Background: an optimization exercise with open tools, aiming at small area. Do not read the settings as production practice.
RTL that was checked went through simulation tests only; none was proved equivalent to the original.
Some runs may be left out. An edit can pass the tests and still lose a function that they never use.
Function not checked in run 1: the RTL went through the layout flow alone.

==> run_1/flops_by_reg.png <==
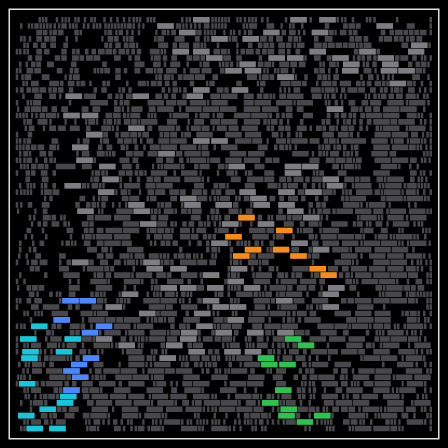
==> run_1/by_instance.png <==
Bar = 50 µm.
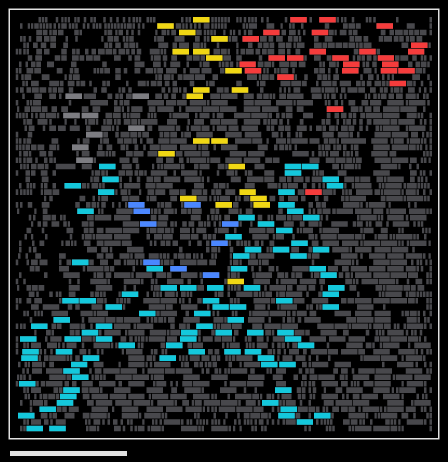
==> run_1/detail.png <==
Region (71, 108) to (111, 148) µm. Cells in grey, sequential cells in the stronger grey; small squares are vias.
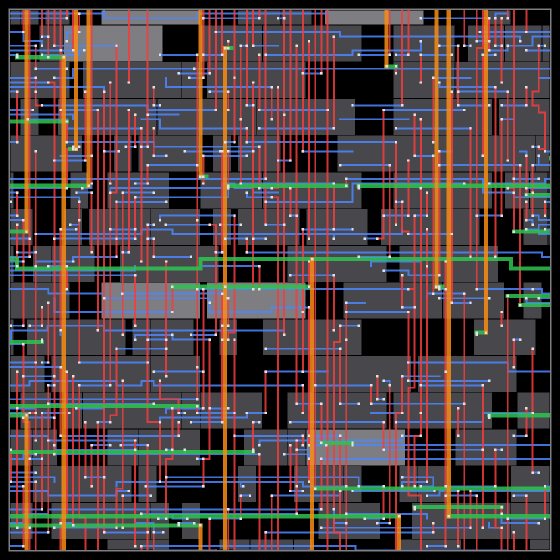
==> run_1/clocks.png <==
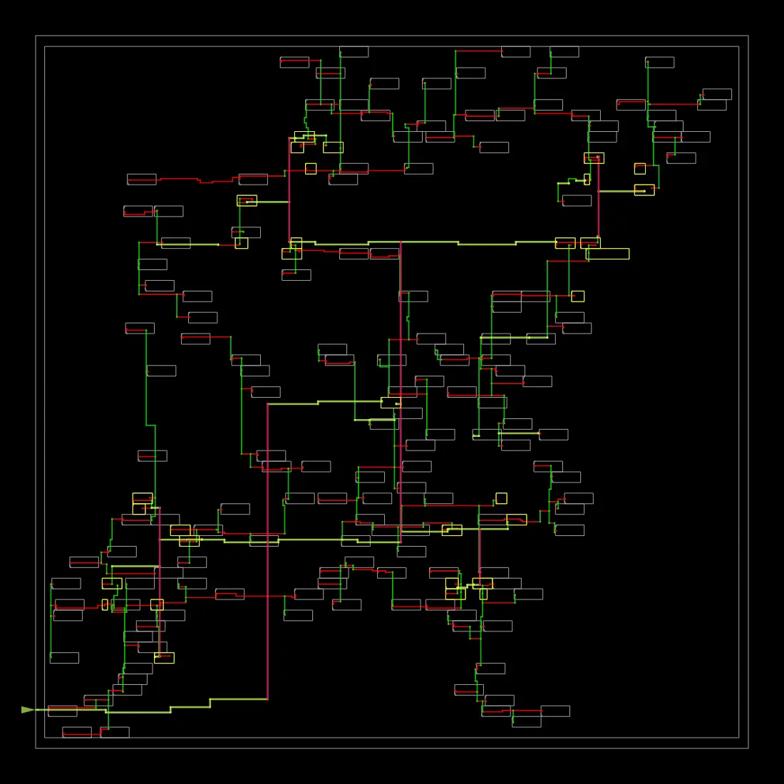
[flow/design.v]
`timescale 1ns / 1ps
module vga_640x480(
	input  wire       clk,
	input  wire       clr,
	output wire       hsync,
	output wire       vsync,
	output reg  [9:0] x,
	output reg  [9:0] y,
	output wire       xjump,
	output wire       vidon
);
	function [15:0] radd(input [15:0] a, input [15:0] b, input cin);
		integer i;
		reg c;
		begin
			c = cin;
			for (i = 0; i < 16; i = i + 1) begin
				radd[i] = a[i] ^ b[i] ^ c;
				c = (a[i] & b[i]) | (c & (a[i] ^ b[i]));
			end
		end
	endfunction
	function ltc(input [15:0] a, input [15:0] k);
		integer i;
		reg r;
		begin
			r = 1'b0;
			for (i = 0; i < 16; i = i + 1)
				r = k[i] ? (~a[i] | r) : (~a[i] & r);
			ltc = r;
		end
	endfunction
	reg vsenable;
	wire xend = (x == 10'd654);
	assign xjump = xend | (&x);
	wire [15:0] xinc = radd({6'd0, x}, 16'd0, 1'b1);
	wire [15:0] yinc = radd({6'd0, y}, 16'd0, 1'b1);
	always @(posedge clk) begin
		if (clr) begin
			x <= 10'd879;
			vsenable <= 1'b0;
		end else begin
			x <= xend ? 10'd879 : xinc[9:0];
			vsenable <= xend;
		end
	end
	always @(posedge clk) begin
		if (clr)
			y <= 10'd992;
		else if (vsenable)
			y <= (y == 10'd488) ? 10'd992 : yinc[9:0];
	end
	assign hsync = ~(!ltc(x, 655) && ltc(x, 975));
	assign vsync = ~(y[9:1] == 9'd496);
	assign vidon = ltc(x, 639) && ltc(y, 479);
endmodule
`timescale 1ns / 1ps
module vga_initials(
	input  wire        clk,
	input  wire        rst,
	input  wire        tick,
	input  wire        vidon,
	input  wire        xjump,
	input  wire [9:0]  x,
	input  wire [9:0]  y,
	input  wire [10:0] nax, nbx, ncx,    
	input  wire [8:0]  at, bt, ct,
	input  wire [9:0]  bird,
	input  wire [7:0]  back_data,
	input  wire [7:0]  bird_data1,
	input  wire [7:0]  bird_data2,
	input  wire [7:0]  bird_data3,
	input  wire [7:0]  downtube_data1,
	input  wire [7:0]  downtube_data2,
	input  wire [7:0]  downtube_data3,
	input  wire [7:0]  uptube_data1,
	input  wire [7:0]  uptube_data2,
	input  wire [7:0]  uptube_data3,
	input  wire [7:0]  strip_data,
	input  wire [7:0]  num_data1,
	input  wire [7:0]  num_data2,
	input  wire [7:0]  num_data3,
	input  wire [3:0]  score1,
	input  wire [3:0]  score2,
	input  wire [3:0]  score3,
	input  wire [1:0]  state,
	input  wire [7:0]  startback_data,
	input  wire [7:0]  retback_data,
	output wire [10:0] startback_add,
	output wire [10:0] retback_add,
	output wire [10:0] num_add1,
	output wire [10:0] num_add2,
	output wire [10:0] num_add3,
	output wire [8:0]  strip_add,
	output wire [12:0] downtube_add1,
	output wire [12:0] downtube_add2,
	output wire [12:0] downtube_add3,
	output wire [12:0] uptube_add1,
	output wire [12:0] uptube_add2,
	output wire [12:0] uptube_add3,
	output wire [14:0] back_add,
	output wire [9:0]  bird_add,
	output reg  [2:0]  red,
	output reg  [2:0]  green,
	output reg  [1:0]  blue
);
	function [15:0] radd(input [15:0] a, input [15:0] b, input cin);
		integer i;
		reg c;
		begin
			c = cin;
			for (i = 0; i < 16; i = i + 1) begin
				radd[i] = a[i] ^ b[i] ^ c;
				c = (a[i] & b[i]) | (c & (a[i] ^ b[i]));
			end
		end
	endfunction
	function ltc(input [15:0] a, input [15:0] k);
		integer i;
		reg r;
		begin
			r = 1'b0;
			for (i = 0; i < 16; i = i + 1)
				r = k[i] ? (~a[i] | r) : (~a[i] & r);
			ltc = r;
		end
	endfunction
	reg [3:0] cnt;
	reg [3:0] m;
	function [3:0] mnext(input [3:0] mm, input j, input t);
		case ({mm, j, t})
			6'd0: mnext = 4'd1;
			6'd1: mnext = 4'd2;
			6'd2: mnext = 4'd9;
			6'd3: mnext = 4'd10;
			6'd4: mnext = 4'd2;
			6'd5: mnext = 4'd3;
			6'd6: mnext = 4'd10;
			6'd7: mnext = 4'd11;
			6'd8: mnext = 4'd3;
			6'd9: mnext = 4'd4;
			6'd10: mnext = 4'd11;
			6'd11: mnext = 4'd0;
			6'd12: mnext = 4'd4;
			6'd13: mnext = 4'd5;
			6'd14: mnext = 4'd0;
			6'd15: mnext = 4'd1;
			6'd16: mnext = 4'd5;
			6'd17: mnext = 4'd6;
			6'd18: mnext = 4'd1;
			6'd19: mnext = 4'd2;
			6'd20: mnext = 4'd6;
			6'd21: mnext = 4'd7;
			6'd22: mnext = 4'd2;
			6'd23: mnext = 4'd3;
			6'd24: mnext = 4'd7;
			6'd25: mnext = 4'd8;
			6'd26: mnext = 4'd3;
			6'd27: mnext = 4'd4;
			6'd28: mnext = 4'd8;
			6'd29: mnext = 4'd9;
			6'd30: mnext = 4'd4;
			6'd31: mnext = 4'd5;
			6'd32: mnext = 4'd9;
			6'd33: mnext = 4'd10;
			6'd34: mnext = 4'd5;
			6'd35: mnext = 4'd6;
			6'd36: mnext = 4'd10;
			6'd37: mnext = 4'd11;
			6'd38: mnext = 4'd6;
			6'd39: mnext = 4'd7;
			6'd40: mnext = 4'd11;
			6'd41: mnext = 4'd0;
			6'd42: mnext = 4'd7;
			6'd43: mnext = 4'd8;
			6'd44: mnext = 4'd0;
			6'd45: mnext = 4'd1;
			6'd46: mnext = 4'd8;
			6'd47: mnext = 4'd9;
			6'd48: mnext = 4'd1;
			6'd49: mnext = 4'd2;
			6'd50: mnext = 4'd9;
			6'd51: mnext = 4'd10;
			6'd52: mnext = 4'd2;
			6'd53: mnext = 4'd3;
			6'd54: mnext = 4'd10;
			6'd55: mnext = 4'd11;
			6'd56: mnext = 4'd3;
			6'd57: mnext = 4'd4;
			6'd58: mnext = 4'd11;
			6'd59: mnext = 4'd12;
			6'd60: mnext = 4'd4;
			6'd61: mnext = 4'd5;
			6'd62: mnext = 4'd12;
			6'd63: mnext = 4'd13;
			default: mnext = 4'd0;
		endcase
	endfunction
	always @(posedge clk) begin
		if (rst) begin
			cnt <= 4'd0;
			m <= 4'd3;
		end else begin
			if (tick)
				cnt <= {cnt[3] ^ (&cnt[2:0]), cnt[2] ^ (&cnt[1:0]), cnt[1] ^ cnt[0], ~cnt[0]};
			m <= mnext(m, xjump, tick);
		end
	end
	wire [15:0] y5 = radd({8'd0, y[9:2]}, {6'd0, y[9:2], 2'b0}, 1'b0);
	wire [15:0] bk = radd(y5, {13'd0, x[9:7]}, 1'b0);
	assign back_add = {bk[9:0], x[6:2]};
	wire [15:0] yb = radd({6'd0, y}, ~{6'd0, bird}, 1'b1);
	wire [15:0] ba1 = radd({6'd0, x}, {yb[14:0], 1'b0}, 1'b0);
	wire [15:0] ba2 = radd(ba1, {yb[10:0], 5'b0}, 1'b0);
	wire [15:0] ba3 = radd(ba2, 16'd632, 1'b0);
	assign bird_add = ba3[9:0];
	wire [15:0] sa = radd({5'd0, nax}, {6'd0, x}, 1'b0);
	wire [15:0] sb = radd({5'd0, nbx}, {6'd0, x}, 1'b0);
	wire [15:0] sc = radd({5'd0, ncx}, {6'd0, x}, 1'b0);
	wire [11:0] da = {sa[11], ~sa[10:0]};
	wire [11:0] db = {sb[11], ~sb[10:0]};
	wire [11:0] dc = {sc[11], ~sc[10:0]};
	wire [15:0] ea = radd({7'd0, at}, ~{6'd0, y}, 1'b1);
	wire [15:0] eb = radd({7'd0, bt}, ~{6'd0, y}, 1'b1);
	wire [15:0] ec = radd({7'd0, ct}, ~{6'd0, y}, 1'b1);
	function [25:0] tubeadd(input [11:0] d, input [15:0] e);
		reg [15:0] p, q, q3, t, pt, up, dn;
		begin
			p = {{6{d[11]}}, d[11:2]};
			q = {{7{e[10]}}, e[10:2]};
			q3 = radd(q, {q[14:0], 1'b0}, 1'b0);
			t = radd({q3[12:0], 3'b0}, q, 1'b0);
			dn = radd(p, t, 1'b0);
			pt = radd(p, ~t, 1'b1);
			up = radd(pt, (e[1:0] != 2'b00) ? -16'd650 : -16'd625, 1'b0);
			tubeadd = {dn[12:0], up[12:0]};
		end
	endfunction
	assign {downtube_add1, uptube_add1} = tubeadd(da, ea);
	assign {downtube_add2, uptube_add2} = tubeadd(db, eb);
	assign {downtube_add3, uptube_add3} = tubeadd(dc, ec);
	wire [15:0] nb1 = radd({7'd0, x[9:1]}, {6'd0, y[9:1], 1'b0}, 1'b0);
	wire [15:0] nb2 = radd(nb1, {5'd0, y[4:1], 7'd0}, 1'b0);
	function [10:0] nconst1(input [3:0] s, input x0, input y0);
		case ({s, x0, y0})
			6'd0: nconst1 = 11'd1228;
			6'd1: nconst1 = 11'd1358;
			6'd2: nconst1 = 11'd1229;
			6'd3: nconst1 = 11'd1359;
			6'd4: nconst1 = 11'd1241;
			6'd5: nconst1 = 11'd1371;
			6'd6: nconst1 = 11'd1242;
			6'd7: nconst1 = 11'd1372;
			6'd8: nconst1 = 11'd1254;
			6'd9: nconst1 = 11'd1384;
			6'd10: nconst1 = 11'd1255;
			6'd11: nconst1 = 11'd1385;
			6'd12: nconst1 = 11'd1267;
			6'd13: nconst1 = 11'd1397;
			6'd14: nconst1 = 11'd1268;
			6'd15: nconst1 = 11'd1398;
			6'd16: nconst1 = 11'd1280;
			6'd17: nconst1 = 11'd1410;
			6'd18: nconst1 = 11'd1281;
			6'd19: nconst1 = 11'd1411;
			6'd20: nconst1 = 11'd1293;
			6'd21: nconst1 = 11'd1423;
			6'd22: nconst1 = 11'd1294;
			6'd23: nconst1 = 11'd1424;
			6'd24: nconst1 = 11'd1306;
			6'd25: nconst1 = 11'd1436;
			6'd26: nconst1 = 11'd1307;
			6'd27: nconst1 = 11'd1437;
			6'd28: nconst1 = 11'd1319;
			6'd29: nconst1 = 11'd1449;
			6'd30: nconst1 = 11'd1320;
			6'd31: nconst1 = 11'd1450;
			6'd32: nconst1 = 11'd1332;
			6'd33: nconst1 = 11'd1462;
			6'd34: nconst1 = 11'd1333;
			6'd35: nconst1 = 11'd1463;
			6'd36: nconst1 = 11'd1345;
			6'd37: nconst1 = 11'd1475;
			6'd38: nconst1 = 11'd1346;
			6'd39: nconst1 = 11'd1476;
			6'd40: nconst1 = 11'd1358;
			6'd41: nconst1 = 11'd1488;
			6'd42: nconst1 = 11'd1359;
			6'd43: nconst1 = 11'd1489;
			6'd44: nconst1 = 11'd1371;
			6'd45: nconst1 = 11'd1501;
			6'd46: nconst1 = 11'd1372;
			6'd47: nconst1 = 11'd1502;
			6'd48: nconst1 = 11'd1384;
			6'd49: nconst1 = 11'd1514;
			6'd50: nconst1 = 11'd1385;
			6'd51: nconst1 = 11'd1515;
			6'd52: nconst1 = 11'd1397;
			6'd53: nconst1 = 11'd1527;
			6'd54: nconst1 = 11'd1398;
			6'd55: nconst1 = 11'd1528;
			6'd56: nconst1 = 11'd1410;
			6'd57: nconst1 = 11'd1540;
			6'd58: nconst1 = 11'd1411;
			6'd59: nconst1 = 11'd1541;
			6'd60: nconst1 = 11'd1423;
			6'd61: nconst1 = 11'd1553;
			6'd62: nconst1 = 11'd1424;
			6'd63: nconst1 = 11'd1554;
			default: nconst1 = 11'd0;
		endcase
	endfunction
	function [10:0] nconst2(input [3:0] s, input x0, input y0);
		case ({s, x0, y0})
			6'd0: nconst2 = 11'd1215;
			6'd1: nconst2 = 11'd1345;
			6'd2: nconst2 = 11'd1216;
			6'd3: nconst2 = 11'd1346;
			6'd4: nconst2 = 11'd1228;
			6'd5: nconst2 = 11'd1358;
			6'd6: nconst2 = 11'd1229;
			6'd7: nconst2 = 11'd1359;
			6'd8: nconst2 = 11'd1241;
			6'd9: nconst2 = 11'd1371;
			6'd10: nconst2 = 11'd1242;
			6'd11: nconst2 = 11'd1372;
			6'd12: nconst2 = 11'd1254;
			6'd13: nconst2 = 11'd1384;
			6'd14: nconst2 = 11'd1255;
			6'd15: nconst2 = 11'd1385;
			6'd16: nconst2 = 11'd1267;
			6'd17: nconst2 = 11'd1397;
			6'd18: nconst2 = 11'd1268;
			6'd19: nconst2 = 11'd1398;
			6'd20: nconst2 = 11'd1280;
			6'd21: nconst2 = 11'd1410;
			6'd22: nconst2 = 11'd1281;
			6'd23: nconst2 = 11'd1411;
			6'd24: nconst2 = 11'd1293;
			6'd25: nconst2 = 11'd1423;
			6'd26: nconst2 = 11'd1294;
			6'd27: nconst2 = 11'd1424;
			6'd28: nconst2 = 11'd1306;
			6'd29: nconst2 = 11'd1436;
			6'd30: nconst2 = 11'd1307;
			6'd31: nconst2 = 11'd1437;
			6'd32: nconst2 = 11'd1319;
			6'd33: nconst2 = 11'd1449;
			6'd34: nconst2 = 11'd1320;
			6'd35: nconst2 = 11'd1450;
			6'd36: nconst2 = 11'd1332;
			6'd37: nconst2 = 11'd1462;
			6'd38: nconst2 = 11'd1333;
			6'd39: nconst2 = 11'd1463;
			6'd40: nconst2 = 11'd1345;
			6'd41: nconst2 = 11'd1475;
			6'd42: nconst2 = 11'd1346;
			6'd43: nconst2 = 11'd1476;
			6'd44: nconst2 = 11'd1358;
			6'd45: nconst2 = 11'd1488;
			6'd46: nconst2 = 11'd1359;
			6'd47: nconst2 = 11'd1489;
			6'd48: nconst2 = 11'd1371;
			6'd49: nconst2 = 11'd1501;
			6'd50: nconst2 = 11'd1372;
			6'd51: nconst2 = 11'd1502;
			6'd52: nconst2 = 11'd1384;
			6'd53: nconst2 = 11'd1514;
			6'd54: nconst2 = 11'd1385;
			6'd55: nconst2 = 11'd1515;
			6'd56: nconst2 = 11'd1397;
			6'd57: nconst2 = 11'd1527;
			6'd58: nconst2 = 11'd1398;
			6'd59: nconst2 = 11'd1528;
			6'd60: nconst2 = 11'd1410;
			6'd61: nconst2 = 11'd1540;
			6'd62: nconst2 = 11'd1411;
			6'd63: nconst2 = 11'd1541;
			default: nconst2 = 11'd0;
		endcase
	endfunction
	function [10:0] nconst3(input [3:0] s, input x0, input y0);
		case ({s, x0, y0})
			6'd0: nconst3 = 11'd1202;
			6'd1: nconst3 = 11'd1332;
			6'd2: nconst3 = 11'd1203;
			6'd3: nconst3 = 11'd1333;
			6'd4: nconst3 = 11'd1215;
			6'd5: nconst3 = 11'd1345;
			6'd6: nconst3 = 11'd1216;
			6'd7: nconst3 = 11'd1346;
			6'd8: nconst3 = 11'd1228;
			6'd9: nconst3 = 11'd1358;
			6'd10: nconst3 = 11'd1229;
			6'd11: nconst3 = 11'd1359;
			6'd12: nconst3 = 11'd1241;
			6'd13: nconst3 = 11'd1371;
			6'd14: nconst3 = 11'd1242;
			6'd15: nconst3 = 11'd1372;
			6'd16: nconst3 = 11'd1254;
			6'd17: nconst3 = 11'd1384;
			6'd18: nconst3 = 11'd1255;
			6'd19: nconst3 = 11'd1385;
			6'd20: nconst3 = 11'd1267;
			6'd21: nconst3 = 11'd1397;
			6'd22: nconst3 = 11'd1268;
			6'd23: nconst3 = 11'd1398;
			6'd24: nconst3 = 11'd1280;
			6'd25: nconst3 = 11'd1410;
			6'd26: nconst3 = 11'd1281;
			6'd27: nconst3 = 11'd1411;
			6'd28: nconst3 = 11'd1293;
			6'd29: nconst3 = 11'd1423;
			6'd30: nconst3 = 11'd1294;
			6'd31: nconst3 = 11'd1424;
			6'd32: nconst3 = 11'd1306;
			6'd33: nconst3 = 11'd1436;
			6'd34: nconst3 = 11'd1307;
			6'd35: nconst3 = 11'd1437;
			6'd36: nconst3 = 11'd1319;
			6'd37: nconst3 = 11'd1449;
			6'd38: nconst3 = 11'd1320;
			6'd39: nconst3 = 11'd1450;
			6'd40: nconst3 = 11'd1332;
			6'd41: nconst3 = 11'd1462;
			6'd42: nconst3 = 11'd1333;
			6'd43: nconst3 = 11'd1463;
			6'd44: nconst3 = 11'd1345;
			6'd45: nconst3 = 11'd1475;
			6'd46: nconst3 = 11'd1346;
			6'd47: nconst3 = 11'd1476;
			6'd48: nconst3 = 11'd1358;
			6'd49: nconst3 = 11'd1488;
			6'd50: nconst3 = 11'd1359;
			6'd51: nconst3 = 11'd1489;
			6'd52: nconst3 = 11'd1371;
			6'd53: nconst3 = 11'd1501;
			6'd54: nconst3 = 11'd1372;
			6'd55: nconst3 = 11'd1502;
			6'd56: nconst3 = 11'd1384;
			6'd57: nconst3 = 11'd1514;
			6'd58: nconst3 = 11'd1385;
			6'd59: nconst3 = 11'd1515;
			6'd60: nconst3 = 11'd1397;
			6'd61: nconst3 = 11'd1527;
			6'd62: nconst3 = 11'd1398;
			6'd63: nconst3 = 11'd1528;
			default: nconst3 = 11'd0;
		endcase
	endfunction
	wire [15:0] na1 = radd(nb2, {5'd0, nconst1(score1, x[0], y[0])}, 1'b0);
	wire [15:0] na2 = radd(nb2, {5'd0, nconst2(score2, x[0], y[0])}, 1'b0);
	wire [15:0] na3 = radd(nb2, {5'd0, nconst3(score3, x[0], y[0])}, 1'b0);
	assign num_add1 = na1[10:0];
	assign num_add2 = na2[10:0];
	assign num_add3 = na3[10:0];
	wire [15:0] y3 = radd({6'd0, y}, {5'd0, y, 1'b0}, 1'b0);
	reg [6:0] s55;    
	always @(*) begin
		case (m[3:2])
			2'd0: s55 = 7'd55;
			2'd1: s55 = 7'd56;
			2'd2: s55 = 7'd57;
			default: s55 = 7'd58;
		endcase
	end
	wire [15:0] st = radd(y3, {9'd0, s55}, 1'b0);
	assign strip_add = {st[6:0], m[1:0]};
	wire [15:0] r1 = radd(y3, {8'd0, y[3:0], 4'd0}, 1'b0);       
	wire [15:0] r2 = radd(r1, {9'd0, x[9:3]}, 1'b0);
	wire [15:0] r3 = radd(r2, 16'd18, 1'b0);
	assign retback_add = {r3[7:0], x[2:0]};
	wire [15:0] s1 = radd(r3, {8'd0, y[7:0]}, 1'b0);
	wire [15:0] s2 = radd(s1, 16'd16, 1'b0);
	assign startback_add = {s2[7:0], x[2:0]};
	wire in_bird = !ltc(x, 151) && ltc(x, 184) &&
	               (yb[10] || yb[9:0] == 10'd0) && (!yb[10] || !ltc(yb[9:0], 1001));
	wire nrow = !ltc(y, 41) && ltc(y, 71);
	wire n1 = (num_data1 != 8'hFF) && !ltc(x, 275) && ltc(x, 301) && nrow && (score1 != 4'd0);
	wire n2 = (num_data2 != 8'hFF) && !ltc(x, 301) && ltc(x, 327) && nrow && ((score2 != 4'd0) || (score1 != 4'd0));
	wire n3 = (num_data3 != 8'hFF) && !ltc(x, 327) && ltc(x, 353) && nrow;
	wire capt = !ltc(x, 241) && !ltc(y, 240) && ltc(y, 251);
	wire in_a = !da[11] && ltc(da[10:0], 100);
	wire in_b = !db[11] && ltc(db[10:0], 100);
	wire in_c = !dc[11] && ltc(dc[10:0], 100);
	wire dn_a = !ea[10], up_a = ea[10] && ltc(ea[10:0], 1949);
	wire dn_b = !eb[10], up_b = eb[10] && ltc(eb[10:0], 1949);
	wire dn_c = !ec[10], up_c = ec[10] && ltc(ec[10:0], 1949);
	wire nf_b1 = ~&bird_data1, nf_b2 = ~&bird_data2, nf_b3 = ~&bird_data3;
	wire nf_d1 = ~&downtube_data1, nf_d2 = ~&downtube_data2, nf_d3 = ~&downtube_data3;
	wire nf_u1 = ~&uptube_data1, nf_u2 = ~&uptube_data2, nf_u3 = ~&uptube_data3;
	wire nf_sb = ~&startback_data, nf_rb = ~&retback_data;
	wire play = ~state[1];                      
	wire ystrip = !ltc(y, 451);
	wire sel_strip = vidon & ystrip;
	wire q1 = vidon & ~ystrip;
	wire sel_sb = q1 & play & (state == 2'd0) & capt & ltc(x, 400) & nf_sb;
	wire q2 = q1 & play & ~sel_sb;
	wire birdz = q2 & in_bird;
	wire f1 = (cnt[3:2] == 2'b00) | (cnt[3:2] == 2'b11);
	wire f2 = (cnt[3:2] == 2'b01);
	wire f3 = (cnt[3:2] == 2'b10);
	wire sel_b1 = birdz & f1 & nf_b1;
	wire sel_b2 = birdz & f2 & nf_b2;
	wire sel_b3 = birdz & f3 & nf_b3;
	wire nr = (q2 & ~in_bird) | (q1 & ~play);
	wire sel_n1 = nr & n1;
	wire sel_n2 = nr & ~n1 & n2;
	wire sel_n3 = nr & ~n1 & ~n2 & n3;
	wire q4 = nr & ~n1 & ~n2 & ~n3;
	wire ta = q4 & play & in_a;
	wire tb = q4 & play & ~in_a & in_b;
	wire tc = q4 & play & ~in_a & ~in_b & in_c;
	wire sel_d1 = ta & dn_a & nf_d1;
	wire sel_u1 = ta & ~(dn_a & nf_d1) & up_a & nf_u1;
	wire sel_d2 = tb & dn_b & nf_d2;
	wire sel_u2 = tb & ~(dn_b & nf_d2) & up_b & nf_u2;
	wire sel_d3 = tc & dn_c & nf_d3;
	wire sel_u3 = tc & ~(dn_c & nf_d3) & up_c & nf_u3;
	wire sel_rb = q4 & ~play & capt & ltc(x, 392) & nf_rb;
	wire sel_back = vidon & ~(sel_strip | sel_sb | sel_b1 | sel_b2 | sel_b3 |
	                          sel_n1 | sel_n2 | sel_n3 | sel_d1 | sel_u1 |
	                          sel_d2 | sel_u2 | sel_d3 | sel_u3 | sel_rb);
	wire [7:0] pix = ({8{sel_strip}} & strip_data) | ({8{sel_sb}} & startback_data) |
	                 ({8{sel_b1}} & bird_data1) | ({8{sel_b2}} & bird_data2) |
	                 ({8{sel_b3}} & bird_data3) | ({8{sel_n1}} & num_data1) |
	                 ({8{sel_n2}} & num_data2) | ({8{sel_n3}} & num_data3) |
	                 ({8{sel_d1}} & downtube_data1) | ({8{sel_u1}} & uptube_data1) |
	                 ({8{sel_d2}} & downtube_data2) | ({8{sel_u2}} & uptube_data2) |
	                 ({8{sel_d3}} & downtube_data3) | ({8{sel_u3}} & uptube_data3) |
	                 ({8{sel_rb}} & retback_data) | ({8{sel_back}} & back_data);
	always @(*) {red, green, blue} = pix;
endmodule
`timescale 1ns / 1ps
module randomgenerator(
	input  wire       clk,
	input  wire       rst,
	input  wire       fly,
	output reg  [8:0] num
);
	function [15:0] radd(input [15:0] a, input [15:0] b, input cin);
		integer i;
		reg c;
		begin
			c = cin;
			for (i = 0; i < 16; i = i + 1) begin
				radd[i] = a[i] ^ b[i] ^ c;
				c = (a[i] & b[i]) | (c & (a[i] ^ b[i]));
			end
		end
	endfunction
	function ltc(input [15:0] a, input [15:0] k);
		integer i;
		reg r;
		begin
			r = 1'b0;
			for (i = 0; i < 16; i = i + 1)
				r = k[i] ? (~a[i] | r) : (~a[i] & r);
			ltc = r;
		end
	endfunction
	wire [15:0] dn = radd({7'd0, num}, -16'd24, 1'b0);
	wire [15:0] up = radd({7'd0, num}, 16'd325, 1'b0);
	wire [15:0] inc = radd({7'd0, num}, 16'd0, 1'b1);
	always @(posedge clk) begin
		if (rst)
			num <= 9'd0;
		else if (fly)
			num <= !ltc(num, 24) ? dn[8:0] : up[8:0];
		else
			num <= (num == 9'd348) ? 9'd0 : inc[8:0];
	end
endmodule
`timescale 1ns / 1ps
module objects(
	input  wire        clk,
	input  wire        rst,
	input  wire        clk10ms,
	input  wire [8:0]  num,
	input  wire        fly,
	input  wire        start,
	input  wire        ret,
	output reg  [10:0] nax, nbx, ncx,
	output reg  [8:0]  at, bt, ct,
	output reg  [9:0]  bird,
	output reg         plusone,
	output reg         clr,
	output reg  [1:0]  state
);
	function [15:0] radd(input [15:0] a, input [15:0] b, input cin);
		integer i;
		reg c;
		begin
			c = cin;
			for (i = 0; i < 16; i = i + 1) begin
				radd[i] = a[i] ^ b[i] ^ c;
				c = (a[i] & b[i]) | (c & (a[i] ^ b[i]));
			end
		end
	endfunction
	function ltc(input [15:0] a, input [15:0] k);
		integer i;
		reg r;
		begin
			r = 1'b0;
			for (i = 0; i < 16; i = i + 1)
				r = k[i] ? (~a[i] | r) : (~a[i] & r);
			ltc = r;
		end
	endfunction
	function hit(input [10:0] ntx, input [8:0] tt, input [9:0] b);
		reg [15:0] d;
		begin
			d = radd({6'd0, b}, ~{7'd0, tt}, 1'b1);
			hit = !ltc(ntx, 1765) && ltc(ntx, 1897) &&
			      (d[10] || ltc(d[9:0], 25) || !ltc(d[9:0], 100));
		end
	endfunction
	reg [12:0] speed;
	reg tf, sf, rf;
	reg af, bf;
	wire go1 = start & ~sf & (state == 2'd0);
	wire go0 = ret & ~rf & (state == 2'd2);
	wire init = rst | ((state == 2'd0) & ~go1);
	wire step = ~rst & (state == 2'd1) & clk10ms & ~tf;
	wire az = &nax, bz = &nbx, cz = &ncx;
	wire [15:0] ainc = radd({5'd0, nax}, 16'd0, step);
	wire [15:0] binc = radd({5'd0, nbx}, 16'd0, step);
	wire [15:0] cinc = radd({5'd0, ncx}, 16'd0, step);
	wire [15:0] sinc = radd({3'd0, speed}, 16'd0, step);
	wire [15:0] bnew = radd({6'd0, bird}, {6'd0, speed[12:3] & {10{step}}}, 1'b0);
	always @(posedge clk) begin
		if (init) begin
			speed <= 13'd0;
			nax <= ~11'd740; nbx <= ~11'd1010; ncx <= ~11'd1280;
			af <= 1'b0; bf <= 1'b0;
			at <= 9'd220; bt <= 9'd330; ct <= 9'd210;
			bird <= 10'd250;
			plusone <= 1'b0;
		end else begin
			speed <= (step & fly) ? -13'd15 : sinc[12:0];
			nax <= (step & az) ? (af ? ~11'd812 : ~11'd810) : ainc[10:0];
			nbx <= (step & bz) ? (bf ? ~11'd812 : ~11'd811) : binc[10:0];
			ncx <= (step & cz) ? ~11'd812 : cinc[10:0];
			if (step & az) begin af <= 1'b1; at <= num; end
			if (step & bz) begin bf <= 1'b1; bt <= num; end
			if (step & cz) ct <= num;
			bird <= bnew[9:0];
			if (step)
				plusone <= (nax == ~11'd201) || (nbx == ~11'd201) || (ncx == ~11'd201);
		end
	end
	always @(posedge clk) begin
		if (rst) begin
			state <= 2'd0;
			tf <= 1'b0; sf <= 1'b0; rf <= 1'b0;
			clr <= 1'b0;
		end else begin
			tf <= clk10ms; sf <= start; rf <= ret;
			if (go1)
				state <= 2'd1;
			else if (go0)
				state <= 2'd0;
			else if (state == 2'd0)
				clr <= 1'b1;
			else begin
				clr <= 1'b0;
				if (step && (hit(nax, at, bird) || hit(nbx, bt, bird) || hit(ncx, ct, bird) || !ltc(bird, 451)))
					state <= 2'd2;
			end
		end
	end
endmodule
`timescale 1ns / 1ps
module scorecnt(
	input  wire       clk,
	input  wire       rst,
	input  wire       plusone,
	input  wire       reset,
	output reg  [3:0] s0, s1, s2,
	output reg  [3:0] h0, h1, h2
);
	function ltu(input [11:0] a, input [11:0] b);
		integer i;
		reg r;
		begin
			r = 1'b0;
			for (i = 0; i < 12; i = i + 1)
				r = (~a[i] & b[i]) | (~(a[i] ^ b[i]) & r);
			ltu = r;
		end
	endfunction
	function [3:0] inc4(input [3:0] d);
		inc4 = {d[3] ^ (d[2] & d[1] & d[0]), d[2] ^ (d[1] & d[0]), d[1] ^ d[0], ~d[0]};
	endfunction
	reg fp;
	wire inc = plusone & ~fp;
	wire wrap = (s2 == 4'd10) && (s1 == 4'd2) && (s0 == 4'd3);
	wire c0 = (s0 == 4'd9);
	wire c1 = (s1 == 4'd9);
	always @(posedge clk) begin
		if (rst) begin
			fp <= 1'b0;
			{s2, s1, s0} <= 12'd0;
			{h2, h1, h0} <= 12'd0;
		end else begin
			fp <= plusone;
			if (reset || (inc && wrap))
				{s2, s1, s0} <= 12'd0;
			else begin
				if (inc) begin
					s0 <= c0 ? 4'd0 : inc4(s0);
					if (c0) begin
						s1 <= c1 ? 4'd0 : inc4(s1);
						if (c1)
							s2 <= inc4(s2);
					end
				end
			end
			if (!reset && ltu({h2, h1, h0}, {s2, s1, s0}))
				{h2, h1, h0} <= {s2, s1, s0};
		end
	end
endmodule
`timescale 1ns / 1ps
module flappy_core(
	input  wire        clk,
	input  wire        rst,
	input  wire        tick,
	input  wire        fly,
	input  wire        start,
	input  wire        ret,
	input  wire        rnd_btn,
	input  wire [7:0]  back_data,
	input  wire [7:0]  bird_data1,
	input  wire [7:0]  bird_data2,
	input  wire [7:0]  bird_data3,
	input  wire [7:0]  downtube_data1,
	input  wire [7:0]  downtube_data2,
	input  wire [7:0]  downtube_data3,
	input  wire [7:0]  uptube_data1,
	input  wire [7:0]  uptube_data2,
	input  wire [7:0]  uptube_data3,
	input  wire [7:0]  strip_data,
	input  wire [7:0]  num_data1,
	input  wire [7:0]  num_data2,
	input  wire [7:0]  num_data3,
	input  wire [7:0]  startback_data,
	input  wire [7:0]  retback_data,
	output wire        hsync,
	output wire        vsync,
	output wire [2:0]  red,
	output wire [2:0]  green,
	output wire [1:0]  blue,
	output wire [14:0] back_add,
	output wire [9:0]  bird_add,
	output wire [12:0] downtube_add1,
	output wire [12:0] downtube_add2,
	output wire [12:0] downtube_add3,
	output wire [12:0] uptube_add1,
	output wire [12:0] uptube_add2,
	output wire [12:0] uptube_add3,
	output wire [8:0]  strip_add,
	output wire [10:0] num_add1,
	output wire [10:0] num_add2,
	output wire [10:0] num_add3,
	output wire [10:0] startback_add,
	output wire [10:0] retback_add,
	output wire [1:0]  game_state,
	output wire [9:0]  bird_y,
	output wire [12:0] tube_x1,
	output wire [12:0] tube_x2,
	output wire [12:0] tube_x3,
	output wire [9:0]  tube_top1,
	output wire [9:0]  tube_top2,
	output wire [9:0]  tube_top3,
	output wire [3:0]  score_d0,
	output wire [3:0]  score_d1,
	output wire [3:0]  score_d2,
	output wire [3:0]  high_score_d0,
	output wire [3:0]  high_score_d1,
	output wire [3:0]  high_score_d2
);
	wire vidon, xjump;
	wire [9:0] x, y;
	wire [8:0] num;
	wire [10:0] nax, nbx, ncx;
	wire [8:0] at, bt, ct;
	wire [9:0] bird;
	wire [3:0] s0, s1, s2, h0, h1, h2;
	wire plusone;
	wire clr2;
	wire [1:0] state;
	vga_640x480 U2 (.clk(clk), .clr(rst), .hsync(hsync), .vsync(vsync), .x(x), .y(y), .xjump(xjump), .vidon(vidon));
	vga_initials U3 (.clk(clk), .rst(rst), .tick(tick), .vidon(vidon), .xjump(xjump), .x(x), .y(y),
		.nax(nax), .nbx(nbx), .ncx(ncx), .at(at), .bt(bt), .ct(ct), .bird(bird),
		.back_data(back_data), .back_add(back_add), .red(red), .green(green), .blue(blue),
		.bird_add(bird_add), .bird_data1(bird_data1), .bird_data2(bird_data2), .bird_data3(bird_data3),
		.downtube_add1(downtube_add1), .downtube_data1(downtube_data1),
		.uptube_data1(uptube_data1), .uptube_add1(uptube_add1),
		.downtube_add2(downtube_add2), .downtube_data2(downtube_data2),
		.uptube_data2(uptube_data2), .uptube_add2(uptube_add2),
		.downtube_add3(downtube_add3), .downtube_data3(downtube_data3),
		.uptube_data3(uptube_data3), .uptube_add3(uptube_add3),
		.strip_data(strip_data), .strip_add(strip_add),
		.num_add1(num_add1), .num_add2(num_add2), .num_add3(num_add3),
		.num_data1(num_data1), .num_data2(num_data2), .num_data3(num_data3),
		.score1(s2), .score2(s1), .score3(s0), .state(state),
		.startback_add(startback_add), .startback_data(startback_data),
		.retback_add(retback_add), .retback_data(retback_data));
	randomgenerator U4 (.clk(clk), .rst(rst), .fly(rnd_btn), .num(num));
	objects U5 (.clk(clk), .rst(rst), .clk10ms(tick), .num(num), .fly(fly), .nax(nax), .nbx(nbx), .ncx(ncx),
		.at(at), .bt(bt), .ct(ct), .bird(bird), .plusone(plusone),
		.start(start), .ret(ret), .clr(clr2), .state(state));
	scorecnt U20 (.clk(clk), .rst(rst), .plusone(plusone), .reset(clr2),
		.s0(s0), .s1(s1), .s2(s2), .h0(h0), .h1(h1), .h2(h2));
	assign game_state = state;
	assign bird_y     = bird;
	assign tube_x1    = {2'b0, ~nax};
	assign tube_x2    = {2'b0, ~nbx};
	assign tube_x3    = {2'b0, ~ncx};
	assign tube_top1  = {1'b0, at};
	assign tube_top2  = {1'b0, bt};
	assign tube_top3  = {1'b0, ct};
	assign score_d0   = s0;
	assign score_d1   = s1;
	assign score_d2   = s2;
	assign high_score_d0 = h0;
	assign high_score_d1 = h1;
	assign high_score_d2 = h2;
endmodule
[flow/flow/run.sh]
#!/bin/bash
# The standard layout (standard.sh), with two changes:
#  - after synthesis, flow/polar.py re-chooses the polarity of the full adders
#    and rebuilds half adders with inverted inputs from plain gates, which
#    drops inverters; flow/eq.sh proves the new netlist equivalent to the
#    synthesized one (registers untouched), else the synthesized one is kept;
#  - the port buffers use the smallest buffer cell.
set -euo pipefail
export BUFFER_PORTS_ARGS="-buffer_cell sky130_fd_sc_hd__buf_1"
bash standard.sh synth > synth.log 2>&1
R=orfs/results/${FLOW_PLATFORM:-sky130hd}/flappy_core/base
cp "$R/1_2_yosys.v" polar_in.v
if python3 flow/polar.py polar_in.v polar_out.v > polar.log 2>&1 &&
   bash flow/eq.sh polar_in.v polar_out.v; then
  echo "polar: netlist replaced" >> polar.log
  cp polar_out.v "$R/1_2_yosys.v"
  rm -f "$R/1_synth.odb" "$R/1_synth.sdc"
else
  echo "polar: kept the synthesized netlist" >> polar.log
fi
bash standard.sh > standard_flow.log 2>&1
[flow/flow/eq.sh]
#!/bin/bash
# eq.sh GOLD.v GATE.v: prove that two mapped netlists of the top module are
# equivalent (same registers, matched by name). Exits non-zero unless proven.
set -uo pipefail
TOP=${FLOW_TOP:-flappy_core}
LIB=$FLOW_HOME/platforms/${FLOW_PLATFORM:-sky130hd}/lib/sky130_fd_sc_hd__tt_025C_1v80.lib
YOSYS=$(command -v yosys || echo "$FLOW_HOME/../tools/install/yosys/bin/yosys")
"$YOSYS" -p "read_liberty -ignore_miss_func $LIB; read_verilog $1; rename $TOP gold; read_verilog $2; rename $TOP gate; setattr -mod -unset top gold gate; flatten gold gate; opt_clean; rename -hide gold/w:_* gate/w:_*; equiv_make gold gate eq; hierarchy -top eq; equiv_simple; equiv_induct; equiv_status -assert" > eq.log 2>&1
[flow/flow/polar.py]
#!/usr/bin/env python3
"""Re-choose the polarity of the full adders in a mapped sky130 netlist.

A full adder is self-dual: FA(~a, ~b, ~c) = (~sum, ~cout). Yosys's extract_fa
often picks the polarity that needs an inverter on an input and on an output of
every bit of a subtraction. This pass removes the netlist's inverters (except
those driving ports), picks for each fa_1 whether to use it flipped so that as
few nets as possible need their complement, and then adds one inverter per net
whose complement is still needed. Registers and all other cells are untouched.

usage: polar.py IN.v OUT.v
"""
import re
import sys

OUT_PINS = {"X", "Y", "Q", "Q_N", "SUM", "COUT", "HI", "LO"}
INV_RE = re.compile(r"^sky130_fd_sc_hd__inv_\d+$")
FA_RE = re.compile(r"^sky130_fd_sc_hd__fa_\d+$")


def main(src, dst):
    text = open(src).read()
    m = re.search(r"\bmodule\s+(\S+)\s*\((.*?)\);", text, re.S)
    mod_start = m.end()
    mod_end = text.rindex("endmodule")
    body = text[mod_start:mod_end]
    outputs = set()
    for d in re.finditer(r"^\s*output\s+(\[\d+:\d+\]\s*)?(\S+)\s*;", body, re.M):
        rng, name = d.group(1), d.group(2)
        if rng:
            hi, lo = map(int, re.findall(r"\d+", rng))
            for i in range(min(hi, lo), max(hi, lo) + 1):
                outputs.add(f"{name}[{i}]")
        else:
            outputs.add(name)
    if re.search(r"^\s*assign\b", body, re.M):
        sys.exit("assign statements are not handled")

    # cells: (type, name, {pin: net}, span in body)
    cells = []
    cell_re = re.compile(r"^\s*(sky130_fd_sc_hd__\w+)\s+(\S+)\s*\((.*?)\);\s*$", re.M | re.S)
    pin_re = re.compile(r"\.(\w+)\(\s*(.*?)\s*\)\s*(?:,|$)", re.S)
    for c in cell_re.finditer(body):
        pins = {}
        for p in pin_re.finditer(c.group(3)):
            net = p.group(2).strip()
            if net.startswith("\\"):
                net = net + " "  # escaped identifiers end with a space
            pins[p.group(1)] = net
        cells.append([c.group(1), c.group(2), pins, c.span()])

    driver = {}
    for i, (t, n, pins, _) in enumerate(cells):
        for p, net in pins.items():
            if p in OUT_PINS:
                driver[net] = (i, p)

    def is_removable_inv(i):
        t, n, pins, _ = cells[i]
        return INV_RE.match(t) and pins["Y"] not in outputs and pins["Y"].strip() not in outputs

    lit_cache = {}

    def lit(net):
        if net in lit_cache:
            return lit_cache[net]
        d = driver.get(net)
        if d is not None and is_removable_inv(d[0]):
            b, q = lit(cells[d[0]][2]["A"])
            r = (b, q ^ 1)
        else:
            r = (net, 0)
        lit_cache[net] = r
        return r

    fa_ids = [i for i, c in enumerate(cells) if FA_RE.match(c[0])]
    flip = {i: 0 for i in fa_ids}
    # loads: list of (cell index, pin, base, pol)
    loads = []
    for i, (t, n, pins, _) in enumerate(cells):
        if is_removable_inv(i):
            continue
        for p, net in pins.items():
            if p in OUT_PINS:
                continue
            if re.match(r"^\d+'[bh]", net.strip()):
                continue
            b, q = lit(net)
            loads.append((i, p, b, q))
    port_loads = []
    for o in outputs:
        for key in (o, ):
            if key in driver:
                b, q = lit(key)
                port_loads.append((b, q))

    # phi: physical polarity of a base net
    def phi(b):
        d = driver.get(b)
        if d is not None and d[0] in flip:
            return flip[d[0]]
        return 0

    from collections import defaultdict
    req = defaultdict(lambda: [0, 0])
    loads_of_cell = defaultdict(list)
    for k, (i, p, b, q) in enumerate(loads):
        qq = q ^ (flip[i] if i in flip else 0)
        req[b][qq] += 1
        loads_of_cell[i].append(k)
    for b, q in port_loads:
        req[b][q] += 1

    def net_cost(b):
        return 1 if req[b][phi(b) ^ 1] > 0 else 0

    def total():
        return sum(net_cost(b) for b in list(req.keys()))

    def affected(group):
        nets = set()
        for i in group:
            for k in loads_of_cell[i]:
                nets.add(loads[k][2])
            for p in ("SUM", "COUT"):
                nets.add(cells[i][2][p])
        return nets

    def toggle(group):
        for i in group:
            for k in loads_of_cell[i]:
                _, _, b, q = loads[k]
                req[b][q ^ flip[i]] -= 1
                req[b][q ^ flip[i] ^ 1] += 1
            flip[i] ^= 1

    def try_group(group):
        nets = affected(group)
        before = sum(net_cost(b) for b in nets)
        toggle(group)
        after = sum(net_cost(b) for b in nets)
        if after < before:
            return before - after
        toggle(group)
        return 0

    # carry chains: COUT -> CIN between adders
    parent = {i: i for i in fa_ids}

    def find(i):
        while parent[i] != i:
            parent[i] = parent[parent[i]]
            i = parent[i]
        return i

    for i in fa_ids:
        co = cells[i][2]["COUT"]
        for j in fa_ids:
            pass
    cin_of = defaultdict(list)
    for j in fa_ids:
        cin_of[cells[j][2]["CIN"]].append(j)
    for i in fa_ids:
        for j in cin_of.get(cells[i][2]["COUT"], []):
            parent[find(i)] = find(j)
    chains = defaultdict(list)
    for i in fa_ids:
        chains[find(i)].append(i)

    start = total()
    improved = True
    rounds = 0
    while improved and rounds < 50:
        improved = False
        rounds += 1
        for g in chains.values():
            if try_group(g):
                improved = True
        for i in fa_ids:
            if try_group([i]):
                improved = True
    end = total()
    n_inv_before = sum(1 for i in range(len(cells)) if is_removable_inv(i))
    sys.stderr.write(f"polar: {len(fa_ids)} adders, {sum(flip.values())} flipped; "
                     f"removable inverters {n_inv_before} -> {end} (model start {start})\n")

    # Half adders that need the complement on an input are rebuilt from
    # plain gates, which take either polarity: ~a ^ ~b = a ^ b and
    # ~a & ~b = nor(a, b); ~a ^ b = xnor(a, b) and ~a & b = nor2b(a, b).
    HA_RE = re.compile(r"^sky130_fd_sc_hd__ha_\d+$")
    split_ha = {}
    changed = True
    while changed:
        changed = False
        for i, c in enumerate(cells):
            if not HA_RE.match(c[0]) or i in split_ha:
                continue
            ks = [k for k in loads_of_cell[i]]
            need = {}
            for k in ks:
                _, p, b, q = loads[k]
                need[p] = (b, q, q ^ phi(b))
            if set(need) != {"A", "B"}:
                continue
            inv = [p for p in ("A", "B") if need[p][2]]
            if not inv:
                continue
            if len(inv) == 1:
                b, q, _ = need[inv[0]]
                if req[b][q] != 1:
                    continue
            for k in ks:
                _, p, b, q = loads[k]
                req[b][q] -= 1
                req[b][q ^ 1] += 0
            split_ha[i] = {p: (need[p][0], need[p][2]) for p in ("A", "B")}
            loads_of_cell[i] = []
            changed = True
    end2 = total()
    sys.stderr.write(f"polar: {len(split_ha)} half adders rebuilt from gates; inverters -> {end2}\n")

    # emit
    fresh = [0]
    new_wires = []

    def new_net():
        fresh[0] += 1
        name = f"_polar{fresh[0]}_"
        new_wires.append(name)
        return name

    phys = {}  # (base, q) -> net name carrying base^q
    new_cells = []

    def net_for(b, q):
        key = (b, q)
        if key in phys:
            return phys[key]
        f = phi(b)
        if f == 0:
            if q == 0:
                phys[key] = b
            else:
                n = new_net()
                new_cells.append((b, n))
                phys[key] = n
        else:
            pn = net_for_flipped_driver(b)
            if q == 1:
                phys[key] = pn
            else:
                new_cells.append((pn, b))
                phys[key] = b
        return phys[key]

    flipped_out = {}

    def net_for_flipped_driver(b):
        if b not in flipped_out:
            flipped_out[b] = new_net()
        return flipped_out[b]

    # rewire loads
    for (i, p, b, q) in loads:
        if i in split_ha:
            continue
        qq = q ^ (flip[i] if i in flip else 0)
        cells[i][2][p] = net_for(b, qq)
    gate_cells = []
    for i, pins_need in split_ha.items():
        (ba, ia), (bb, ib) = pins_need["A"], pins_need["B"]
        wa = net_for(ba, phi(ba))
        wb = net_for(bb, phi(bb))
        s_net = cells[i][2]["SUM"]
        c_net = cells[i][2]["COUT"]
        if ia and ib:
            gate_cells.append(("sky130_fd_sc_hd__xor2_1", {"A": wa, "B": wb, "X": s_net}))
            gate_cells.append(("sky130_fd_sc_hd__nor2_1", {"A": wa, "B": wb, "Y": c_net}))
        else:
            if ib:
                wa, wb = wb, wa
            # the pin on wa needs the complement
            gate_cells.append(("sky130_fd_sc_hd__xnor2_1", {"A": wa, "B": wb, "Y": s_net}))
            gate_cells.append(("sky130_fd_sc_hd__nor2b_1", {"A": wa, "B_N": wb, "Y": c_net}))
    # ports needing the true value of a flipped base net
    for b, q in port_loads:
        net_for(b, q)
    # flipped adder outputs
    for i in fa_ids:
        if flip[i]:
            for p in ("SUM", "COUT"):
                b = cells[i][2][p]
                cells[i][2][p] = net_for_flipped_driver(b)

    out = []
    pos = 0
    for i, (t, n, pins, (s, e)) in enumerate(cells):
        out.append(body[pos:s])
        pos = e
        if is_removable_inv(i) or i in split_ha:
            continue
        conns = ",\n".join(f"    .{p}({net})" for p, net in pins.items())
        out.append(f"\n  {t} {n} (\n{conns}\n  );")
    out.append(body[pos:])
    extra = "".join(f"  wire {w};\n" for w in new_wires)
    for k, (a, y) in enumerate(new_cells):
        extra += f"  sky130_fd_sc_hd__inv_1 _polarinv{k}_ (\n    .A({a}),\n    .Y({y})\n  );\n"
    for k, (t, pins) in enumerate(gate_cells):
        conns = ",\n".join(f"    .{p}({net})" for p, net in pins.items())
        extra += f"  {t} _polarg{k}_ (\n{conns}\n  );\n"
    newbody = "".join(out)
    result = text[:mod_start] + "\n" + extra + newbody + text[mod_end:]
    open(dst, "w").write(result)
    sys.stderr.write(f"polar: wrote {len(new_cells)} inverters\n")


if __name__ == "__main__":
    main(sys.argv[1], sys.argv[2])
[flow/standard.sh]
#!/bin/bash
# synth_recipe.tcl (not shown) runs the flow's synth.tcl, then flattens the netlist and writes it again
# the make line also repeats each setting of config.mk as NAME=value (left out here)
make -C /OpenROAD-flow-scripts/flow DESIGN_CONFIG=/design/flow/config.mk WORK_HOME=/design/flow/orfs CLKGATE_MAP_FILE= SYNTH_SCRIPT=/design/flow/synth_recipe.tcl "${@:-finish}"
[flow/config.mk]
export PLATFORM = sky130hd
export DESIGN_NAME = flappy_core
export DESIGN_NICKNAME = flappy_core
export VERILOG_FILES = /design/flow/design.v
export SDC_FILE = /design/flow/constraint.sdc
export NUM_CORES = 4
export LEC_CHECK = 0
export CAP_MARGIN = 20
export CORE_MARGIN = 2
export CORE_UTILIZATION = 60
export CTS_BUF_LIST = sky130_fd_sc_hd__clkbuf_8
export SLEW_MARGIN = 20
[flow/constraint.sdc]
create_clock -name core_clock -period 14.0 [get_ports {clk}]
set_input_delay 2.8000 -clock core_clock [delete_from_list [all_inputs] [get_ports {clk}]]
set_output_delay 2.8000 -clock core_clock [all_outputs]
set_load 0.01 [all_outputs]
==> results_dict.tcl, run 1 <==
set metrics [dict create \
    ff2ff_setup_slack_ns 8.67 \
    holdCritPathClass "reg -> reg" \
    drc 0 \
    crit_chain "inv_1 > fa_1 > fa_1 > fa_1 > fa_1 > fa_1 > fa_1 > fa_1 > fa_1 > inv_1 > fa_1 > fa_1 > fa_1 > fa_1 > inv_1 > fa_1 > fa_1 > fa_1 > ha_1 > xor2_1 > xnor2_1 > buf_1" \
    dp_hpwl_um 48450 \
    root_buffer "sky130_fd_sc_hd__clkbuf_8" \
    finalWeightedCongestion 0.9693 \
    regToRegStartpoint "U5.bird[0]$_SDFF_PP0_" \
    layout.cells.most_common_list "406 x sky130_fd_sc_hd__buf_1, 325 x sky130_fd_sc_hd__inv_1, 286 x sky130_fd_sc_hd__fa_1, 165 x sky130_fd_sc_hd__ha_1, 155 x sky130_fd_sc_hd__dfxtp_1" \
    grt_start_max_net_pins 61 \
    critical_path_max_stage_delay_ns 0.57 \
    insertedDiodeCount 0 \
    worst_setup_path_end_kind "primary output" \
    die_w_um 182.3 \
    detail_route.iter0.violations 1285 \
    die-area_um2 33230 \
    postCtsSetupRepairBufs 0 \
    first_pass_detailed_route_iteration_total 6 \
    gr-usage-all-layers_pct 36.12 \
    drtAntennaViolNets 0 \
    final_hold_viol_count 0 \
    crit_required_ns 11.20 \
    worst_r2r_path_depth 18 \
    worstPathArrival_ns 8.88 \
    post-route-period-util_pct 83.43 \
    setup_repair_after_global_routing_missed_its_margin "false" \
    dpl_cell_area_um2 20840 \
    min_delay_path_depth 1 \
    final-max-slew-violation-count 0 \
    synth.yosys.warnings 5 \
    max-cap-violations 0 \
    tns_ns 0 \
    antenna_violations_before_repair 2 \
    grt_overflow_total 0 \
    drt_wl_total_um 59370 \
    critPathSlowestCell "sky130_fd_sc_hd__fa_1" \
    floorplan.rows 65 \
    timing.final.crit_period_ns 11.68 \
    fin_nets 3014 \
    global_route_wire_length_before_repair_um 90840 \
    report.final.setup_viol 0 \
    hold_path_end "U20.fp$_SDFF_PP0_" \
    wire_per_inst_um 20.88 \
    first_global_vias 16250 \
    timing.hold.worst.start "U5.plusone$_SDFFE_PP0P_" \
    postSynthCellCount 2067 \
    dr_total_vias 16630 \
    design_area_um2 21210 \
    core_area_um2 31390 \
    cts_inserted_buffers 17 \
    regToRegEndpoint "U5.state[1]$_SDFFE_PP0P_" \
    layout.cells.most_common "sky130_fd_sc_hd__buf_1" \
    clock_latency_on_the_worst_skew_pair_ns 0.51 \
    buffer_ports.inserted 407 \
    boundaryPins 417 \
    timing.critical_path.from_type "flop" \
    cts_tree "yes" \
    critical_path_class "reg -> out" \
    htreeDepth 4 \
    die_height_um 182.3 \
    cts_hold_repair.buffers 0 \
    run_status "timing/DRC/antenna clean" \
    max_slew.worst_pin.slew_ns 1.239 \
    path_max_fanout 8 \
    synth.avg_cell_area_um2 9.226 \
    clockBufferDepth 2 \
    clkTransAtPathRegs_ns 0.10 \
    floorplan.initialDensity_pct 60.75 \
    post_route_cells_drive_above_1_share_pct 3.277 \
    syn2layout_area_growth_pct 11.21 \
    crit_top_cell "sky130_fd_sc_hd__fa_1" \
    max_freq_mhz 85.61 \
    slew_headroom_pct 16.10 \
    via_per_inst 5.850 \
    cell_area_after_technology_mapping_um2 19070 \
    number_of_gates_resized_after_cts 0 \
]
-- flops_by_reg.png (at the start) --
U5.nax: drawn in green, flops 11. U5.bird: drawn in blue, flops 10, where south-west. U5.ct: drawn in orange, flops 9. U5.speed: drawn in cyan, flops 13, where south-west.

-- by_instance.png (at the start) --
U2: drawn in yellow, flops 21. U20: drawn in red, flops 25. U5: drawn in cyan, flops 92. U4: drawn in blue, flops 9, where centre.
Another 8 sequential cells are not coloured.

-- detail.png (at the start) --
metal 3: drawn in green. metal 1: drawn in blue. metal 2: drawn in red. metal 4: drawn in orange.
Sequential cells in the window: 4. Netlist names of flops here include U2.y (3), U2.vsenable (1). Most frequent: fa_1 (31), ha_1 (18), inv_1 (12). 94 logic cells have their middle in the window.

-- clocks.png (at the start) --
sequential cell count of the final layout: 155
number of clock sinks seen by CTS: 155
Worst Clk Skew: 0.01850 ns
number of clock buffer instances in the layout: 18

run 1: layer usage:
layer | up-vias | routed length, µm | GRT usage (%)
li1 | 7515 | - | -
met1 | 8084 | 23240 | 46.07
met2 | 893 | 27930 | 60.06
met3 | 137 | 5683 | 7.863
met4 | 2 | 2503 | 14.65
met5 | - | 13 | 0
run 1: through the flow:
| stage | hold WS (ns) | util, % | setup WS (ns) | cells |
|---|---|---|---|---|
| 6_report | 0.4754 | 67.56 | 2.319 | 2843 |
| 5_1_grt | 0.5024 | 67.56 | 1.919 | 2843 |
| 4_1_cts | 0.4866 | 67.56 | 2.291 | 2843 |
| 3_5_place_dp | 0.4657 | 66.37 | 2.841 | 2811 |
| 3_3_place_gp | 0.4517 | 66.37 | 2.984 | 2811 |
| 2_1_floorplan | 0.4402 | - | 3.439 | 2075 |
run 1: how the worst max path moves through the flow:
| stage | from | end | slack (ns) |
|---|---|---|---|
| floorplan | U2.y[0]$_SDFFE_PP0P_ | uptube_add1[12] | 3.44 |
| detailed placement | U2.y[1]$_SDFFE_PP0P_ | uptube_add1[12] | 2.84 |
| global placement | U2.y[1]$_SDFFE_PP0P_ | uptube_add1[12] | 2.98 |
| global route | U2.y[1]$_SDFFE_PP0P_ | uptube_add1[12] | 1.92 |
| finish | U2.y[1]$_SDFFE_PP0P_ | uptube_add1[12] | 2.32 |
| CTS | U2.y[1]$_SDFFE_PP0P_ | uptube_add1[12] | 2.29 |
run 1: layout make-up:
class,count,area (µm²)
Tap cell,402,503.0
Timing Repair Buffer,427,1679
Multi-Input combinational cell,1501,14330
Sequential cell,155,3103
Inverter,326,1224
Clock buffer,18,247.7
Clock inverter,14,125.1
Fill cell,2645,10180
run 1: worst max-delay path: cells and delay by family, from the launching register on:
kind	cells	cell delay, ns
xor+xnor	2	0.34
fa+ha+maj	16	6.79
buf+inv	4	0.67
flops	1	0.56
run 1: registers in the layout, summed over array words and instances (netlist names), 9 cells and up:
name      cells
U2.x         10
U2.y         10
U4.num        9
U5.at         9
U5.bird      10
U5.bt         9
U5.ct         9
U5.nax       11
U5.nbx       11
U5.ncx       11
U5.speed     13
==> run_1/layer_met4.png <==
Supply wires on this layer in grey.
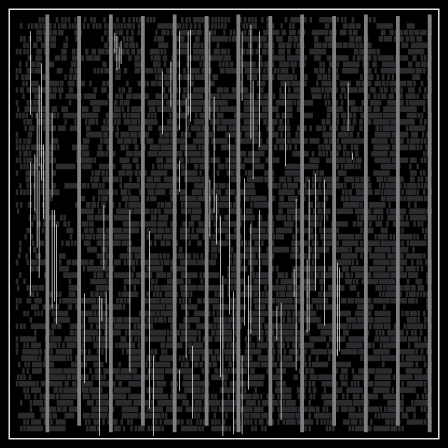

==> run 1 -> run 2 <==
--- a/flow/design.v
+++ b/flow/design.v
@@ -125,8 +125,117 @@
 			ltc = r;
 		end
 	endfunction
-	reg [3:0] cnt;
-	reg [3:0] m;
+	function [10:0] nconst1(input [3:0] s, input y0);
+		case ({s, y0})
+			5'd0: nconst1 = 11'd1228;
+			5'd1: nconst1 = 11'd1358;
+			5'd2: nconst1 = 11'd1241;
+			5'd3: nconst1 = 11'd1371;
+			5'd4: nconst1 = 11'd1254;
+			5'd5: nconst1 = 11'd1384;
+			5'd6: nconst1 = 11'd1267;
+			5'd7: nconst1 = 11'd1397;
+			5'd8: nconst1 = 11'd1280;
+			5'd9: nconst1 = 11'd1410;
+			5'd10: nconst1 = 11'd1293;
+			5'd11: nconst1 = 11'd1423;
+			5'd12: nconst1 = 11'd1306;
+			5'd13: nconst1 = 11'd1436;
+			5'd14: nconst1 = 11'd1319;
+			5'd15: nconst1 = 11'd1449;
+			5'd16: nconst1 = 11'd1332;
+			5'd17: nconst1 = 11'd1462;
+			5'd18: nconst1 = 11'd1345;
+			5'd19: nconst1 = 11'd1475;
+			5'd20: nconst1 = 11'd1358;
+			5'd21: nconst1 = 11'd1488;
+			5'd22: nconst1 = 11'd1371;
+			5'd23: nconst1 = 11'd1501;
+			5'd24: nconst1 = 11'd1384;
+			5'd25: nconst1 = 11'd1514;
+			5'd26: nconst1 = 11'd1397;
+			5'd27: nconst1 = 11'd1527;
+			5'd28: nconst1 = 11'd1410;
+			5'd29: nconst1 = 11'd1540;
+			5'd30: nconst1 = 11'd1423;
+			5'd31: nconst1 = 11'd1553;
+			default: nconst1 = 11'd0;
+		endcase
+	endfunction
+	function [10:0] nconst2(input [3:0] s, input y0);
+		case ({s, y0})
+			5'd0: nconst2 = 11'd1215;
+			5'd1: nconst2 = 11'd1345;
+			5'd2: nconst2 = 11'd1228;
+			5'd3: nconst2 = 11'd1358;
+			5'd4: nconst2 = 11'd1241;
+			5'd5: nconst2 = 11'd1371;
+			5'd6: nconst2 = 11'd1254;
+			5'd7: nconst2 = 11'd1384;
+			5'd8: nconst2 = 11'd1267;
+			5'd9: nconst2 = 11'd1397;
+			5'd10: nconst2 = 11'd1280;
+			5'd11: nconst2 = 11'd1410;
+			5'd12: nconst2 = 11'd1293;
+			5'd13: nconst2 = 11'd1423;
+			5'd14: nconst2 = 11'd1306;
+			5'd15: nconst2 = 11'd1436;
+			5'd16: nconst2 = 11'd1319;
+			5'd17: nconst2 = 11'd1449;
+			5'd18: nconst2 = 11'd1332;
+			5'd19: nconst2 = 11'd1462;
+			5'd20: nconst2 = 11'd1345;
+			5'd21: nconst2 = 11'd1475;
+			5'd22: nconst2 = 11'd1358;
+			5'd23: nconst2 = 11'd1488;
+			5'd24: nconst2 = 11'd1371;
+			5'd25: nconst2 = 11'd1501;
+			5'd26: nconst2 = 11'd1384;
+			5'd27: nconst2 = 11'd1514;
+			5'd28: nconst2 = 11'd1397;
+			5'd29: nconst2 = 11'd1527;
+			5'd30: nconst2 = 11'd1410;
+			5'd31: nconst2 = 11'd1540;
+			default: nconst2 = 11'd0;
+		endcase
+	endfunction
+	function [10:0] nconst3(input [3:0] s, input y0);
+		case ({s, y0})
+			5'd0: nconst3 = 11'd1202;
+			5'd1: nconst3 = 11'd1332;
+			5'd2: nconst3 = 11'd1215;
+			5'd3: nconst3 = 11'd1345;
+			5'd4: nconst3 = 11'd1228;
+			5'd5: nconst3 = 11'd1358;
+			5'd6: nconst3 = 11'd1241;
+			5'd7: nconst3 = 11'd1371;
+			5'd8: nconst3 = 11'd1254;
+			5'd9: nconst3 = 11'd1384;
+			5'd10: nconst3 = 11'd1267;
+			5'd11: nconst3 = 11'd1397;
+			5'd12: nconst3 = 11'd1280;
+			5'd13: nconst3 = 11'd1410;
+			5'd14: nconst3 = 11'd1293;
+			5'd15: nconst3 = 11'd1423;
+			5'd16: nconst3 = 11'd1306;
+			5'd17: nconst3 = 11'd1436;
+			5'd18: nconst3 = 11'd1319;
+			5'd19: nconst3 = 11'd1449;
+			5'd20: nconst3 = 11'd1332;
+			5'd21: nconst3 = 11'd1462;
+			5'd22: nconst3 = 11'd1345;
+			5'd23: nconst3 = 11'd1475;
+			5'd24: nconst3 = 11'd1358;
+			5'd25: nconst3 = 11'd1488;
+			5'd26: nconst3 = 11'd1371;
+			5'd27: nconst3 = 11'd1501;
+			5'd28: nconst3 = 11'd1384;
+			5'd29: nconst3 = 11'd1514;
+			5'd30: nconst3 = 11'd1397;
+			5'd31: nconst3 = 11'd1527;
+			default: nconst3 = 11'd0;
+		endcase
+	endfunction
 	function [3:0] mnext(input [3:0] mm, input j, input t);
 		case ({mm, j, t})
 			6'd0: mnext = 4'd1;
@@ -196,6 +305,8 @@
 			default: mnext = 4'd0;
 		endcase
 	endfunction
+	reg [3:0] cnt;
+	reg [3:0] m;
 	always @(posedge clk) begin
 		if (rst) begin
 			cnt <= 4'd0;
@@ -241,216 +352,9 @@
 	assign {downtube_add3, uptube_add3} = tubeadd(dc, ec);
 	wire [15:0] nb1 = radd({7'd0, x[9:1]}, {6'd0, y[9:1], 1'b0}, 1'b0);
 	wire [15:0] nb2 = radd(nb1, {5'd0, y[4:1], 7'd0}, 1'b0);
-	function [10:0] nconst1(input [3:0] s, input x0, input y0);
-		case ({s, x0, y0})
-			6'd0: nconst1 = 11'd1228;
-			6'd1: nconst1 = 11'd1358;
-			6'd2: nconst1 = 11'd1229;
-			6'd3: nconst1 = 11'd1359;
-			6'd4: nconst1 = 11'd1241;
-			6'd5: nconst1 = 11'd1371;
-			6'd6: nconst1 = 11'd1242;
-			6'd7: nconst1 = 11'd1372;
-			6'd8: nconst1 = 11'd1254;
-			6'd9: nconst1 = 11'd1384;
-			6'd10: nconst1 = 11'd1255;
-			6'd11: nconst1 = 11'd1385;
-			6'd12: nconst1 = 11'd1267;
-			6'd13: nconst1 = 11'd1397;
-			6'd14: nconst1 = 11'd1268;
-			6'd15: nconst1 = 11'd1398;
-			6'd16: nconst1 = 11'd1280;
-			6'd17: nconst1 = 11'd1410;
-			6'd18: nconst1 = 11'd1281;
-			6'd19: nconst1 = 11'd1411;
-			6'd20: nconst1 = 11'd1293;
-			6'd21: nconst1 = 11'd1423;
-			6'd22: nconst1 = 11'd1294;
-			6'd23: nconst1 = 11'd1424;
-			6'd24: nconst1 = 11'd1306;
-			6'd25: nconst1 = 11'd1436;
-			6'd26: nconst1 = 11'd1307;
-			6'd27: nconst1 = 11'd1437;
-			6'd28: nconst1 = 11'd1319;
-			6'd29: nconst1 = 11'd1449;
-			6'd30: nconst1 = 11'd1320;
-			6'd31: nconst1 = 11'd1450;
-			6'd32: nconst1 = 11'd1332;
-			6'd33: nconst1 = 11'd1462;
-			6'd34: nconst1 = 11'd1333;
-			6'd35: nconst1 = 11'd1463;
-			6'd36: nconst1 = 11'd1345;
-			6'd37: nconst1 = 11'd1475;
-			6'd38: nconst1 = 11'd1346;
-			6'd39: nconst1 = 11'd1476;
-			6'd40: nconst1 = 11'd1358;
-			6'd41: nconst1 = 11'd1488;
-			6'd42: nconst1 = 11'd1359;
-			6'd43: nconst1 = 11'd1489;
-			6'd44: nconst1 = 11'd1371;
-			6'd45: nconst1 = 11'd1501;
-			6'd46: nconst1 = 11'd1372;
-			6'd47: nconst1 = 11'd1502;
-			6'd48: nconst1 = 11'd1384;
-			6'd49: nconst1 = 11'd1514;
-			6'd50: nconst1 = 11'd1385;
-			6'd51: nconst1 = 11'd1515;
-			6'd52: nconst1 = 11'd1397;
-			6'd53: nconst1 = 11'd1527;
-			6'd54: nconst1 = 11'd1398;
-			6'd55: nconst1 = 11'd1528;
-			6'd56: nconst1 = 11'd1410;
-			6'd57: nconst1 = 11'd1540;
-			6'd58: nconst1 = 11'd1411;
-			6'd59: nconst1 = 11'd1541;
-			6'd60: nconst1 = 11'd1423;
-			6'd61: nconst1 = 11'd1553;
-			6'd62: nconst1 = 11'd1424;
-			6'd63: nconst1 = 11'd1554;
-			default: nconst1 = 11'd0;
-		endcase
-	endfunction
-	function [10:0] nconst2(input [3:0] s, input x0, input y0);
-		case ({s, x0, y0})
-			6'd0: nconst2 = 11'd1215;
-			6'd1: nconst2 = 11'd1345;
-			6'd2: nconst2 = 11'd1216;
-			6'd3: nconst2 = 11'd1346;
-			6'd4: nconst2 = 11'd1228;
-			6'd5: nconst2 = 11'd1358;
-			6'd6: nconst2 = 11'd1229;
-			6'd7: nconst2 = 11'd1359;
-			6'd8: nconst2 = 11'd1241;
-			6'd9: nconst2 = 11'd1371;
-			6'd10: nconst2 = 11'd1242;
-			6'd11: nconst2 = 11'd1372;
-			6'd12: nconst2 = 11'd1254;
-			6'd13: nconst2 = 11'd1384;
-			6'd14: nconst2 = 11'd1255;
-			6'd15: nconst2 = 11'd1385;
-			6'd16: nconst2 = 11'd1267;
-			6'd17: nconst2 = 11'd1397;
-			6'd18: nconst2 = 11'd1268;
-			6'd19: nconst2 = 11'd1398;
-			6'd20: nconst2 = 11'd1280;
-			6'd21: nconst2 = 11'd1410;
-			6'd22: nconst2 = 11'd1281;
-			6'd23: nconst2 = 11'd1411;
-			6'd24: nconst2 = 11'd1293;
-			6'd25: nconst2 = 11'd1423;
-			6'd26: nconst2 = 11'd1294;
-			6'd27: nconst2 = 11'd1424;
-			6'd28: nconst2 = 11'd1306;
-			6'd29: nconst2 = 11'd1436;
-			6'd30: nconst2 = 11'd1307;
-			6'd31: nconst2 = 11'd1437;
-			6'd32: nconst2 = 11'd1319;
-			6'd33: nconst2 = 11'd1449;
-			6'd34: nconst2 = 11'd1320;
-			6'd35: nconst2 = 11'd1450;
-			6'd36: nconst2 = 11'd1332;
-			6'd37: nconst2 = 11'd1462;
-			6'd38: nconst2 = 11'd1333;
-			6'd39: nconst2 = 11'd1463;
-			6'd40: nconst2 = 11'd1345;
-			6'd41: nconst2 = 11'd1475;
-			6'd42: nconst2 = 11'd1346;
-			6'd43: nconst2 = 11'd1476;
-			6'd44: nconst2 = 11'd1358;
-			6'd45: nconst2 = 11'd1488;
-			6'd46: nconst2 = 11'd1359;
-			6'd47: nconst2 = 11'd1489;
-			6'd48: nconst2 = 11'd1371;
-			6'd49: nconst2 = 11'd1501;
-			6'd50: nconst2 = 11'd1372;
-			6'd51: nconst2 = 11'd1502;
-			6'd52: nconst2 = 11'd1384;
-			6'd53: nconst2 = 11'd1514;
-			6'd54: nconst2 = 11'd1385;
-			6'd55: nconst2 = 11'd1515;
-			6'd56: nconst2 = 11'd1397;
-			6'd57: nconst2 = 11'd1527;
-			6'd58: nconst2 = 11'd1398;
-			6'd59: nconst2 = 11'd1528;
-			6'd60: nconst2 = 11'd1410;
-			6'd61: nconst2 = 11'd1540;
-			6'd62: nconst2 = 11'd1411;
-			6'd63: nconst2 = 11'd1541;
-			default: nconst2 = 11'd0;
-		endcase
-	endfunction
-	function [10:0] nconst3(input [3:0] s, input x0, input y0);
-		case ({s, x0, y0})
-			6'd0: nconst3 = 11'd1202;
-			6'd1: nconst3 = 11'd1332;
-			6'd2: nconst3 = 11'd1203;
-			6'd3: nconst3 = 11'd1333;
-			6'd4: nconst3 = 11'd1215;
-			6'd5: nconst3 = 11'd1345;
-			6'd6: nconst3 = 11'd1216;
-			6'd7: nconst3 = 11'd1346;
-			6'd8: nconst3 = 11'd1228;
-			6'd9: nconst3 = 11'd1358;
-			6'd10: nconst3 = 11'd1229;
-			6'd11: nconst3 = 11'd1359;
-			6'd12: nconst3 = 11'd1241;
-			6'd13: nconst3 = 11'd1371;
-			6'd14: nconst3 = 11'd1242;
-			6'd15: nconst3 = 11'd1372;
-			6'd16: nconst3 = 11'd1254;
-			6'd17: nconst3 = 11'd1384;
-			6'd18: nconst3 = 11'd1255;
-			6'd19: nconst3 = 11'd1385;
-			6'd20: nconst3 = 11'd1267;
-			6'd21: nconst3 = 11'd1397;
-			6'd22: nconst3 = 11'd1268;
-			6'd23: nconst3 = 11'd1398;
-			6'd24: nconst3 = 11'd1280;
-			6'd25: nconst3 = 11'd1410;
-			6'd26: nconst3 = 11'd1281;
-			6'd27: nconst3 = 11'd1411;
-			6'd28: nconst3 = 11'd1293;
-			6'd29: nconst3 = 11'd1423;
-			6'd30: nconst3 = 11'd1294;
-			6'd31: nconst3 = 11'd1424;
-			6'd32: nconst3 = 11'd1306;
-			6'd33: nconst3 = 11'd1436;
-			6'd34: nconst3 = 11'd1307;
-			6'd35: nconst3 = 11'd1437;
-			6'd36: nconst3 = 11'd1319;
-			6'd37: nconst3 = 11'd1449;
-			6'd38: nconst3 = 11'd1320;
-			6'd39: nconst3 = 11'd1450;
-			6'd40: nconst3 = 11'd1332;
-			6'd41: nconst3 = 11'd1462;
-			6'd42: nconst3 = 11'd1333;
-			6'd43: nconst3 = 11'd1463;
-			6'd44: nconst3 = 11'd1345;
-			6'd45: nconst3 = 11'd1475;
-			6'd46: nconst3 = 11'd1346;
-			6'd47: nconst3 = 11'd1476;
-			6'd48: nconst3 = 11'd1358;
-			6'd49: nconst3 = 11'd1488;
-			6'd50: nconst3 = 11'd1359;
-			6'd51: nconst3 = 11'd1489;
-			6'd52: nconst3 = 11'd1371;
-			6'd53: nconst3 = 11'd1501;
-			6'd54: nconst3 = 11'd1372;
-			6'd55: nconst3 = 11'd1502;
-			6'd56: nconst3 = 11'd1384;
-			6'd57: nconst3 = 11'd1514;
-			6'd58: nconst3 = 11'd1385;
-			6'd59: nconst3 = 11'd1515;
-			6'd60: nconst3 = 11'd1397;
-			6'd61: nconst3 = 11'd1527;
-			6'd62: nconst3 = 11'd1398;
-			6'd63: nconst3 = 11'd1528;
-			default: nconst3 = 11'd0;
-		endcase
-	endfunction
-	wire [15:0] na1 = radd(nb2, {5'd0, nconst1(score1, x[0], y[0])}, 1'b0);
-	wire [15:0] na2 = radd(nb2, {5'd0, nconst2(score2, x[0], y[0])}, 1'b0);
-	wire [15:0] na3 = radd(nb2, {5'd0, nconst3(score3, x[0], y[0])}, 1'b0);
+	wire [15:0] na1 = radd(nb2, {5'd0, nconst1(score1, y[0])}, x[0]);
+	wire [15:0] na2 = radd(nb2, {5'd0, nconst2(score2, y[0])}, x[0]);
+	wire [15:0] na3 = radd(nb2, {5'd0, nconst3(score3, y[0])}, x[0]);
 	assign num_add1 = na1[10:0];
 	assign num_add2 = na2[10:0];
 	assign num_add3 = na3[10:0];
--- a/flow/flow/polar.py
+++ b/flow/flow/polar.py
@@ -292,6 +292,17 @@
                 b = cells[i][2][p]
                 cells[i][2][p] = net_for_flipped_driver(b)
 
+    # buffers that only copy a net to an output port (yosys's insbuf) are
+    # made the smallest buffer: the layout puts its own buffer at every port
+    nbuf = 0
+    for c in cells:
+        if re.match(r"^sky130_fd_sc_hd__buf_\d+$", c[0]) and c[0] != "sky130_fd_sc_hd__buf_1":
+            y = c[2].get("X", "")
+            if y in outputs or y.strip() in outputs:
+                c[0] = "sky130_fd_sc_hd__buf_1"
+                nbuf += 1
+    sys.stderr.write(f"polar: {nbuf} port copy buffers made buf_1\n")
+
     out = []
     pos = 0
     for i, (t, n, pins, (s, e)) in enumerate(cells):
==> run_2/layer_met4.png <==
Supply wires on this layer in grey.
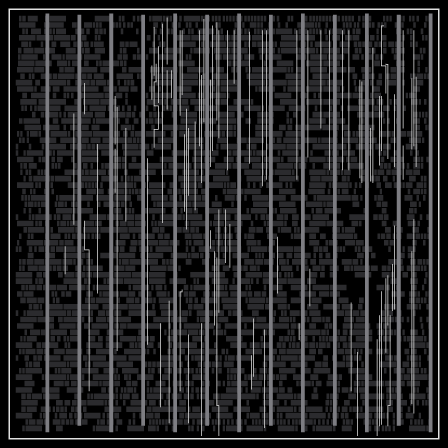
72 nets have wire on it. The longest straight run is 103 µm.

==> run_2/flops_by_reg.png <==
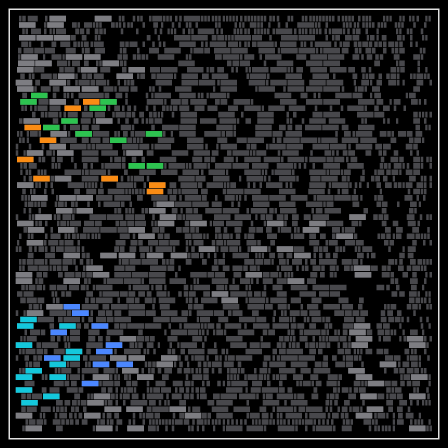
U5.nax: drawn in green, flops 11, where north-west. U5.bird: drawn in blue, flops 10, where south-west. U5.speed: drawn in cyan, flops 13, where south-west. U5.ct: drawn in orange, flops 9.
Another 112 sequential cells are not coloured.

==> results_dict.tcl, run 2 <==
set metrics [dict create \
    cts_hold_repair.buffers 0 \
    critical_path_class "reg -> out" \
    antenna_violations_before_repair 0 \
    finalWeightedCongestion 0.9792 \
    postSynthCellCount 2066 \
    clockBufferDepth 2 \
    via_per_inst 5.840 \
    path_max_fanout 10 \
    floorplan.rows 65 \
    floorplan.initialDensity_pct 60.58 \
    crit_required_ns 11.20 \
    die_height_um 181.8 \
    final-max-slew-violation-count 0 \
    grt_overflow_total 0 \
    design_area_um2 21130 \
    detail_route.wirelength.met1_um 24410 \
    critical_path_max_stage_delay_ns 0.60 \
    slew_headroom_pct 32.72 \
    grt_start_max_net_pins 50 \
    worst_r2r_path_depth 19 \
    max_freq_mhz 83.99 \
    largest-register "U5.speed" \
    dp.cells 2794 \
    holdCritPathClass "reg -> reg" \
    route.met2.wl_um 29150 \
    detail_route.iter0.violations 1131 \
    setup_repair_after_global_routing_missed_its_margin "false" \
    crit_buf_inv 4 \
    buffer_ports.inserted 407 \
    first_pass_detailed_route_iteration_total 8 \
    report.final.setup_viol 0 \
    cts_inserted_buffers 17 \
    global_route_wire_length_before_repair_um 94010 \
    number_of_gates_resized_after_cts 0 \
    insertedDiodeCount 0 \
    cell_area_after_technology_mapping_um2 18970 \
    max-cap-violations 0 \
    boundaryPins 417 \
    crit_chain "inv_1 > fa_1 > fa_1 > fa_1 > fa_1 > fa_1 > fa_1 > fa_1 > fa_1 > inv_1 > fa_1 > inv_1 > fa_1 > fa_1 > fa_1 > fa_1 > fa_1 > fa_1 > ha_1 > xor2_1 > xnor2_1 > buf_1" \
    tns_ns 0 \
    worst_setup_path_end_kind "primary output" \
    die_w_um 181.8 \
    met3_length_um 5097 \
    worstPathArrival_ns 9.11 \
    timing.critical_path.from_type "flop" \
    gr-usage-all-layers_pct 37.73 \
    syn2layout_area_growth_pct 11.40 \
    layout.cells.most_common_list "406 x sky130_fd_sc_hd__buf_1, 313 x sky130_fd_sc_hd__inv_1, 289 x sky130_fd_sc_hd__fa_1, 169 x sky130_fd_sc_hd__nor2_1, 167 x sky130_fd_sc_hd__ha_1" \
    critPathTopFamily "adder cells" \
    largest_register_ffs 13 \
    post-route-period-util_pct 85.05 \
    first_global_vias 16400 \
    crit_top_cell "sky130_fd_sc_hd__fa_1" \
    final_hold_viol_count 0 \
    wire_per_inst_um 21.95 \
    num-fill-cells 2676 \
    core_area_um2 31310 \
    drtAntennaViolNets 0 \
    clock_sinks 155 \
    dpl_cell_area_um2 20720 \
    drc 0 \
    postCtsSetupRepairBufs 0 \
    critPathSlowestCell "sky130_fd_sc_hd__dfxtp_1" \
    clkTransAtPathRegs_ns 0.10 \
    synth.yosys.warnings 5 \
    max_slew.worst_pin.slew_ns 1.008 \
    drt_wl_total_um 62040 \
    fin_nets 3002 \
    layout.cells.most_common "sky130_fd_sc_hd__buf_1" \
    root_buffer "sky130_fd_sc_hd__clkbuf_8" \
    critical_path_depth 22 \
    htreeDepth 4 \
    dr_total_vias 16510 \
    min_delay_path_depth 2 \
    timing.final.crit_period_ns 11.91 \
    synth.avg_cell_area_um2 9.182 \
    cts_tree "yes" \
    dp_hpwl_um 51660 \
    run_status "timing/DRC/antenna clean" \
    maxUsedRoutingLayer "met4" \
    post_route_cells_drive_above_1_share_pct 2.847 \
]
==> run_2/by_instance.png <==
Bar = 50 µm.
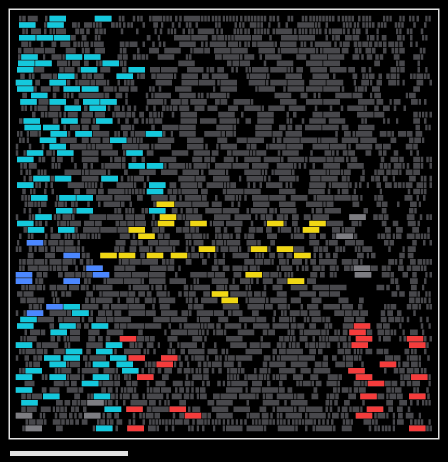
final design utilization: 67.49%
total die area: 33050 µm²
non-filler cells in the finished layout: 2826

==> run_2/clocks.png <==
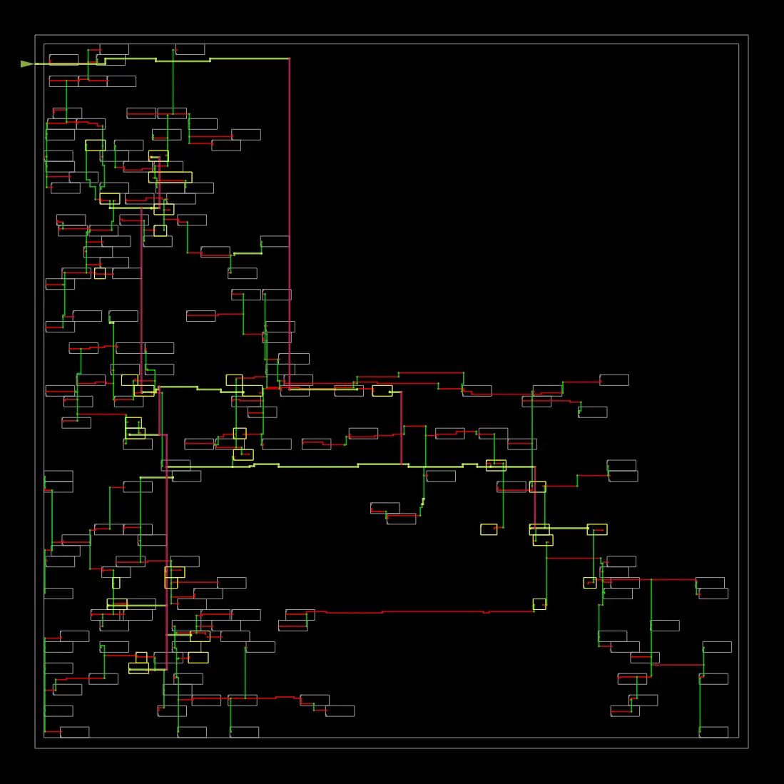
Worst Clk Skew: 0.02340 ns
clock latency on the worst-skew pair: 0.50 ns

[run 2: final timing paths]
check / startpoint / endpoint / slack, ns
worst max-delay path: U2.y[1]$_SDFFE_PP0P_ / uptube_add3[12] / 2.09
worst min-delay path: U5.af$_SDFFE_PP0P_ / U5.af$_SDFFE_PP0P_ / 0.50
worst max register to register: U5.bird[0]$_SDFF_PP0_ / U5.state[0]$_SDFFE_PP0P_ / 8.69
worst min register to register: U5.af$_SDFFE_PP0P_ / U5.af$_SDFFE_PP0P_ / 0.50
[run 2: layout make-up]
| class | instances | area (µm²) | area share [%] |
|---|---|---|---|
| repair buffers | 418 | 1612 | 7.626 |
| inverters | 314 | 1179 | 5.577 |
| multi-input cells | 1505 | 14340 | 67.84 |
| flip-flops and latches | 155 | 3104 | 14.69 |
| clock inverters | 14 | 150.1 | 0.7105 |
| clock buffers | 18 | 247.7 | 1.172 |
| well taps | 402 | 503.0 | 2.380 |
[run 2: metrics by stage]
| step | setup WS (ns) | hold slack [ns] |
|---|---|---|
| after floorplan | 3.132 | 0.4402 |
| after global placement | 2.735 | 0.4528 |
| after detailed placement | 2.651 | 0.4759 |
| after CTS | 2.072 | 0.5000 |
| after global routing | 1.652 | 0.5191 |
| final | 2.094 | 0.4967 |
[run 2: layer usage]
metal | GRT usage (%) | up-vias
met4 | 19.48 | 0
met3 | 7.962 | 179
met2 | 61.24 | 789
met5 | 0 | -
li1 | - | 7456
met1 | 47.84 | 8081
==> run_2/detail.png <==
Region (71, 107) to (111, 147) µm. Cells in grey, sequential cells in the stronger grey; small squares are vias.
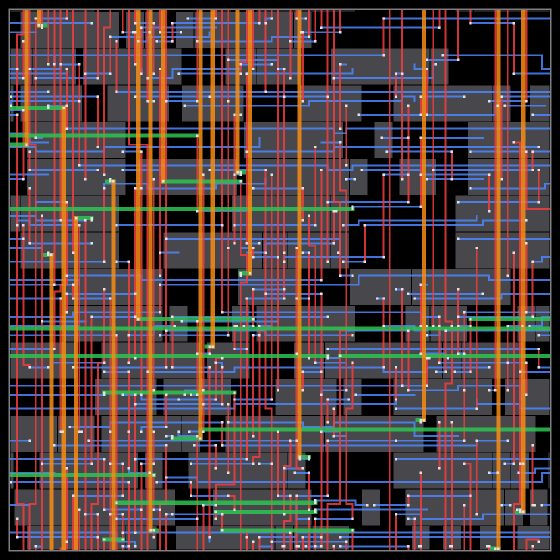

==> run 2 -> run 3 <==
--- a/flow/design.v
+++ b/flow/design.v
@@ -522,7 +522,6 @@
 	endfunction
 	reg [12:0] speed;
 	reg tf, sf, rf;
-	reg af, bf;
 	wire go1 = start & ~sf & (state == 2'd0);
 	wire go0 = ret & ~rf & (state == 2'd2);
 	wire init = rst | ((state == 2'd0) & ~go1);
@@ -537,17 +536,16 @@
 		if (init) begin
 			speed <= 13'd0;
 			nax <= ~11'd740; nbx <= ~11'd1010; ncx <= ~11'd1280;
-			af <= 1'b0; bf <= 1'b0;
 			at <= 9'd220; bt <= 9'd330; ct <= 9'd210;
 			bird <= 10'd250;
 			plusone <= 1'b0;
 		end else begin
 			speed <= (step & fly) ? -13'd15 : sinc[12:0];
-			nax <= (step & az) ? (af ? ~11'd812 : ~11'd810) : ainc[10:0];
-			nbx <= (step & bz) ? (bf ? ~11'd812 : ~11'd811) : binc[10:0];
+			nax <= (step & az) ? (ncx[1] ? ~11'd810 : ~11'd812) : ainc[10:0];
+			nbx <= (step & bz) ? (nax[0] ? ~11'd812 : ~11'd811) : binc[10:0];
 			ncx <= (step & cz) ? ~11'd812 : cinc[10:0];
-			if (step & az) begin af <= 1'b1; at <= num; end
-			if (step & bz) begin bf <= 1'b1; bt <= num; end
+			if (step & az) at <= num;
+			if (step & bz) bt <= num;
 			if (step & cz) ct <= num;
 			bird <= bnew[9:0];
 			if (step)
==> flow/flow/run.sh (replaced) <==
#!/bin/bash
# The standard layout (standard.sh), with these changes:
#  - after synthesis, the netlist is reworked and then laid out:
#    flow/polar.py re-chooses the polarity of the full adders and rebuilds half
#    adders with inverted inputs from plain gates (fewer inverters);
#    flow/remap.sh maps the remaining plain logic again with ABC's area mapper
#    (adders, flip-flops and their names untouched);
#    flow/debuf.py drops buffers that only copy a net to an output port;
#    flow/eq.sh then proves the result equivalent to the synthesized netlist,
#    register by register; if any step fails, the synthesized netlist is used;
#  - the port buffers use the smallest buffer cell;
#  - clock tree synthesis uses clkbuf_8 and no dummy loads.
set -euo pipefail
export BUFFER_PORTS_ARGS="-buffer_cell sky130_fd_sc_hd__buf_1"
export CTS_ARGS="-sink_clustering_enable -repair_clock_nets -buf_list sky130_fd_sc_hd__clkbuf_8 -dont_use_dummy_load"
bash standard.sh synth > synth.log 2>&1
R=orfs/results/${FLOW_PLATFORM:-sky130hd}/flappy_core/base
cp "$R/1_2_yosys.v" net0_synth.v
if python3 flow/polar.py net0_synth.v net1_polar.v > rework.log 2>&1 &&
   bash flow/remap.sh net1_polar.v net2_remap.v >> rework.log 2>&1 &&
   python3 flow/debuf.py net2_remap.v net3_debuf.v >> rework.log 2>&1 &&
   bash flow/eq.sh net0_synth.v net3_debuf.v; then
  echo "rework: netlist replaced" >> rework.log
  cp net3_debuf.v "$R/1_2_yosys.v"
  rm -f "$R/1_synth.odb" "$R/1_synth.sdc"
else
  echo "rework: kept the synthesized netlist" >> rework.log
fi
bash standard.sh > standard_flow.log 2>&1
==> flow/flow/area.abc (new file) <==
strash
dc2
dch
amap
topo
==> flow/flow/debuf.py (new file) <==
#!/usr/bin/env python3
"""Drop the buffers that only copy an internal net to an output port.

Yosys inserts such a buffer (insbuf) wherever an output port is an alias of
another net. When the net is driven by a cell (not by an input port) and the
buffer is the only one on it that feeds a port, the buffer is removed and the
net takes the port's name. The layout buffers every port anyway.

usage: debuf.py IN.v OUT.v
"""
import re
import sys

OUT_PINS = {"X", "Y", "Q", "Q_N", "SUM", "COUT", "HI", "LO"}


def norm(n):
    n = n.strip()
    return n + " " if n.startswith("\\") else n


def main(src, dst):
    text = open(src).read()
    m = re.search(r"\bmodule\s+(\S+)\s*\((.*?)\);", text, re.S)
    body_start, body_end = m.end(), text.rindex("endmodule")
    body = text[body_start:body_end]
    outputs, inputs = set(), set()
    for kind, rng, name in re.findall(r"^\s*(output|input)\s+(\[\d+:\d+\]\s*)?(\S+)\s*;", body, re.M):
        names = [name]
        if rng:
            hi, lo = map(int, re.findall(r"\d+", rng))
            names = [f"{name}[{i}]" for i in range(min(hi, lo), max(hi, lo) + 1)]
        (outputs if kind == "output" else inputs).update(names)
    if re.search(r"^\s*assign\b", body, re.M):
        sys.exit("assign statements are not handled")
    cell_re = re.compile(r"^\s*(sky130_fd_sc_hd__\w+)\s+(\S+)\s*\((.*?)\);\s*$", re.M | re.S)
    pin_re = re.compile(r"\.(\w+)\(\s*(.*?)\s*\)\s*(?:,|$)", re.S)
    cells = []
    for c in cell_re.finditer(body):
        pins = {p.group(1): norm(p.group(2)) for p in pin_re.finditer(c.group(3))}
        cells.append([c.group(1), c.group(2), pins, c.span()])
    driver = {}
    for i, (t, n, pins, _) in enumerate(cells):
        for p, net in pins.items():
            if p in OUT_PINS:
                driver[net] = i
    rename = {}
    drop = set()
    for i, (t, n, pins, _) in enumerate(cells):
        if not re.match(r"^sky130_fd_sc_hd__buf_\d+$", t):
            continue
        a, x = pins.get("A"), pins.get("X")
        if a is None or x is None or x.strip() not in outputs:
            continue
        if a.strip() in inputs or a.strip() in outputs or a not in driver:
            continue
        if a in rename:
            continue
        rename[a] = x
        drop.add(i)
    out, pos = [], 0
    for i, (t, n, pins, (s, e)) in enumerate(cells):
        out.append(body[pos:s])
        pos = e
        if i in drop:
            continue
        conns = ",\n".join(f"    .{p}({rename.get(net, net)})" for p, net in pins.items())
        out.append(f"\n  {t} {n} (\n{conns}\n  );")
    out.append(body[pos:])
    newbody = "".join(out)
    # drop the declarations of the renamed nets
    for a in rename:
        newbody = re.sub(r"^\s*wire\s+" + re.escape(a.strip()) + r"\s*;\s*$\n?", "", newbody, flags=re.M)
    open(dst, "w").write(text[:body_start] + newbody + text[body_end:])
    sys.stderr.write(f"debuf: removed {len(drop)} port copy buffers\n")


if __name__ == "__main__":
    main(sys.argv[1], sys.argv[2])
==> flow/flow/dontuse.txt (new file) <==
-dont_use sky130_fd_sc_hd__lpflow_bleeder_1 -dont_use sky130_fd_sc_hd__lpflow_clkbufkapwr_1 -dont_use sky130_fd_sc_hd__lpflow_clkbufkapwr_16 -dont_use sky130_fd_sc_hd__lpflow_clkbufkapwr_2 -dont_use sky130_fd_sc_hd__lpflow_clkbufkapwr_4 -dont_use sky130_fd_sc_hd__lpflow_clkbufkapwr_8 -dont_use sky130_fd_sc_hd__lpflow_clkinvkapwr_1 -dont_use sky130_fd_sc_hd__lpflow_clkinvkapwr_16 -dont_use sky130_fd_sc_hd__lpflow_clkinvkapwr_2 -dont_use sky130_fd_sc_hd__lpflow_clkinvkapwr_4 -dont_use sky130_fd_sc_hd__lpflow_clkinvkapwr_8 -dont_use sky130_fd_sc_hd__lpflow_decapkapwr_12 -dont_use sky130_fd_sc_hd__lpflow_decapkapwr_3 -dont_use sky130_fd_sc_hd__lpflow_decapkapwr_4 -dont_use sky130_fd_sc_hd__lpflow_decapkapwr_6 -dont_use sky130_fd_sc_hd__lpflow_decapkapwr_8 -dont_use sky130_fd_sc_hd__lpflow_inputiso0n_1 -dont_use sky130_fd_sc_hd__lpflow_inputiso0p_1 -dont_use sky130_fd_sc_hd__lpflow_inputiso1n_1 -dont_use sky130_fd_sc_hd__lpflow_inputiso1p_1 -dont_use sky130_fd_sc_hd__lpflow_inputisolatch_1 -dont_use sky130_fd_sc_hd__lpflow_isobufsrc_1 -dont_use sky130_fd_sc_hd__lpflow_isobufsrc_16 -dont_use sky130_fd_sc_hd__lpflow_isobufsrc_2 -dont_use sky130_fd_sc_hd__lpflow_isobufsrc_4 -dont_use sky130_fd_sc_hd__lpflow_isobufsrc_8 -dont_use sky130_fd_sc_hd__lpflow_isobufsrckapwr_16 -dont_use sky130_fd_sc_hd__lpflow_lsbuf_lh_hl_isowell_tap_1 -dont_use sky130_fd_sc_hd__lpflow_lsbuf_lh_hl_isowell_tap_2 -dont_use sky130_fd_sc_hd__lpflow_lsbuf_lh_hl_isowell_tap_4 -dont_use sky130_fd_sc_hd__lpflow_lsbuf_lh_isowell_4 -dont_use sky130_fd_sc_hd__lpflow_lsbuf_lh_isowell_tap_1 -dont_use sky130_fd_sc_hd__lpflow_lsbuf_lh_isowell_tap_2 -dont_use sky130_fd_sc_hd__lpflow_lsbuf_lh_isowell_tap_4 -dont_use sky130_fd_sc_hd__probe_p_8 -dont_use sky130_fd_sc_hd__probec_p_8 
--- a/flow/flow/polar.py
+++ b/flow/flow/polar.py
@@ -14,7 +14,7 @@
 import sys
 
 OUT_PINS = {"X", "Y", "Q", "Q_N", "SUM", "COUT", "HI", "LO"}
-INV_RE = re.compile(r"^sky130_fd_sc_hd__inv_\d+$")
+INV_RE = re.compile(r"^sky130_fd_sc_hd__(clk)?inv_\d+$")
 FA_RE = re.compile(r"^sky130_fd_sc_hd__fa_\d+$")
 
 
==> flow/flow/remap.sh (new file) <==
#!/bin/bash
# remap.sh IN.v OUT.v: map the plain logic of a mapped netlist again with ABC's
# area mapper (flow/area.abc), keeping the full adders, flip-flops and tie cells as
# they are (half adders are mapped again too). Cells on the platform's don't-use list (flow/dontuse.txt) stay unused.
set -uo pipefail
D=$(cd "$(dirname "$0")" && pwd)
TOP=${FLOW_TOP:-flappy_core}
LIB=$FLOW_HOME/platforms/${FLOW_PLATFORM:-sky130hd}/lib/sky130_fd_sc_hd__tt_025C_1v80.lib
YOSYS=$(command -v yosys || echo "$FLOW_HOME/../tools/install/yosys/bin/yosys")
DU=$(cat "$D/dontuse.txt")
KEEP="sky130_fd_sc_hd__fa_1 sky130_fd_sc_hd__dfxtp_1 sky130_fd_sc_hd__conb_1"
"$YOSYS" -p "read_liberty -ignore_miss_func $LIB; blackbox $KEEP; read_verilog $1; hierarchy -top $TOP; flatten; rename -hide w:_*.*; opt_clean; abc -liberty $LIB $DU -script $D/area.abc; opt_clean -purge; splitnets; insbuf -buf sky130_fd_sc_hd__buf_1 A X; opt_clean -purge; stat -liberty $LIB; write_verilog -noattr -noexpr -nohex -nodec $2" > remap.log 2>&1
--- a/flow/config.mk
+++ b/flow/config.mk
@@ -8,5 +8,4 @@
 export CAP_MARGIN = 20
 export CORE_MARGIN = 2
 export CORE_UTILIZATION = 60
-export CTS_BUF_LIST = sky130_fd_sc_hd__clkbuf_8
 export SLEW_MARGIN = 20
==> run_3/detail.png <==
Region (64, 98) to (104, 138) µm. Cells in grey, sequential cells in the stronger grey; small squares are vias.
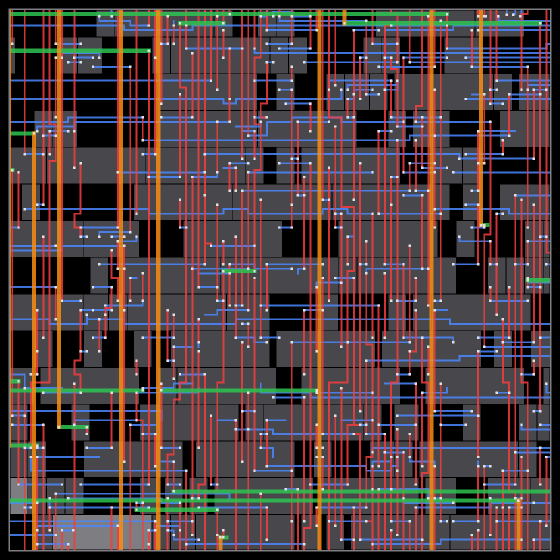
metal 4: drawn in orange. metal 3: drawn in green. metal 1: drawn in blue. metal 2: drawn in red.
Most frequent: fa_1 (41), clkinv_1 (38), buf_1 (13). Netlist names of flops here include U5.nax (1). 122 logic cells have their middle in the window. Sequential cells in the window: 1.

==> run_3/layer_met4.png <==
Supply wires on this layer in grey.
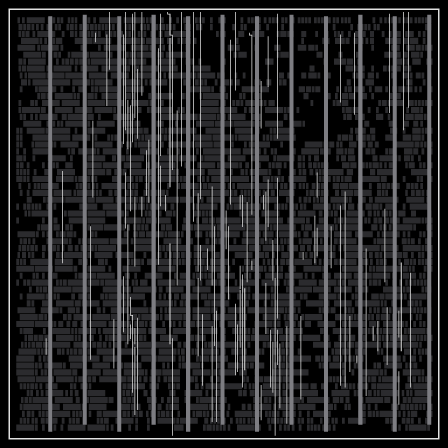
The wires run mostly vertical. The layer carries 3210 µm of wire. The longest straight run is 85.0 µm. 92 nets have wire on it.

==> run_3/clocks.png <==
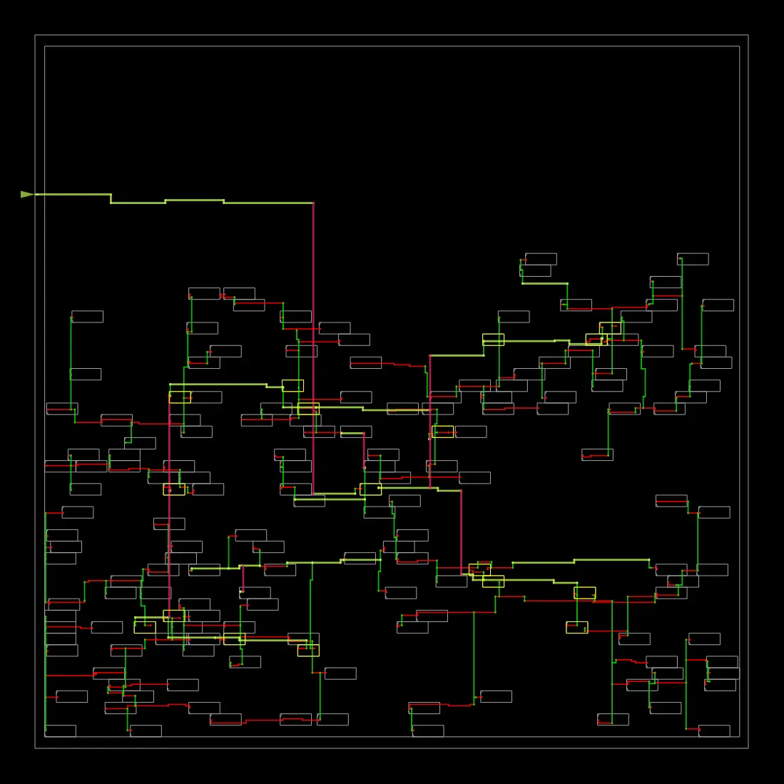
Worst Clk Skew: 0.03380 ns
number of clock buffer instances in the layout: 17
number of clock sinks seen by CTS: 153
clock latency on the worst-skew pair: 0.48 ns

==> run_3/flops_by_reg.png <==
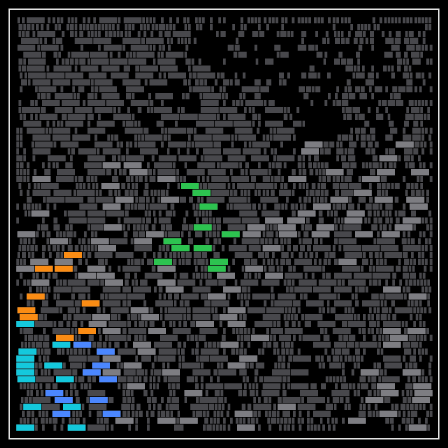
final design utilization: 69.09%
area of all sequential standard cells: 3063 µm²
share of cell area taken by flip-flops and latches: 16.54%

==> results_dict.tcl, run 3 <==
set metrics [dict create \
    htreeDepth 4 \
    syn2layout_area_growth_pct 13.95 \
    ff2ff_setup_slack_ns 8.82 \
    layout.cells.most_common_list "407 x sky130_fd_sc_hd__buf_1, 371 x sky130_fd_sc_hd__clkinv_1, 348 x sky130_fd_sc_hd__nor2_1, 289 x sky130_fd_sc_hd__fa_1, 159 x sky130_fd_sc_hd__nand2_1" \
    worstPathArrival_ns 9.62 \
    dr_total_vias 16840 \
    grt_start_max_net_pins 32 \
    clockBufferDepth 2 \
    max_freq_mhz 80.51 \
    holdCritPathClass "reg -> reg" \
    drt_wl_total_um 58390 \
    die_height_um 168.6 \
    buffer_ports.inserted 407 \
    postCtsSetupRepairBufs 0 \
    final-max-slew-violation-count 0 \
    root_buffer "sky130_fd_sc_hd__clkbuf_8" \
    crit_top_cell "sky130_fd_sc_hd__fa_1" \
    largest-register "U5.speed" \
    insertedDiodeCount 0 \
    drtAntennaViolNets 0 \
    cts_inserted_buffers 17 \
    worst_r2r_path_depth 17 \
    detail_route.iter0.violations 2093 \
    first_pass_detailed_route_iteration_total 7 \
    worst_setup_path_end_kind "primary output" \
    die-area_um2 28420 \
    cell_area_after_technology_mapping_um2 16250 \
    gr-usage-all-layers_pct 41.35 \
    timing.critical_path.from_type "flop" \
    path_max_fanout 16 \
    regToRegStartpoint "U5.state[1]$_SDFFE_PP0P_" \
    max-cap-violations 0 \
    slew_headroom_pct 30.52 \
    floorplan.initialDensity_pct 60.63 \
    critical_path_max_stage_delay_ns 0.75 \
    setup.worst_path.start "U2.y[0]$_SDFFE_PP0P_" \
    critPathSlowestCell "sky130_fd_sc_hd__dfxtp_1" \
    final_hold_viol_count 0 \
    drc 0 \
    floorplan.rows 60 \
    dp_hpwl_um 48640 \
    timing.final.crit_period_ns 12.42 \
    max_slew.worst_pin.slew_ns 1.033 \
    largest_register_ffs 13 \
    antenna_violations_before_repair 0 \
    report.final.setup_viol 0 \
    setup_repair_after_global_routing_missed_its_margin "false" \
    first_global_vias 16360 \
    clkTransAtPathRegs_ns 0.07 \
    global_route_wire_length_before_repair_um 89020 \
    cts_tree "yes" \
    number_of_gates_resized_after_cts 0 \
    die_w_um 168.6 \
    wire_per_inst_um 21.18 \
    finalWeightedCongestion 0.9912 \
    num-fill-cells 2305 \
    post-route-period-util_pct 88.72 \
    postSynthCellCount 1986 \
    timing.critical_path.to "uptube_add3[12]" \
    synth.avg_cell_area_um2 8.183 \
    via_per_inst 6.107 \
    grt_overflow_total 0 \
    boundaryPins 417 \
    run_status "timing/DRC/antenna clean" \
    layout.cells.most_common "sky130_fd_sc_hd__buf_1" \
    tns_ns 0 \
    cts_hold_repair.buffers 0 \
    regToRegEndpoint "U5.bird[9]$_SDFF_PP0_" \
    core_area_um2 26800 \
    post_route_cells_drive_above_1_share_pct 1.325 \
    fin_nets 2842 \
    crit_required_ns 11.20 \
    synth.yosys.warnings 5 \
    critical_path_class "reg -> out" \
]
run 3: how the worst min path moves through the flow:
stage	start	cells past startpoint	slack, ns	end
2_1_floorplan	U5.plusone$_SDFFE_PP0P_	2	0.41	U20.fp$_SDFF_PP0_
3_3_place_gp	U5.plusone$_SDFFE_PP0P_	2	0.43	U20.fp$_SDFF_PP0_
3_5_place_dp	U5.plusone$_SDFFE_PP0P_	2	0.44	U20.fp$_SDFF_PP0_
4_1_cts	U5.plusone$_SDFFE_PP0P_	2	0.45	U20.fp$_SDFF_PP0_
5_1_grt	U5.plusone$_SDFFE_PP0P_	2	0.47	U20.fp$_SDFF_PP0_
6_report	U5.plusone$_SDFFE_PP0P_	2	0.46	U20.fp$_SDFF_PP0_
run 3: layer usage:
layer	track usage [%]	routed length [µm]	up-vias
met5	0	0	-
met4	19.45	3206	0
met3	8.347	6158	221
met2	67.69	27240	1098
met1	53.31	21780	8034
li1	-	-	7483
run 3: final cells by class:
class	count	area [µm²]	share of cell area, %
tap	341	426.7	2.304
timing repair buffer	422	1640	8.858
sequential	153	3063	16.54
inverter	371	1393	7.520
clock buffer	17	234.0	1.264
multi-input combinational	1453	11760	63.51
run 3: critical path, delay by kind of cell (launching register included):
kind | cells | cell delay [ns]
DFF | 1 | 0.75
adders and majority gates | 15 | 6.76
AOI/OAI and AO/OA | 2 | 0.30
and+or+nand+nor | 3 | 0.39
buffers and inverters | 5 | 0.95
run 3: metrics by stage:
step,instances,hold slack (ns),area (µm²),worst slack [ns]
6_report,2757,0.4550,18520,1.580
2_1_floorplan,1994,0.4126,16280,2.546
3_5_place_dp,2740,0.4438,18280,2.042
5_1_grt,2757,0.4687,18520,0.9421
4_1_cts,2757,0.4529,18520,1.538
3_3_place_gp,2740,0.4306,18280,2.193
==> run_3/by_instance.png <==
Bar = 50 µm.
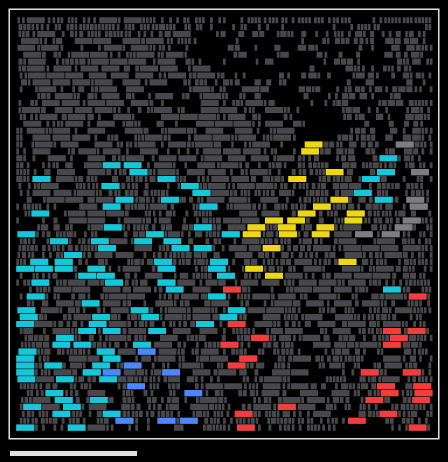

==> run 3 -> run 4 <==
==> flow/flow/area.abc (replaced) <==
strash
dc2
dch
amap
strash
dc2
dch
amap
strash
dc2
dch
amap
topo
==> run_4/by_instance.png <==
Bar = 50 µm.
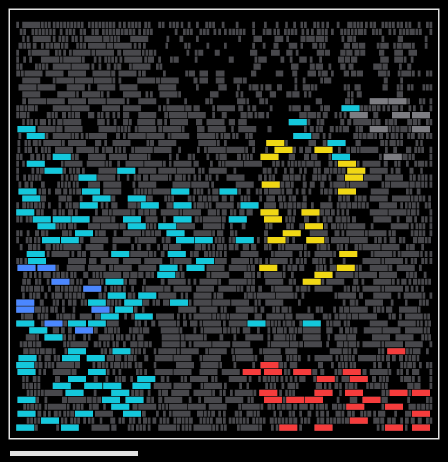
U4: drawn in blue, flops 9. U2: drawn in yellow, flops 21. U5: drawn in cyan, flops 90. U20: drawn in red, flops 25, where south-east.
Another 8 sequential cells are not coloured.

==> run_4/layer_met4.png <==
Supply wires on this layer in grey.
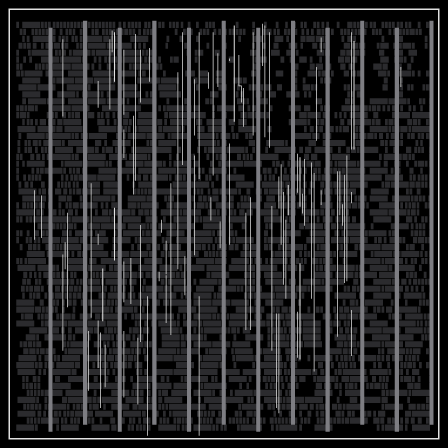
The layer holds 4.2% of the routed length. The longest straight run is 77.5 µm. 71 nets have wire on it. The layer carries 2450 µm of wire. The wires run mostly vertical.

==> results_dict.tcl, run 4 <==
set metrics [dict create \
    run_status "timing/DRC/antenna clean" \
    first_global_vias 16070 \
    worst_setup_path_end_kind "primary output" \
    syn2layout_area_growth_pct 14.11 \
    layout.cells.most_common "sky130_fd_sc_hd__buf_1" \
    core_area_um2 26210 \
    critical_path_max_stage_delay_ns 0.78 \
    clock_latency_on_the_worst_skew_pair_ns 0.48 \
    die_height_um 167.7 \
    postCtsSetupRepairBufs 0 \
    drt_wl_total_um 58330 \
    die-area_um2 28120 \
    global_route_wire_length_before_repair_um 88510 \
    number_of_gates_resized_after_cts 0 \
    worst_clk_skew_ns 0.04352 \
    boundaryPins 417 \
    report.final.setup_viol 0 \
    max_freq_mhz 81.29 \
    crit_top_cell "sky130_fd_sc_hd__fa_1" \
    root_buffer "sky130_fd_sc_hd__clkbuf_8" \
    largest-register "U5.speed" \
    dr_total_vias 16640 \
    drc 0 \
    antenna_violations_before_repair 1 \
    layout.cells.most_common_list "407 x sky130_fd_sc_hd__buf_1, 375 x sky130_fd_sc_hd__clkinv_1, 342 x sky130_fd_sc_hd__nor2_1, 289 x sky130_fd_sc_hd__fa_1, 153 x sky130_fd_sc_hd__dfxtp_1" \
    largest_register_ffs 13 \
    synth.yosys.warnings 5 \
    clock_sinks 153 \
    gr-usage-all-layers_pct 41.53 \
    critPathTopFamily "adder cells" \
    cts_tree "yes" \
    critPathSlowestCell "sky130_fd_sc_hd__dfxtp_1" \
    first_pass_detailed_route_iteration_total 7 \
    max_slew.worst_pin.slew_ns 1.247 \
    tns_ns 0 \
    crit_buf_inv 6 \
    slew_headroom_pct 14.69 \
    grt_overflow_total 0 \
    critical_path_class "reg -> out" \
    final-max-slew-violation-count 0 \
    crit_required_ns 11.20 \
    detail_route.iter0.violations 1881 \
    post_route_cells_drive_above_1_share_pct 1.384 \
    via_per_inst 6.121 \
    path_max_fanout 27 \
    timing.final.crit_period_ns 12.30 \
    buffer_ports.inserted 407 \
    holdCritPathClass "reg -> reg" \
    postSynthCellCount 1953 \
    timing.critical_path.from_type "flop" \
    drtAntennaViolNets 0 \
    cell_area_after_technology_mapping_um2 16080 \
    floorplan.initialDensity_pct 61.35 \
    cts_hold_repair.buffers 0 \
    post-route-period-util_pct 87.87 \
    clockBufferDepth 2 \
    synth.avg_cell_area_um2 8.232 \
    wire_per_inst_um 21.45 \
    htreeDepth 4 \
    floorplan.rows 59 \
    clkTransAtPathRegs_ns 0.08 \
    finalWeightedCongestion 1.022 \
    setup_repair_after_global_routing_missed_its_margin "false" \
    die_w_um 167.7 \
    insertedDiodeCount 0 \
]
==> run_4/flops_by_reg.png <==
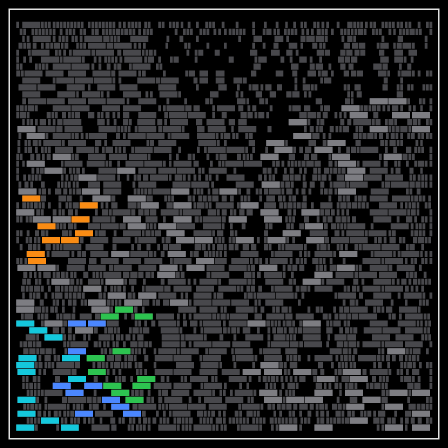
U5.bird: drawn in blue, flops 10, where south-west. U5.speed: drawn in cyan, flops 13, where south-west. U5.ct: drawn in orange, flops 9, where west. U5.nax: drawn in green, flops 11, where south-west.
Another 110 sequential cells are not coloured.

==> run_4/detail.png <==
Region (64, 97) to (104, 137) µm. Cells in grey, sequential cells in the stronger grey; small squares are vias.
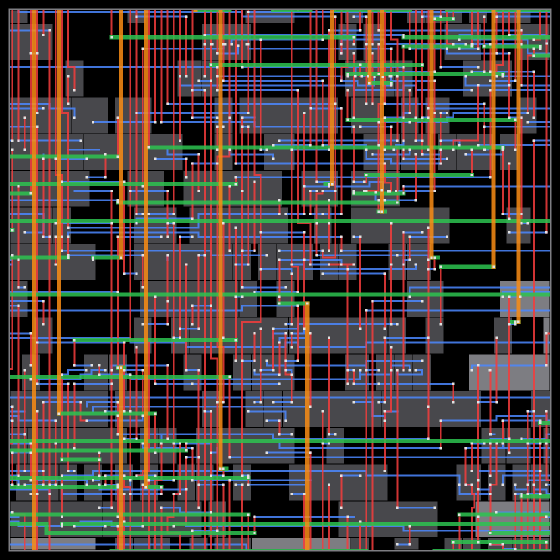
metal 4: drawn in orange. metal 2: drawn in red. metal 1: drawn in blue. metal 3: drawn in green.
108 logic cells have their middle in the window. Most frequent: fa_1 (22), clkinv_1 (21). Sequential cells in the window: 3. Netlist names of flops here include U2.x (3).

## run 4: final timing paths
kind                                            endpoint  slack (ns)  cells after the start               startpoint
worst max-delay path                     uptube_add1[12]        1.70                     26     U2.y[0]$_SDFFE_PP0P_
worst min-delay path                   U20.fp$_SDFF_PP0_        0.44                      2  U5.plusone$_SDFFE_PP0P_
worst max register to register  U5.state[1]$_SDFFE_PP0P_        8.59                     18    U5.ct[0]$_SDFFE_PP0P_
worst min register to register         U20.fp$_SDFF_PP0_        0.44                      2  U5.plusone$_SDFFE_PP0P_
## run 4: layout make-up
type	instances	area, µm²
multi-input cells	1416	11570
flip-flops and latches	153	3063
clock buffers	17	234.0
fillers	2223	7861
repair buffers	423	1648
well taps	335	419.2
inverters	375	1408
## run 4: through the flow
stage	cells	cell area [µm²]	utilization [%]	hold WS (ns)	setup WS, ns
finish	2719	18350	70.00	0.4442	1.698
global placement	2702	18110	69.10	0.4375	2.478
CTS	2719	18350	70.00	0.4445	1.728
floorplan	1961	16110	-	0.4126	2.481
detailed placement	2702	18110	69.11	0.4458	2.236
global route	2719	18350	70.00	0.4642	1.159
## run 4: routing by layer
metal	vias up	GRT usage, %	routed length [µm]
met2	1116	64.75	26840
met4	2	17.32	2446
li1	7380	-	-
met3	186	11.44	7202
met5	-	0	17
met1	7960	55.21	21820
==> run_4/clocks.png <==
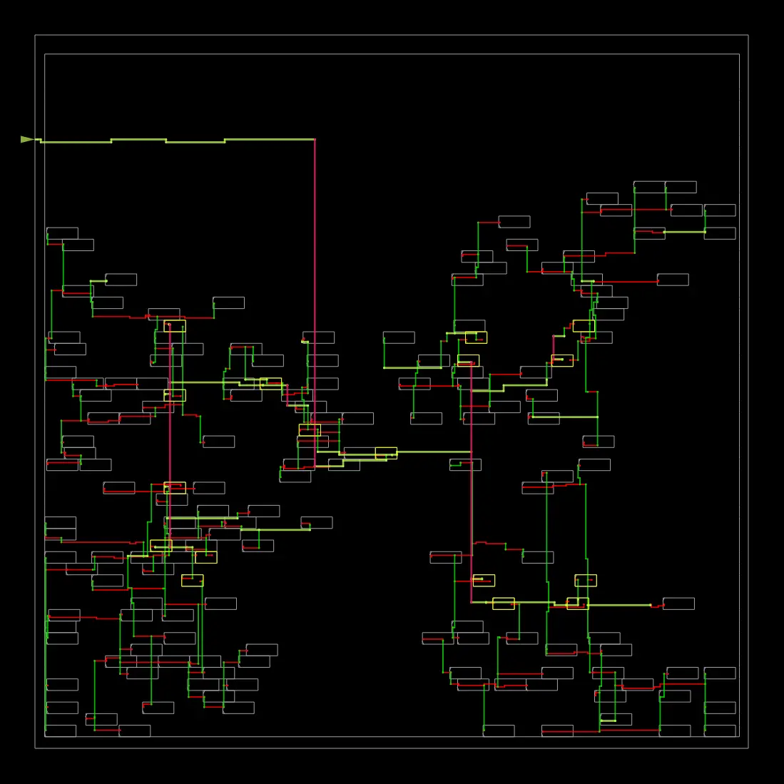

==> run 4 -> run 5 <==
--- a/flow/design.v
+++ b/flow/design.v
@@ -548,8 +548,7 @@
 			if (step & bz) bt <= num;
 			if (step & cz) ct <= num;
 			bird <= bnew[9:0];
-			if (step)
-				plusone <= (nax == ~11'd201) || (nbx == ~11'd201) || (ncx == ~11'd201);
+			plusone <= step && ((nax == ~11'd201) || (nbx == ~11'd201) || (ncx == ~11'd201));
 		end
 	end
 	always @(posedge clk) begin
@@ -595,18 +594,15 @@
 	function [3:0] inc4(input [3:0] d);
 		inc4 = {d[3] ^ (d[2] & d[1] & d[0]), d[2] ^ (d[1] & d[0]), d[1] ^ d[0], ~d[0]};
 	endfunction
-	reg fp;
-	wire inc = plusone & ~fp;
+	wire inc = plusone;
 	wire wrap = (s2 == 4'd10) && (s1 == 4'd2) && (s0 == 4'd3);
 	wire c0 = (s0 == 4'd9);
 	wire c1 = (s1 == 4'd9);
 	always @(posedge clk) begin
 		if (rst) begin
-			fp <= 1'b0;
 			{s2, s1, s0} <= 12'd0;
 			{h2, h1, h0} <= 12'd0;
 		end else begin
-			fp <= plusone;
 			if (reset || (inc && wrap))
 				{s2, s1, s0} <= 12'd0;
 			else begin
==> run_5/clocks.png <==
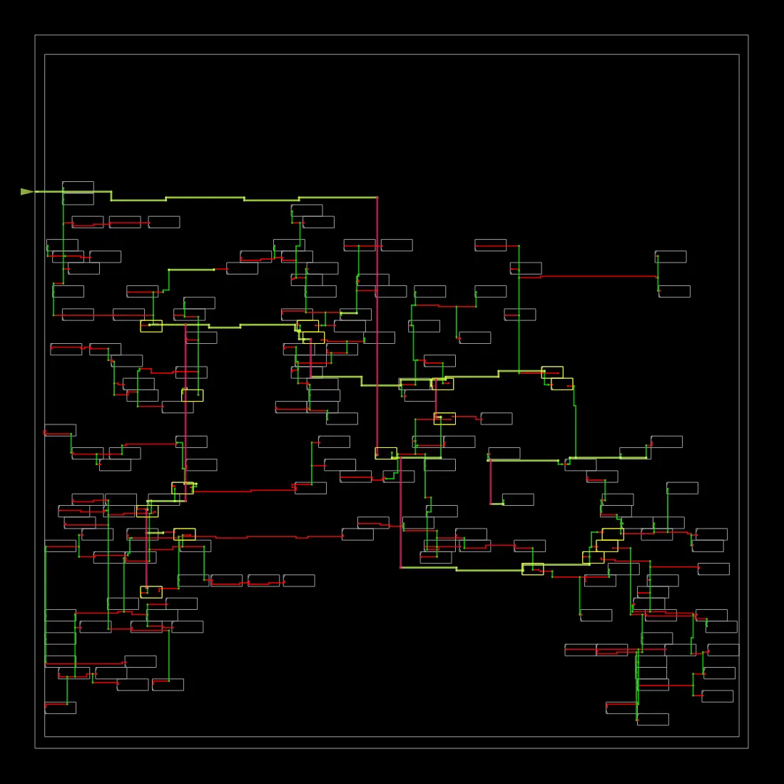
number of clock sinks seen by CTS: 152
number of buffers created by CTS: 17
sequential cell count of the final layout: 152
Worst Clk Skew: 0.03724 ns

==> run_5/layer_met4.png <==
Supply wires on this layer in grey.
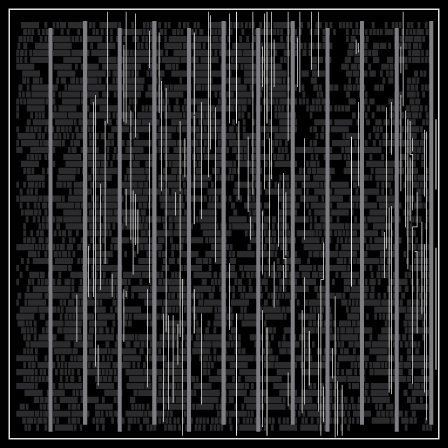
96 nets have wire on it. The wires run mostly vertical. The layer carries 3950 µm of wire.

==> run_5/flops_by_reg.png <==
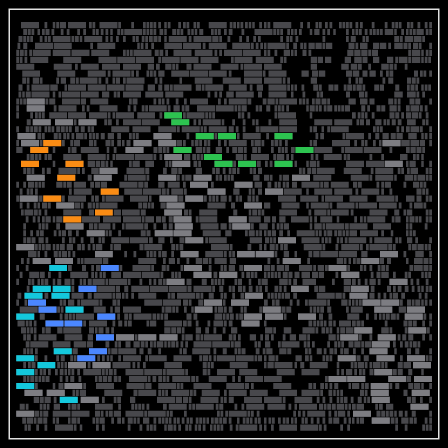
share of cell area taken by flip-flops and latches: 16.58%
area of all sequential standard cells: 3043 µm²

==> run_5/detail.png <==
Region (64, 97) to (104, 137) µm. Cells in grey, sequential cells in the stronger grey; small squares are vias.
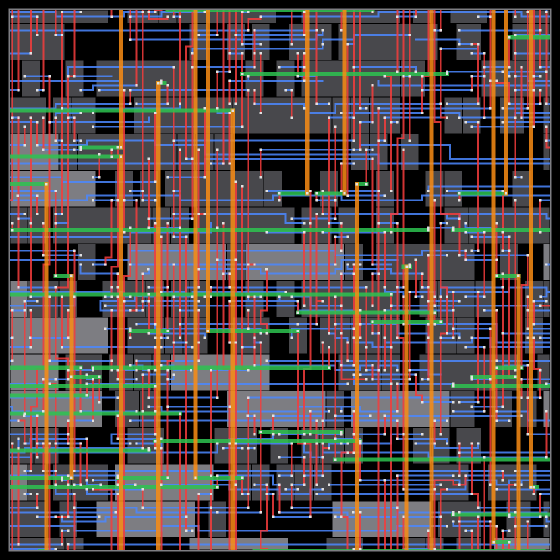

==> results_dict.tcl, run 5 <==
set metrics [dict create \
    run_status "timing/DRC/antenna clean" \
    drt_wl_total_um 56880 \
    clock_latency_on_the_worst_skew_pair_ns 0.48 \
    htreeDepth 4 \
    tns_ns 0 \
    timing.final.crit_period_ns 12.28 \
    design_area_um2 18350 \
    crit_required_ns 11.20 \
    grt_overflow_total 0 \
    buffer_ports.inserted 407 \
    floorplan.rows 59 \
    first_global_vias 16090 \
    layout.cells.most_common_list "408 x sky130_fd_sc_hd__buf_1, 352 x sky130_fd_sc_hd__clkinv_1, 346 x sky130_fd_sc_hd__nor2_1, 289 x sky130_fd_sc_hd__fa_1, 166 x sky130_fd_sc_hd__nand2_1" \
    synth.yosys.warnings 5 \
    crit_top_cell "sky130_fd_sc_hd__fa_1" \
    max_freq_mhz 81.45 \
    wire_per_inst_um 20.91 \
    drc 0 \
    report.final.setup_viol 0 \
    setup_repair_after_global_routing_missed_its_margin "false" \
    grt_start_max_net_pins 27 \
    postCtsSetupRepairBufs 0 \
    first_pass_detailed_route_iteration_total 12 \
    antenna_violations_before_repair 3 \
    final_hold_viol_count 0 \
    holdCritPathClass "reg -> reg" \
    cts_hold_repair.buffers 0 \
    post-route-period-util_pct 87.70 \
    die_w_um 167.8 \
    dp.cells 2700 \
    cell_area_after_technology_mapping_um2 16090 \
    die-area_um2 28150 \
    root_buffer "sky130_fd_sc_hd__clkbuf_8" \
    synth.avg_cell_area_um2 8.231 \
    slew_headroom_pct 30.33 \
    gr-usage-all-layers_pct 41.02 \
    post_route_cells_drive_above_1_share_pct 1.301 \
    final-max-slew-violation-count 0 \
    postSynthCellCount 1955 \
    largest_register_ffs 13 \
    number_of_gates_resized_after_cts 0 \
    syn2layout_area_growth_pct 14.02 \
    path_max_fanout 24 \
    worst_setup_path_end_kind "primary output" \
    finalWeightedCongestion 0.9834 \
    floorplan.initialDensity_pct 61.40 \
    detail_route.iter0.violations 1514 \
    critical_path_max_stage_delay_ns 0.76 \
    core_area_um2 26210 \
    clockBufferDepth 2 \
    worstPathArrival_ns 9.48 \
    dpl_cell_area_um2 18100 \
    clkTransAtPathRegs_ns 0.10 \
    global_route_wire_length_before_repair_um 87690 \
    final_cell_count_no_fill 2720 \
    drtAntennaViolNets 0 \
    dr_total_vias 16380 \
    largest-register "U5.speed" \
    boundaryPins 417 \
    crit_buf_inv 6 \
    dp_hpwl_um 46950 \
    timing.critical_path.from_type "flop" \
    max_slew.worst_pin.slew_ns 1.038 \
    critPathSlowestCell "sky130_fd_sc_hd__dfxtp_1" \
    cts_tree "yes" \
    die_height_um 167.8 \
    critical_path_class "reg -> out" \
    via_per_inst 6.022 \
    critPathTopFamily "adder cells" \
    layout.cells.most_common "sky130_fd_sc_hd__buf_1" \
    fin_nets 2808 \
    max-cap-violations 0 \
]
==> run 5: metal layers <==
layer | track usage (%) | wire length, µm
met5 | 0 | 0
met4 | 23.44 | 3945
met3 | 9.147 | 5667
met2 | 65.33 | 25970
met1 | 52.02 | 21300
==> run 5: final cells by class <==
type	count	area, µm²
multi-input combinational	1442	11710
tap	335	419.2
inverter	352	1321
sequential	152	3043
timing repair buffer	419	1614
clock buffer	17	234.0
fill	2267	7859
antenna	3	7.507
==> run 5: final timing paths <==
check                                              end                      from  slack (ns)  cells past startpoint
worst max-delay path                   uptube_add1[12]      U2.y[0]$_SDFFE_PP0P_        1.72                     26
worst min register to register  U3.cnt[1]$_SDFFE_PP0P_    U3.cnt[1]$_SDFFE_PP0P_        0.47                      1
worst min-delay path            U3.cnt[1]$_SDFFE_PP0P_    U3.cnt[1]$_SDFFE_PP0P_        0.47                      1
worst max register to register   U5.bird[9]$_SDFF_PP0_  U5.state[1]$_SDFFE_PP0P_        8.83                     18
==> run 5: metrics by stage <==
step / hold slack, ns / utilization, % / worst slack [ns]
6_report: 0.4702 / 70.01 / 1.722
2_1_floorplan: 0.4258 / - / 2.532
3_5_place_dp: 0.4552 / 69.08 / 2.266
4_1_cts: 0.4667 / 69.97 / 1.739
3_3_place_gp: 0.4370 / 69.07 / 2.470
5_1_grt: 0.4813 / 70.01 / 1.216

==> separate check: timing with driven ports <==
In the flow no input, the clock included, has a driving cell. The finished layouts below were timed again as built, in two steps.
Step 1: set_driving_cell puts a clkbuf_16 on clk and a buf_2 on each other input, an assumption about the parent block.
Step 2 adds t to the input delays and takes it off the output delays; t is the mean of the earliest and latest rising clock arrival at the registers after step 1. Input paths then give back, and output paths get back, about the clock's delay inside the block.
a / b / c = ideal ports / drivers / drivers and shift; a / b = the first two.
| run | t (ns) | setup slack, ns | latest minus earliest clock arrival (ns) | slew at the worst register clock pin (ns) | cell pins on the clock port's net |
|---|---|---|---|---|---|
| run 1 | 0.547 | 2.319 / 2.269 / 2.816 | 0.020 / 0.020 | 0.10 / 0.10 | 1 |
| run 2 | 0.538 | 2.094 / 2.043 / 2.581 | 0.025 / 0.025 | 0.11 / 0.11 | 1 |
| run 3 | 0.512 | 1.580 / 1.533 / 2.045 | 0.044 / 0.044 | 0.11 / 0.11 | 1 |
| run 4 | 0.504 | 1.698 / 1.649 / 2.153 | 0.044 / 0.044 | 0.11 / 0.11 | 1 |
| run 5 | 0.504 | 1.722 / 1.676 / 2.180 | 0.039 / 0.040 | 0.10 / 0.10 | 1 |
After both steps every run listed still meets setup and hold.
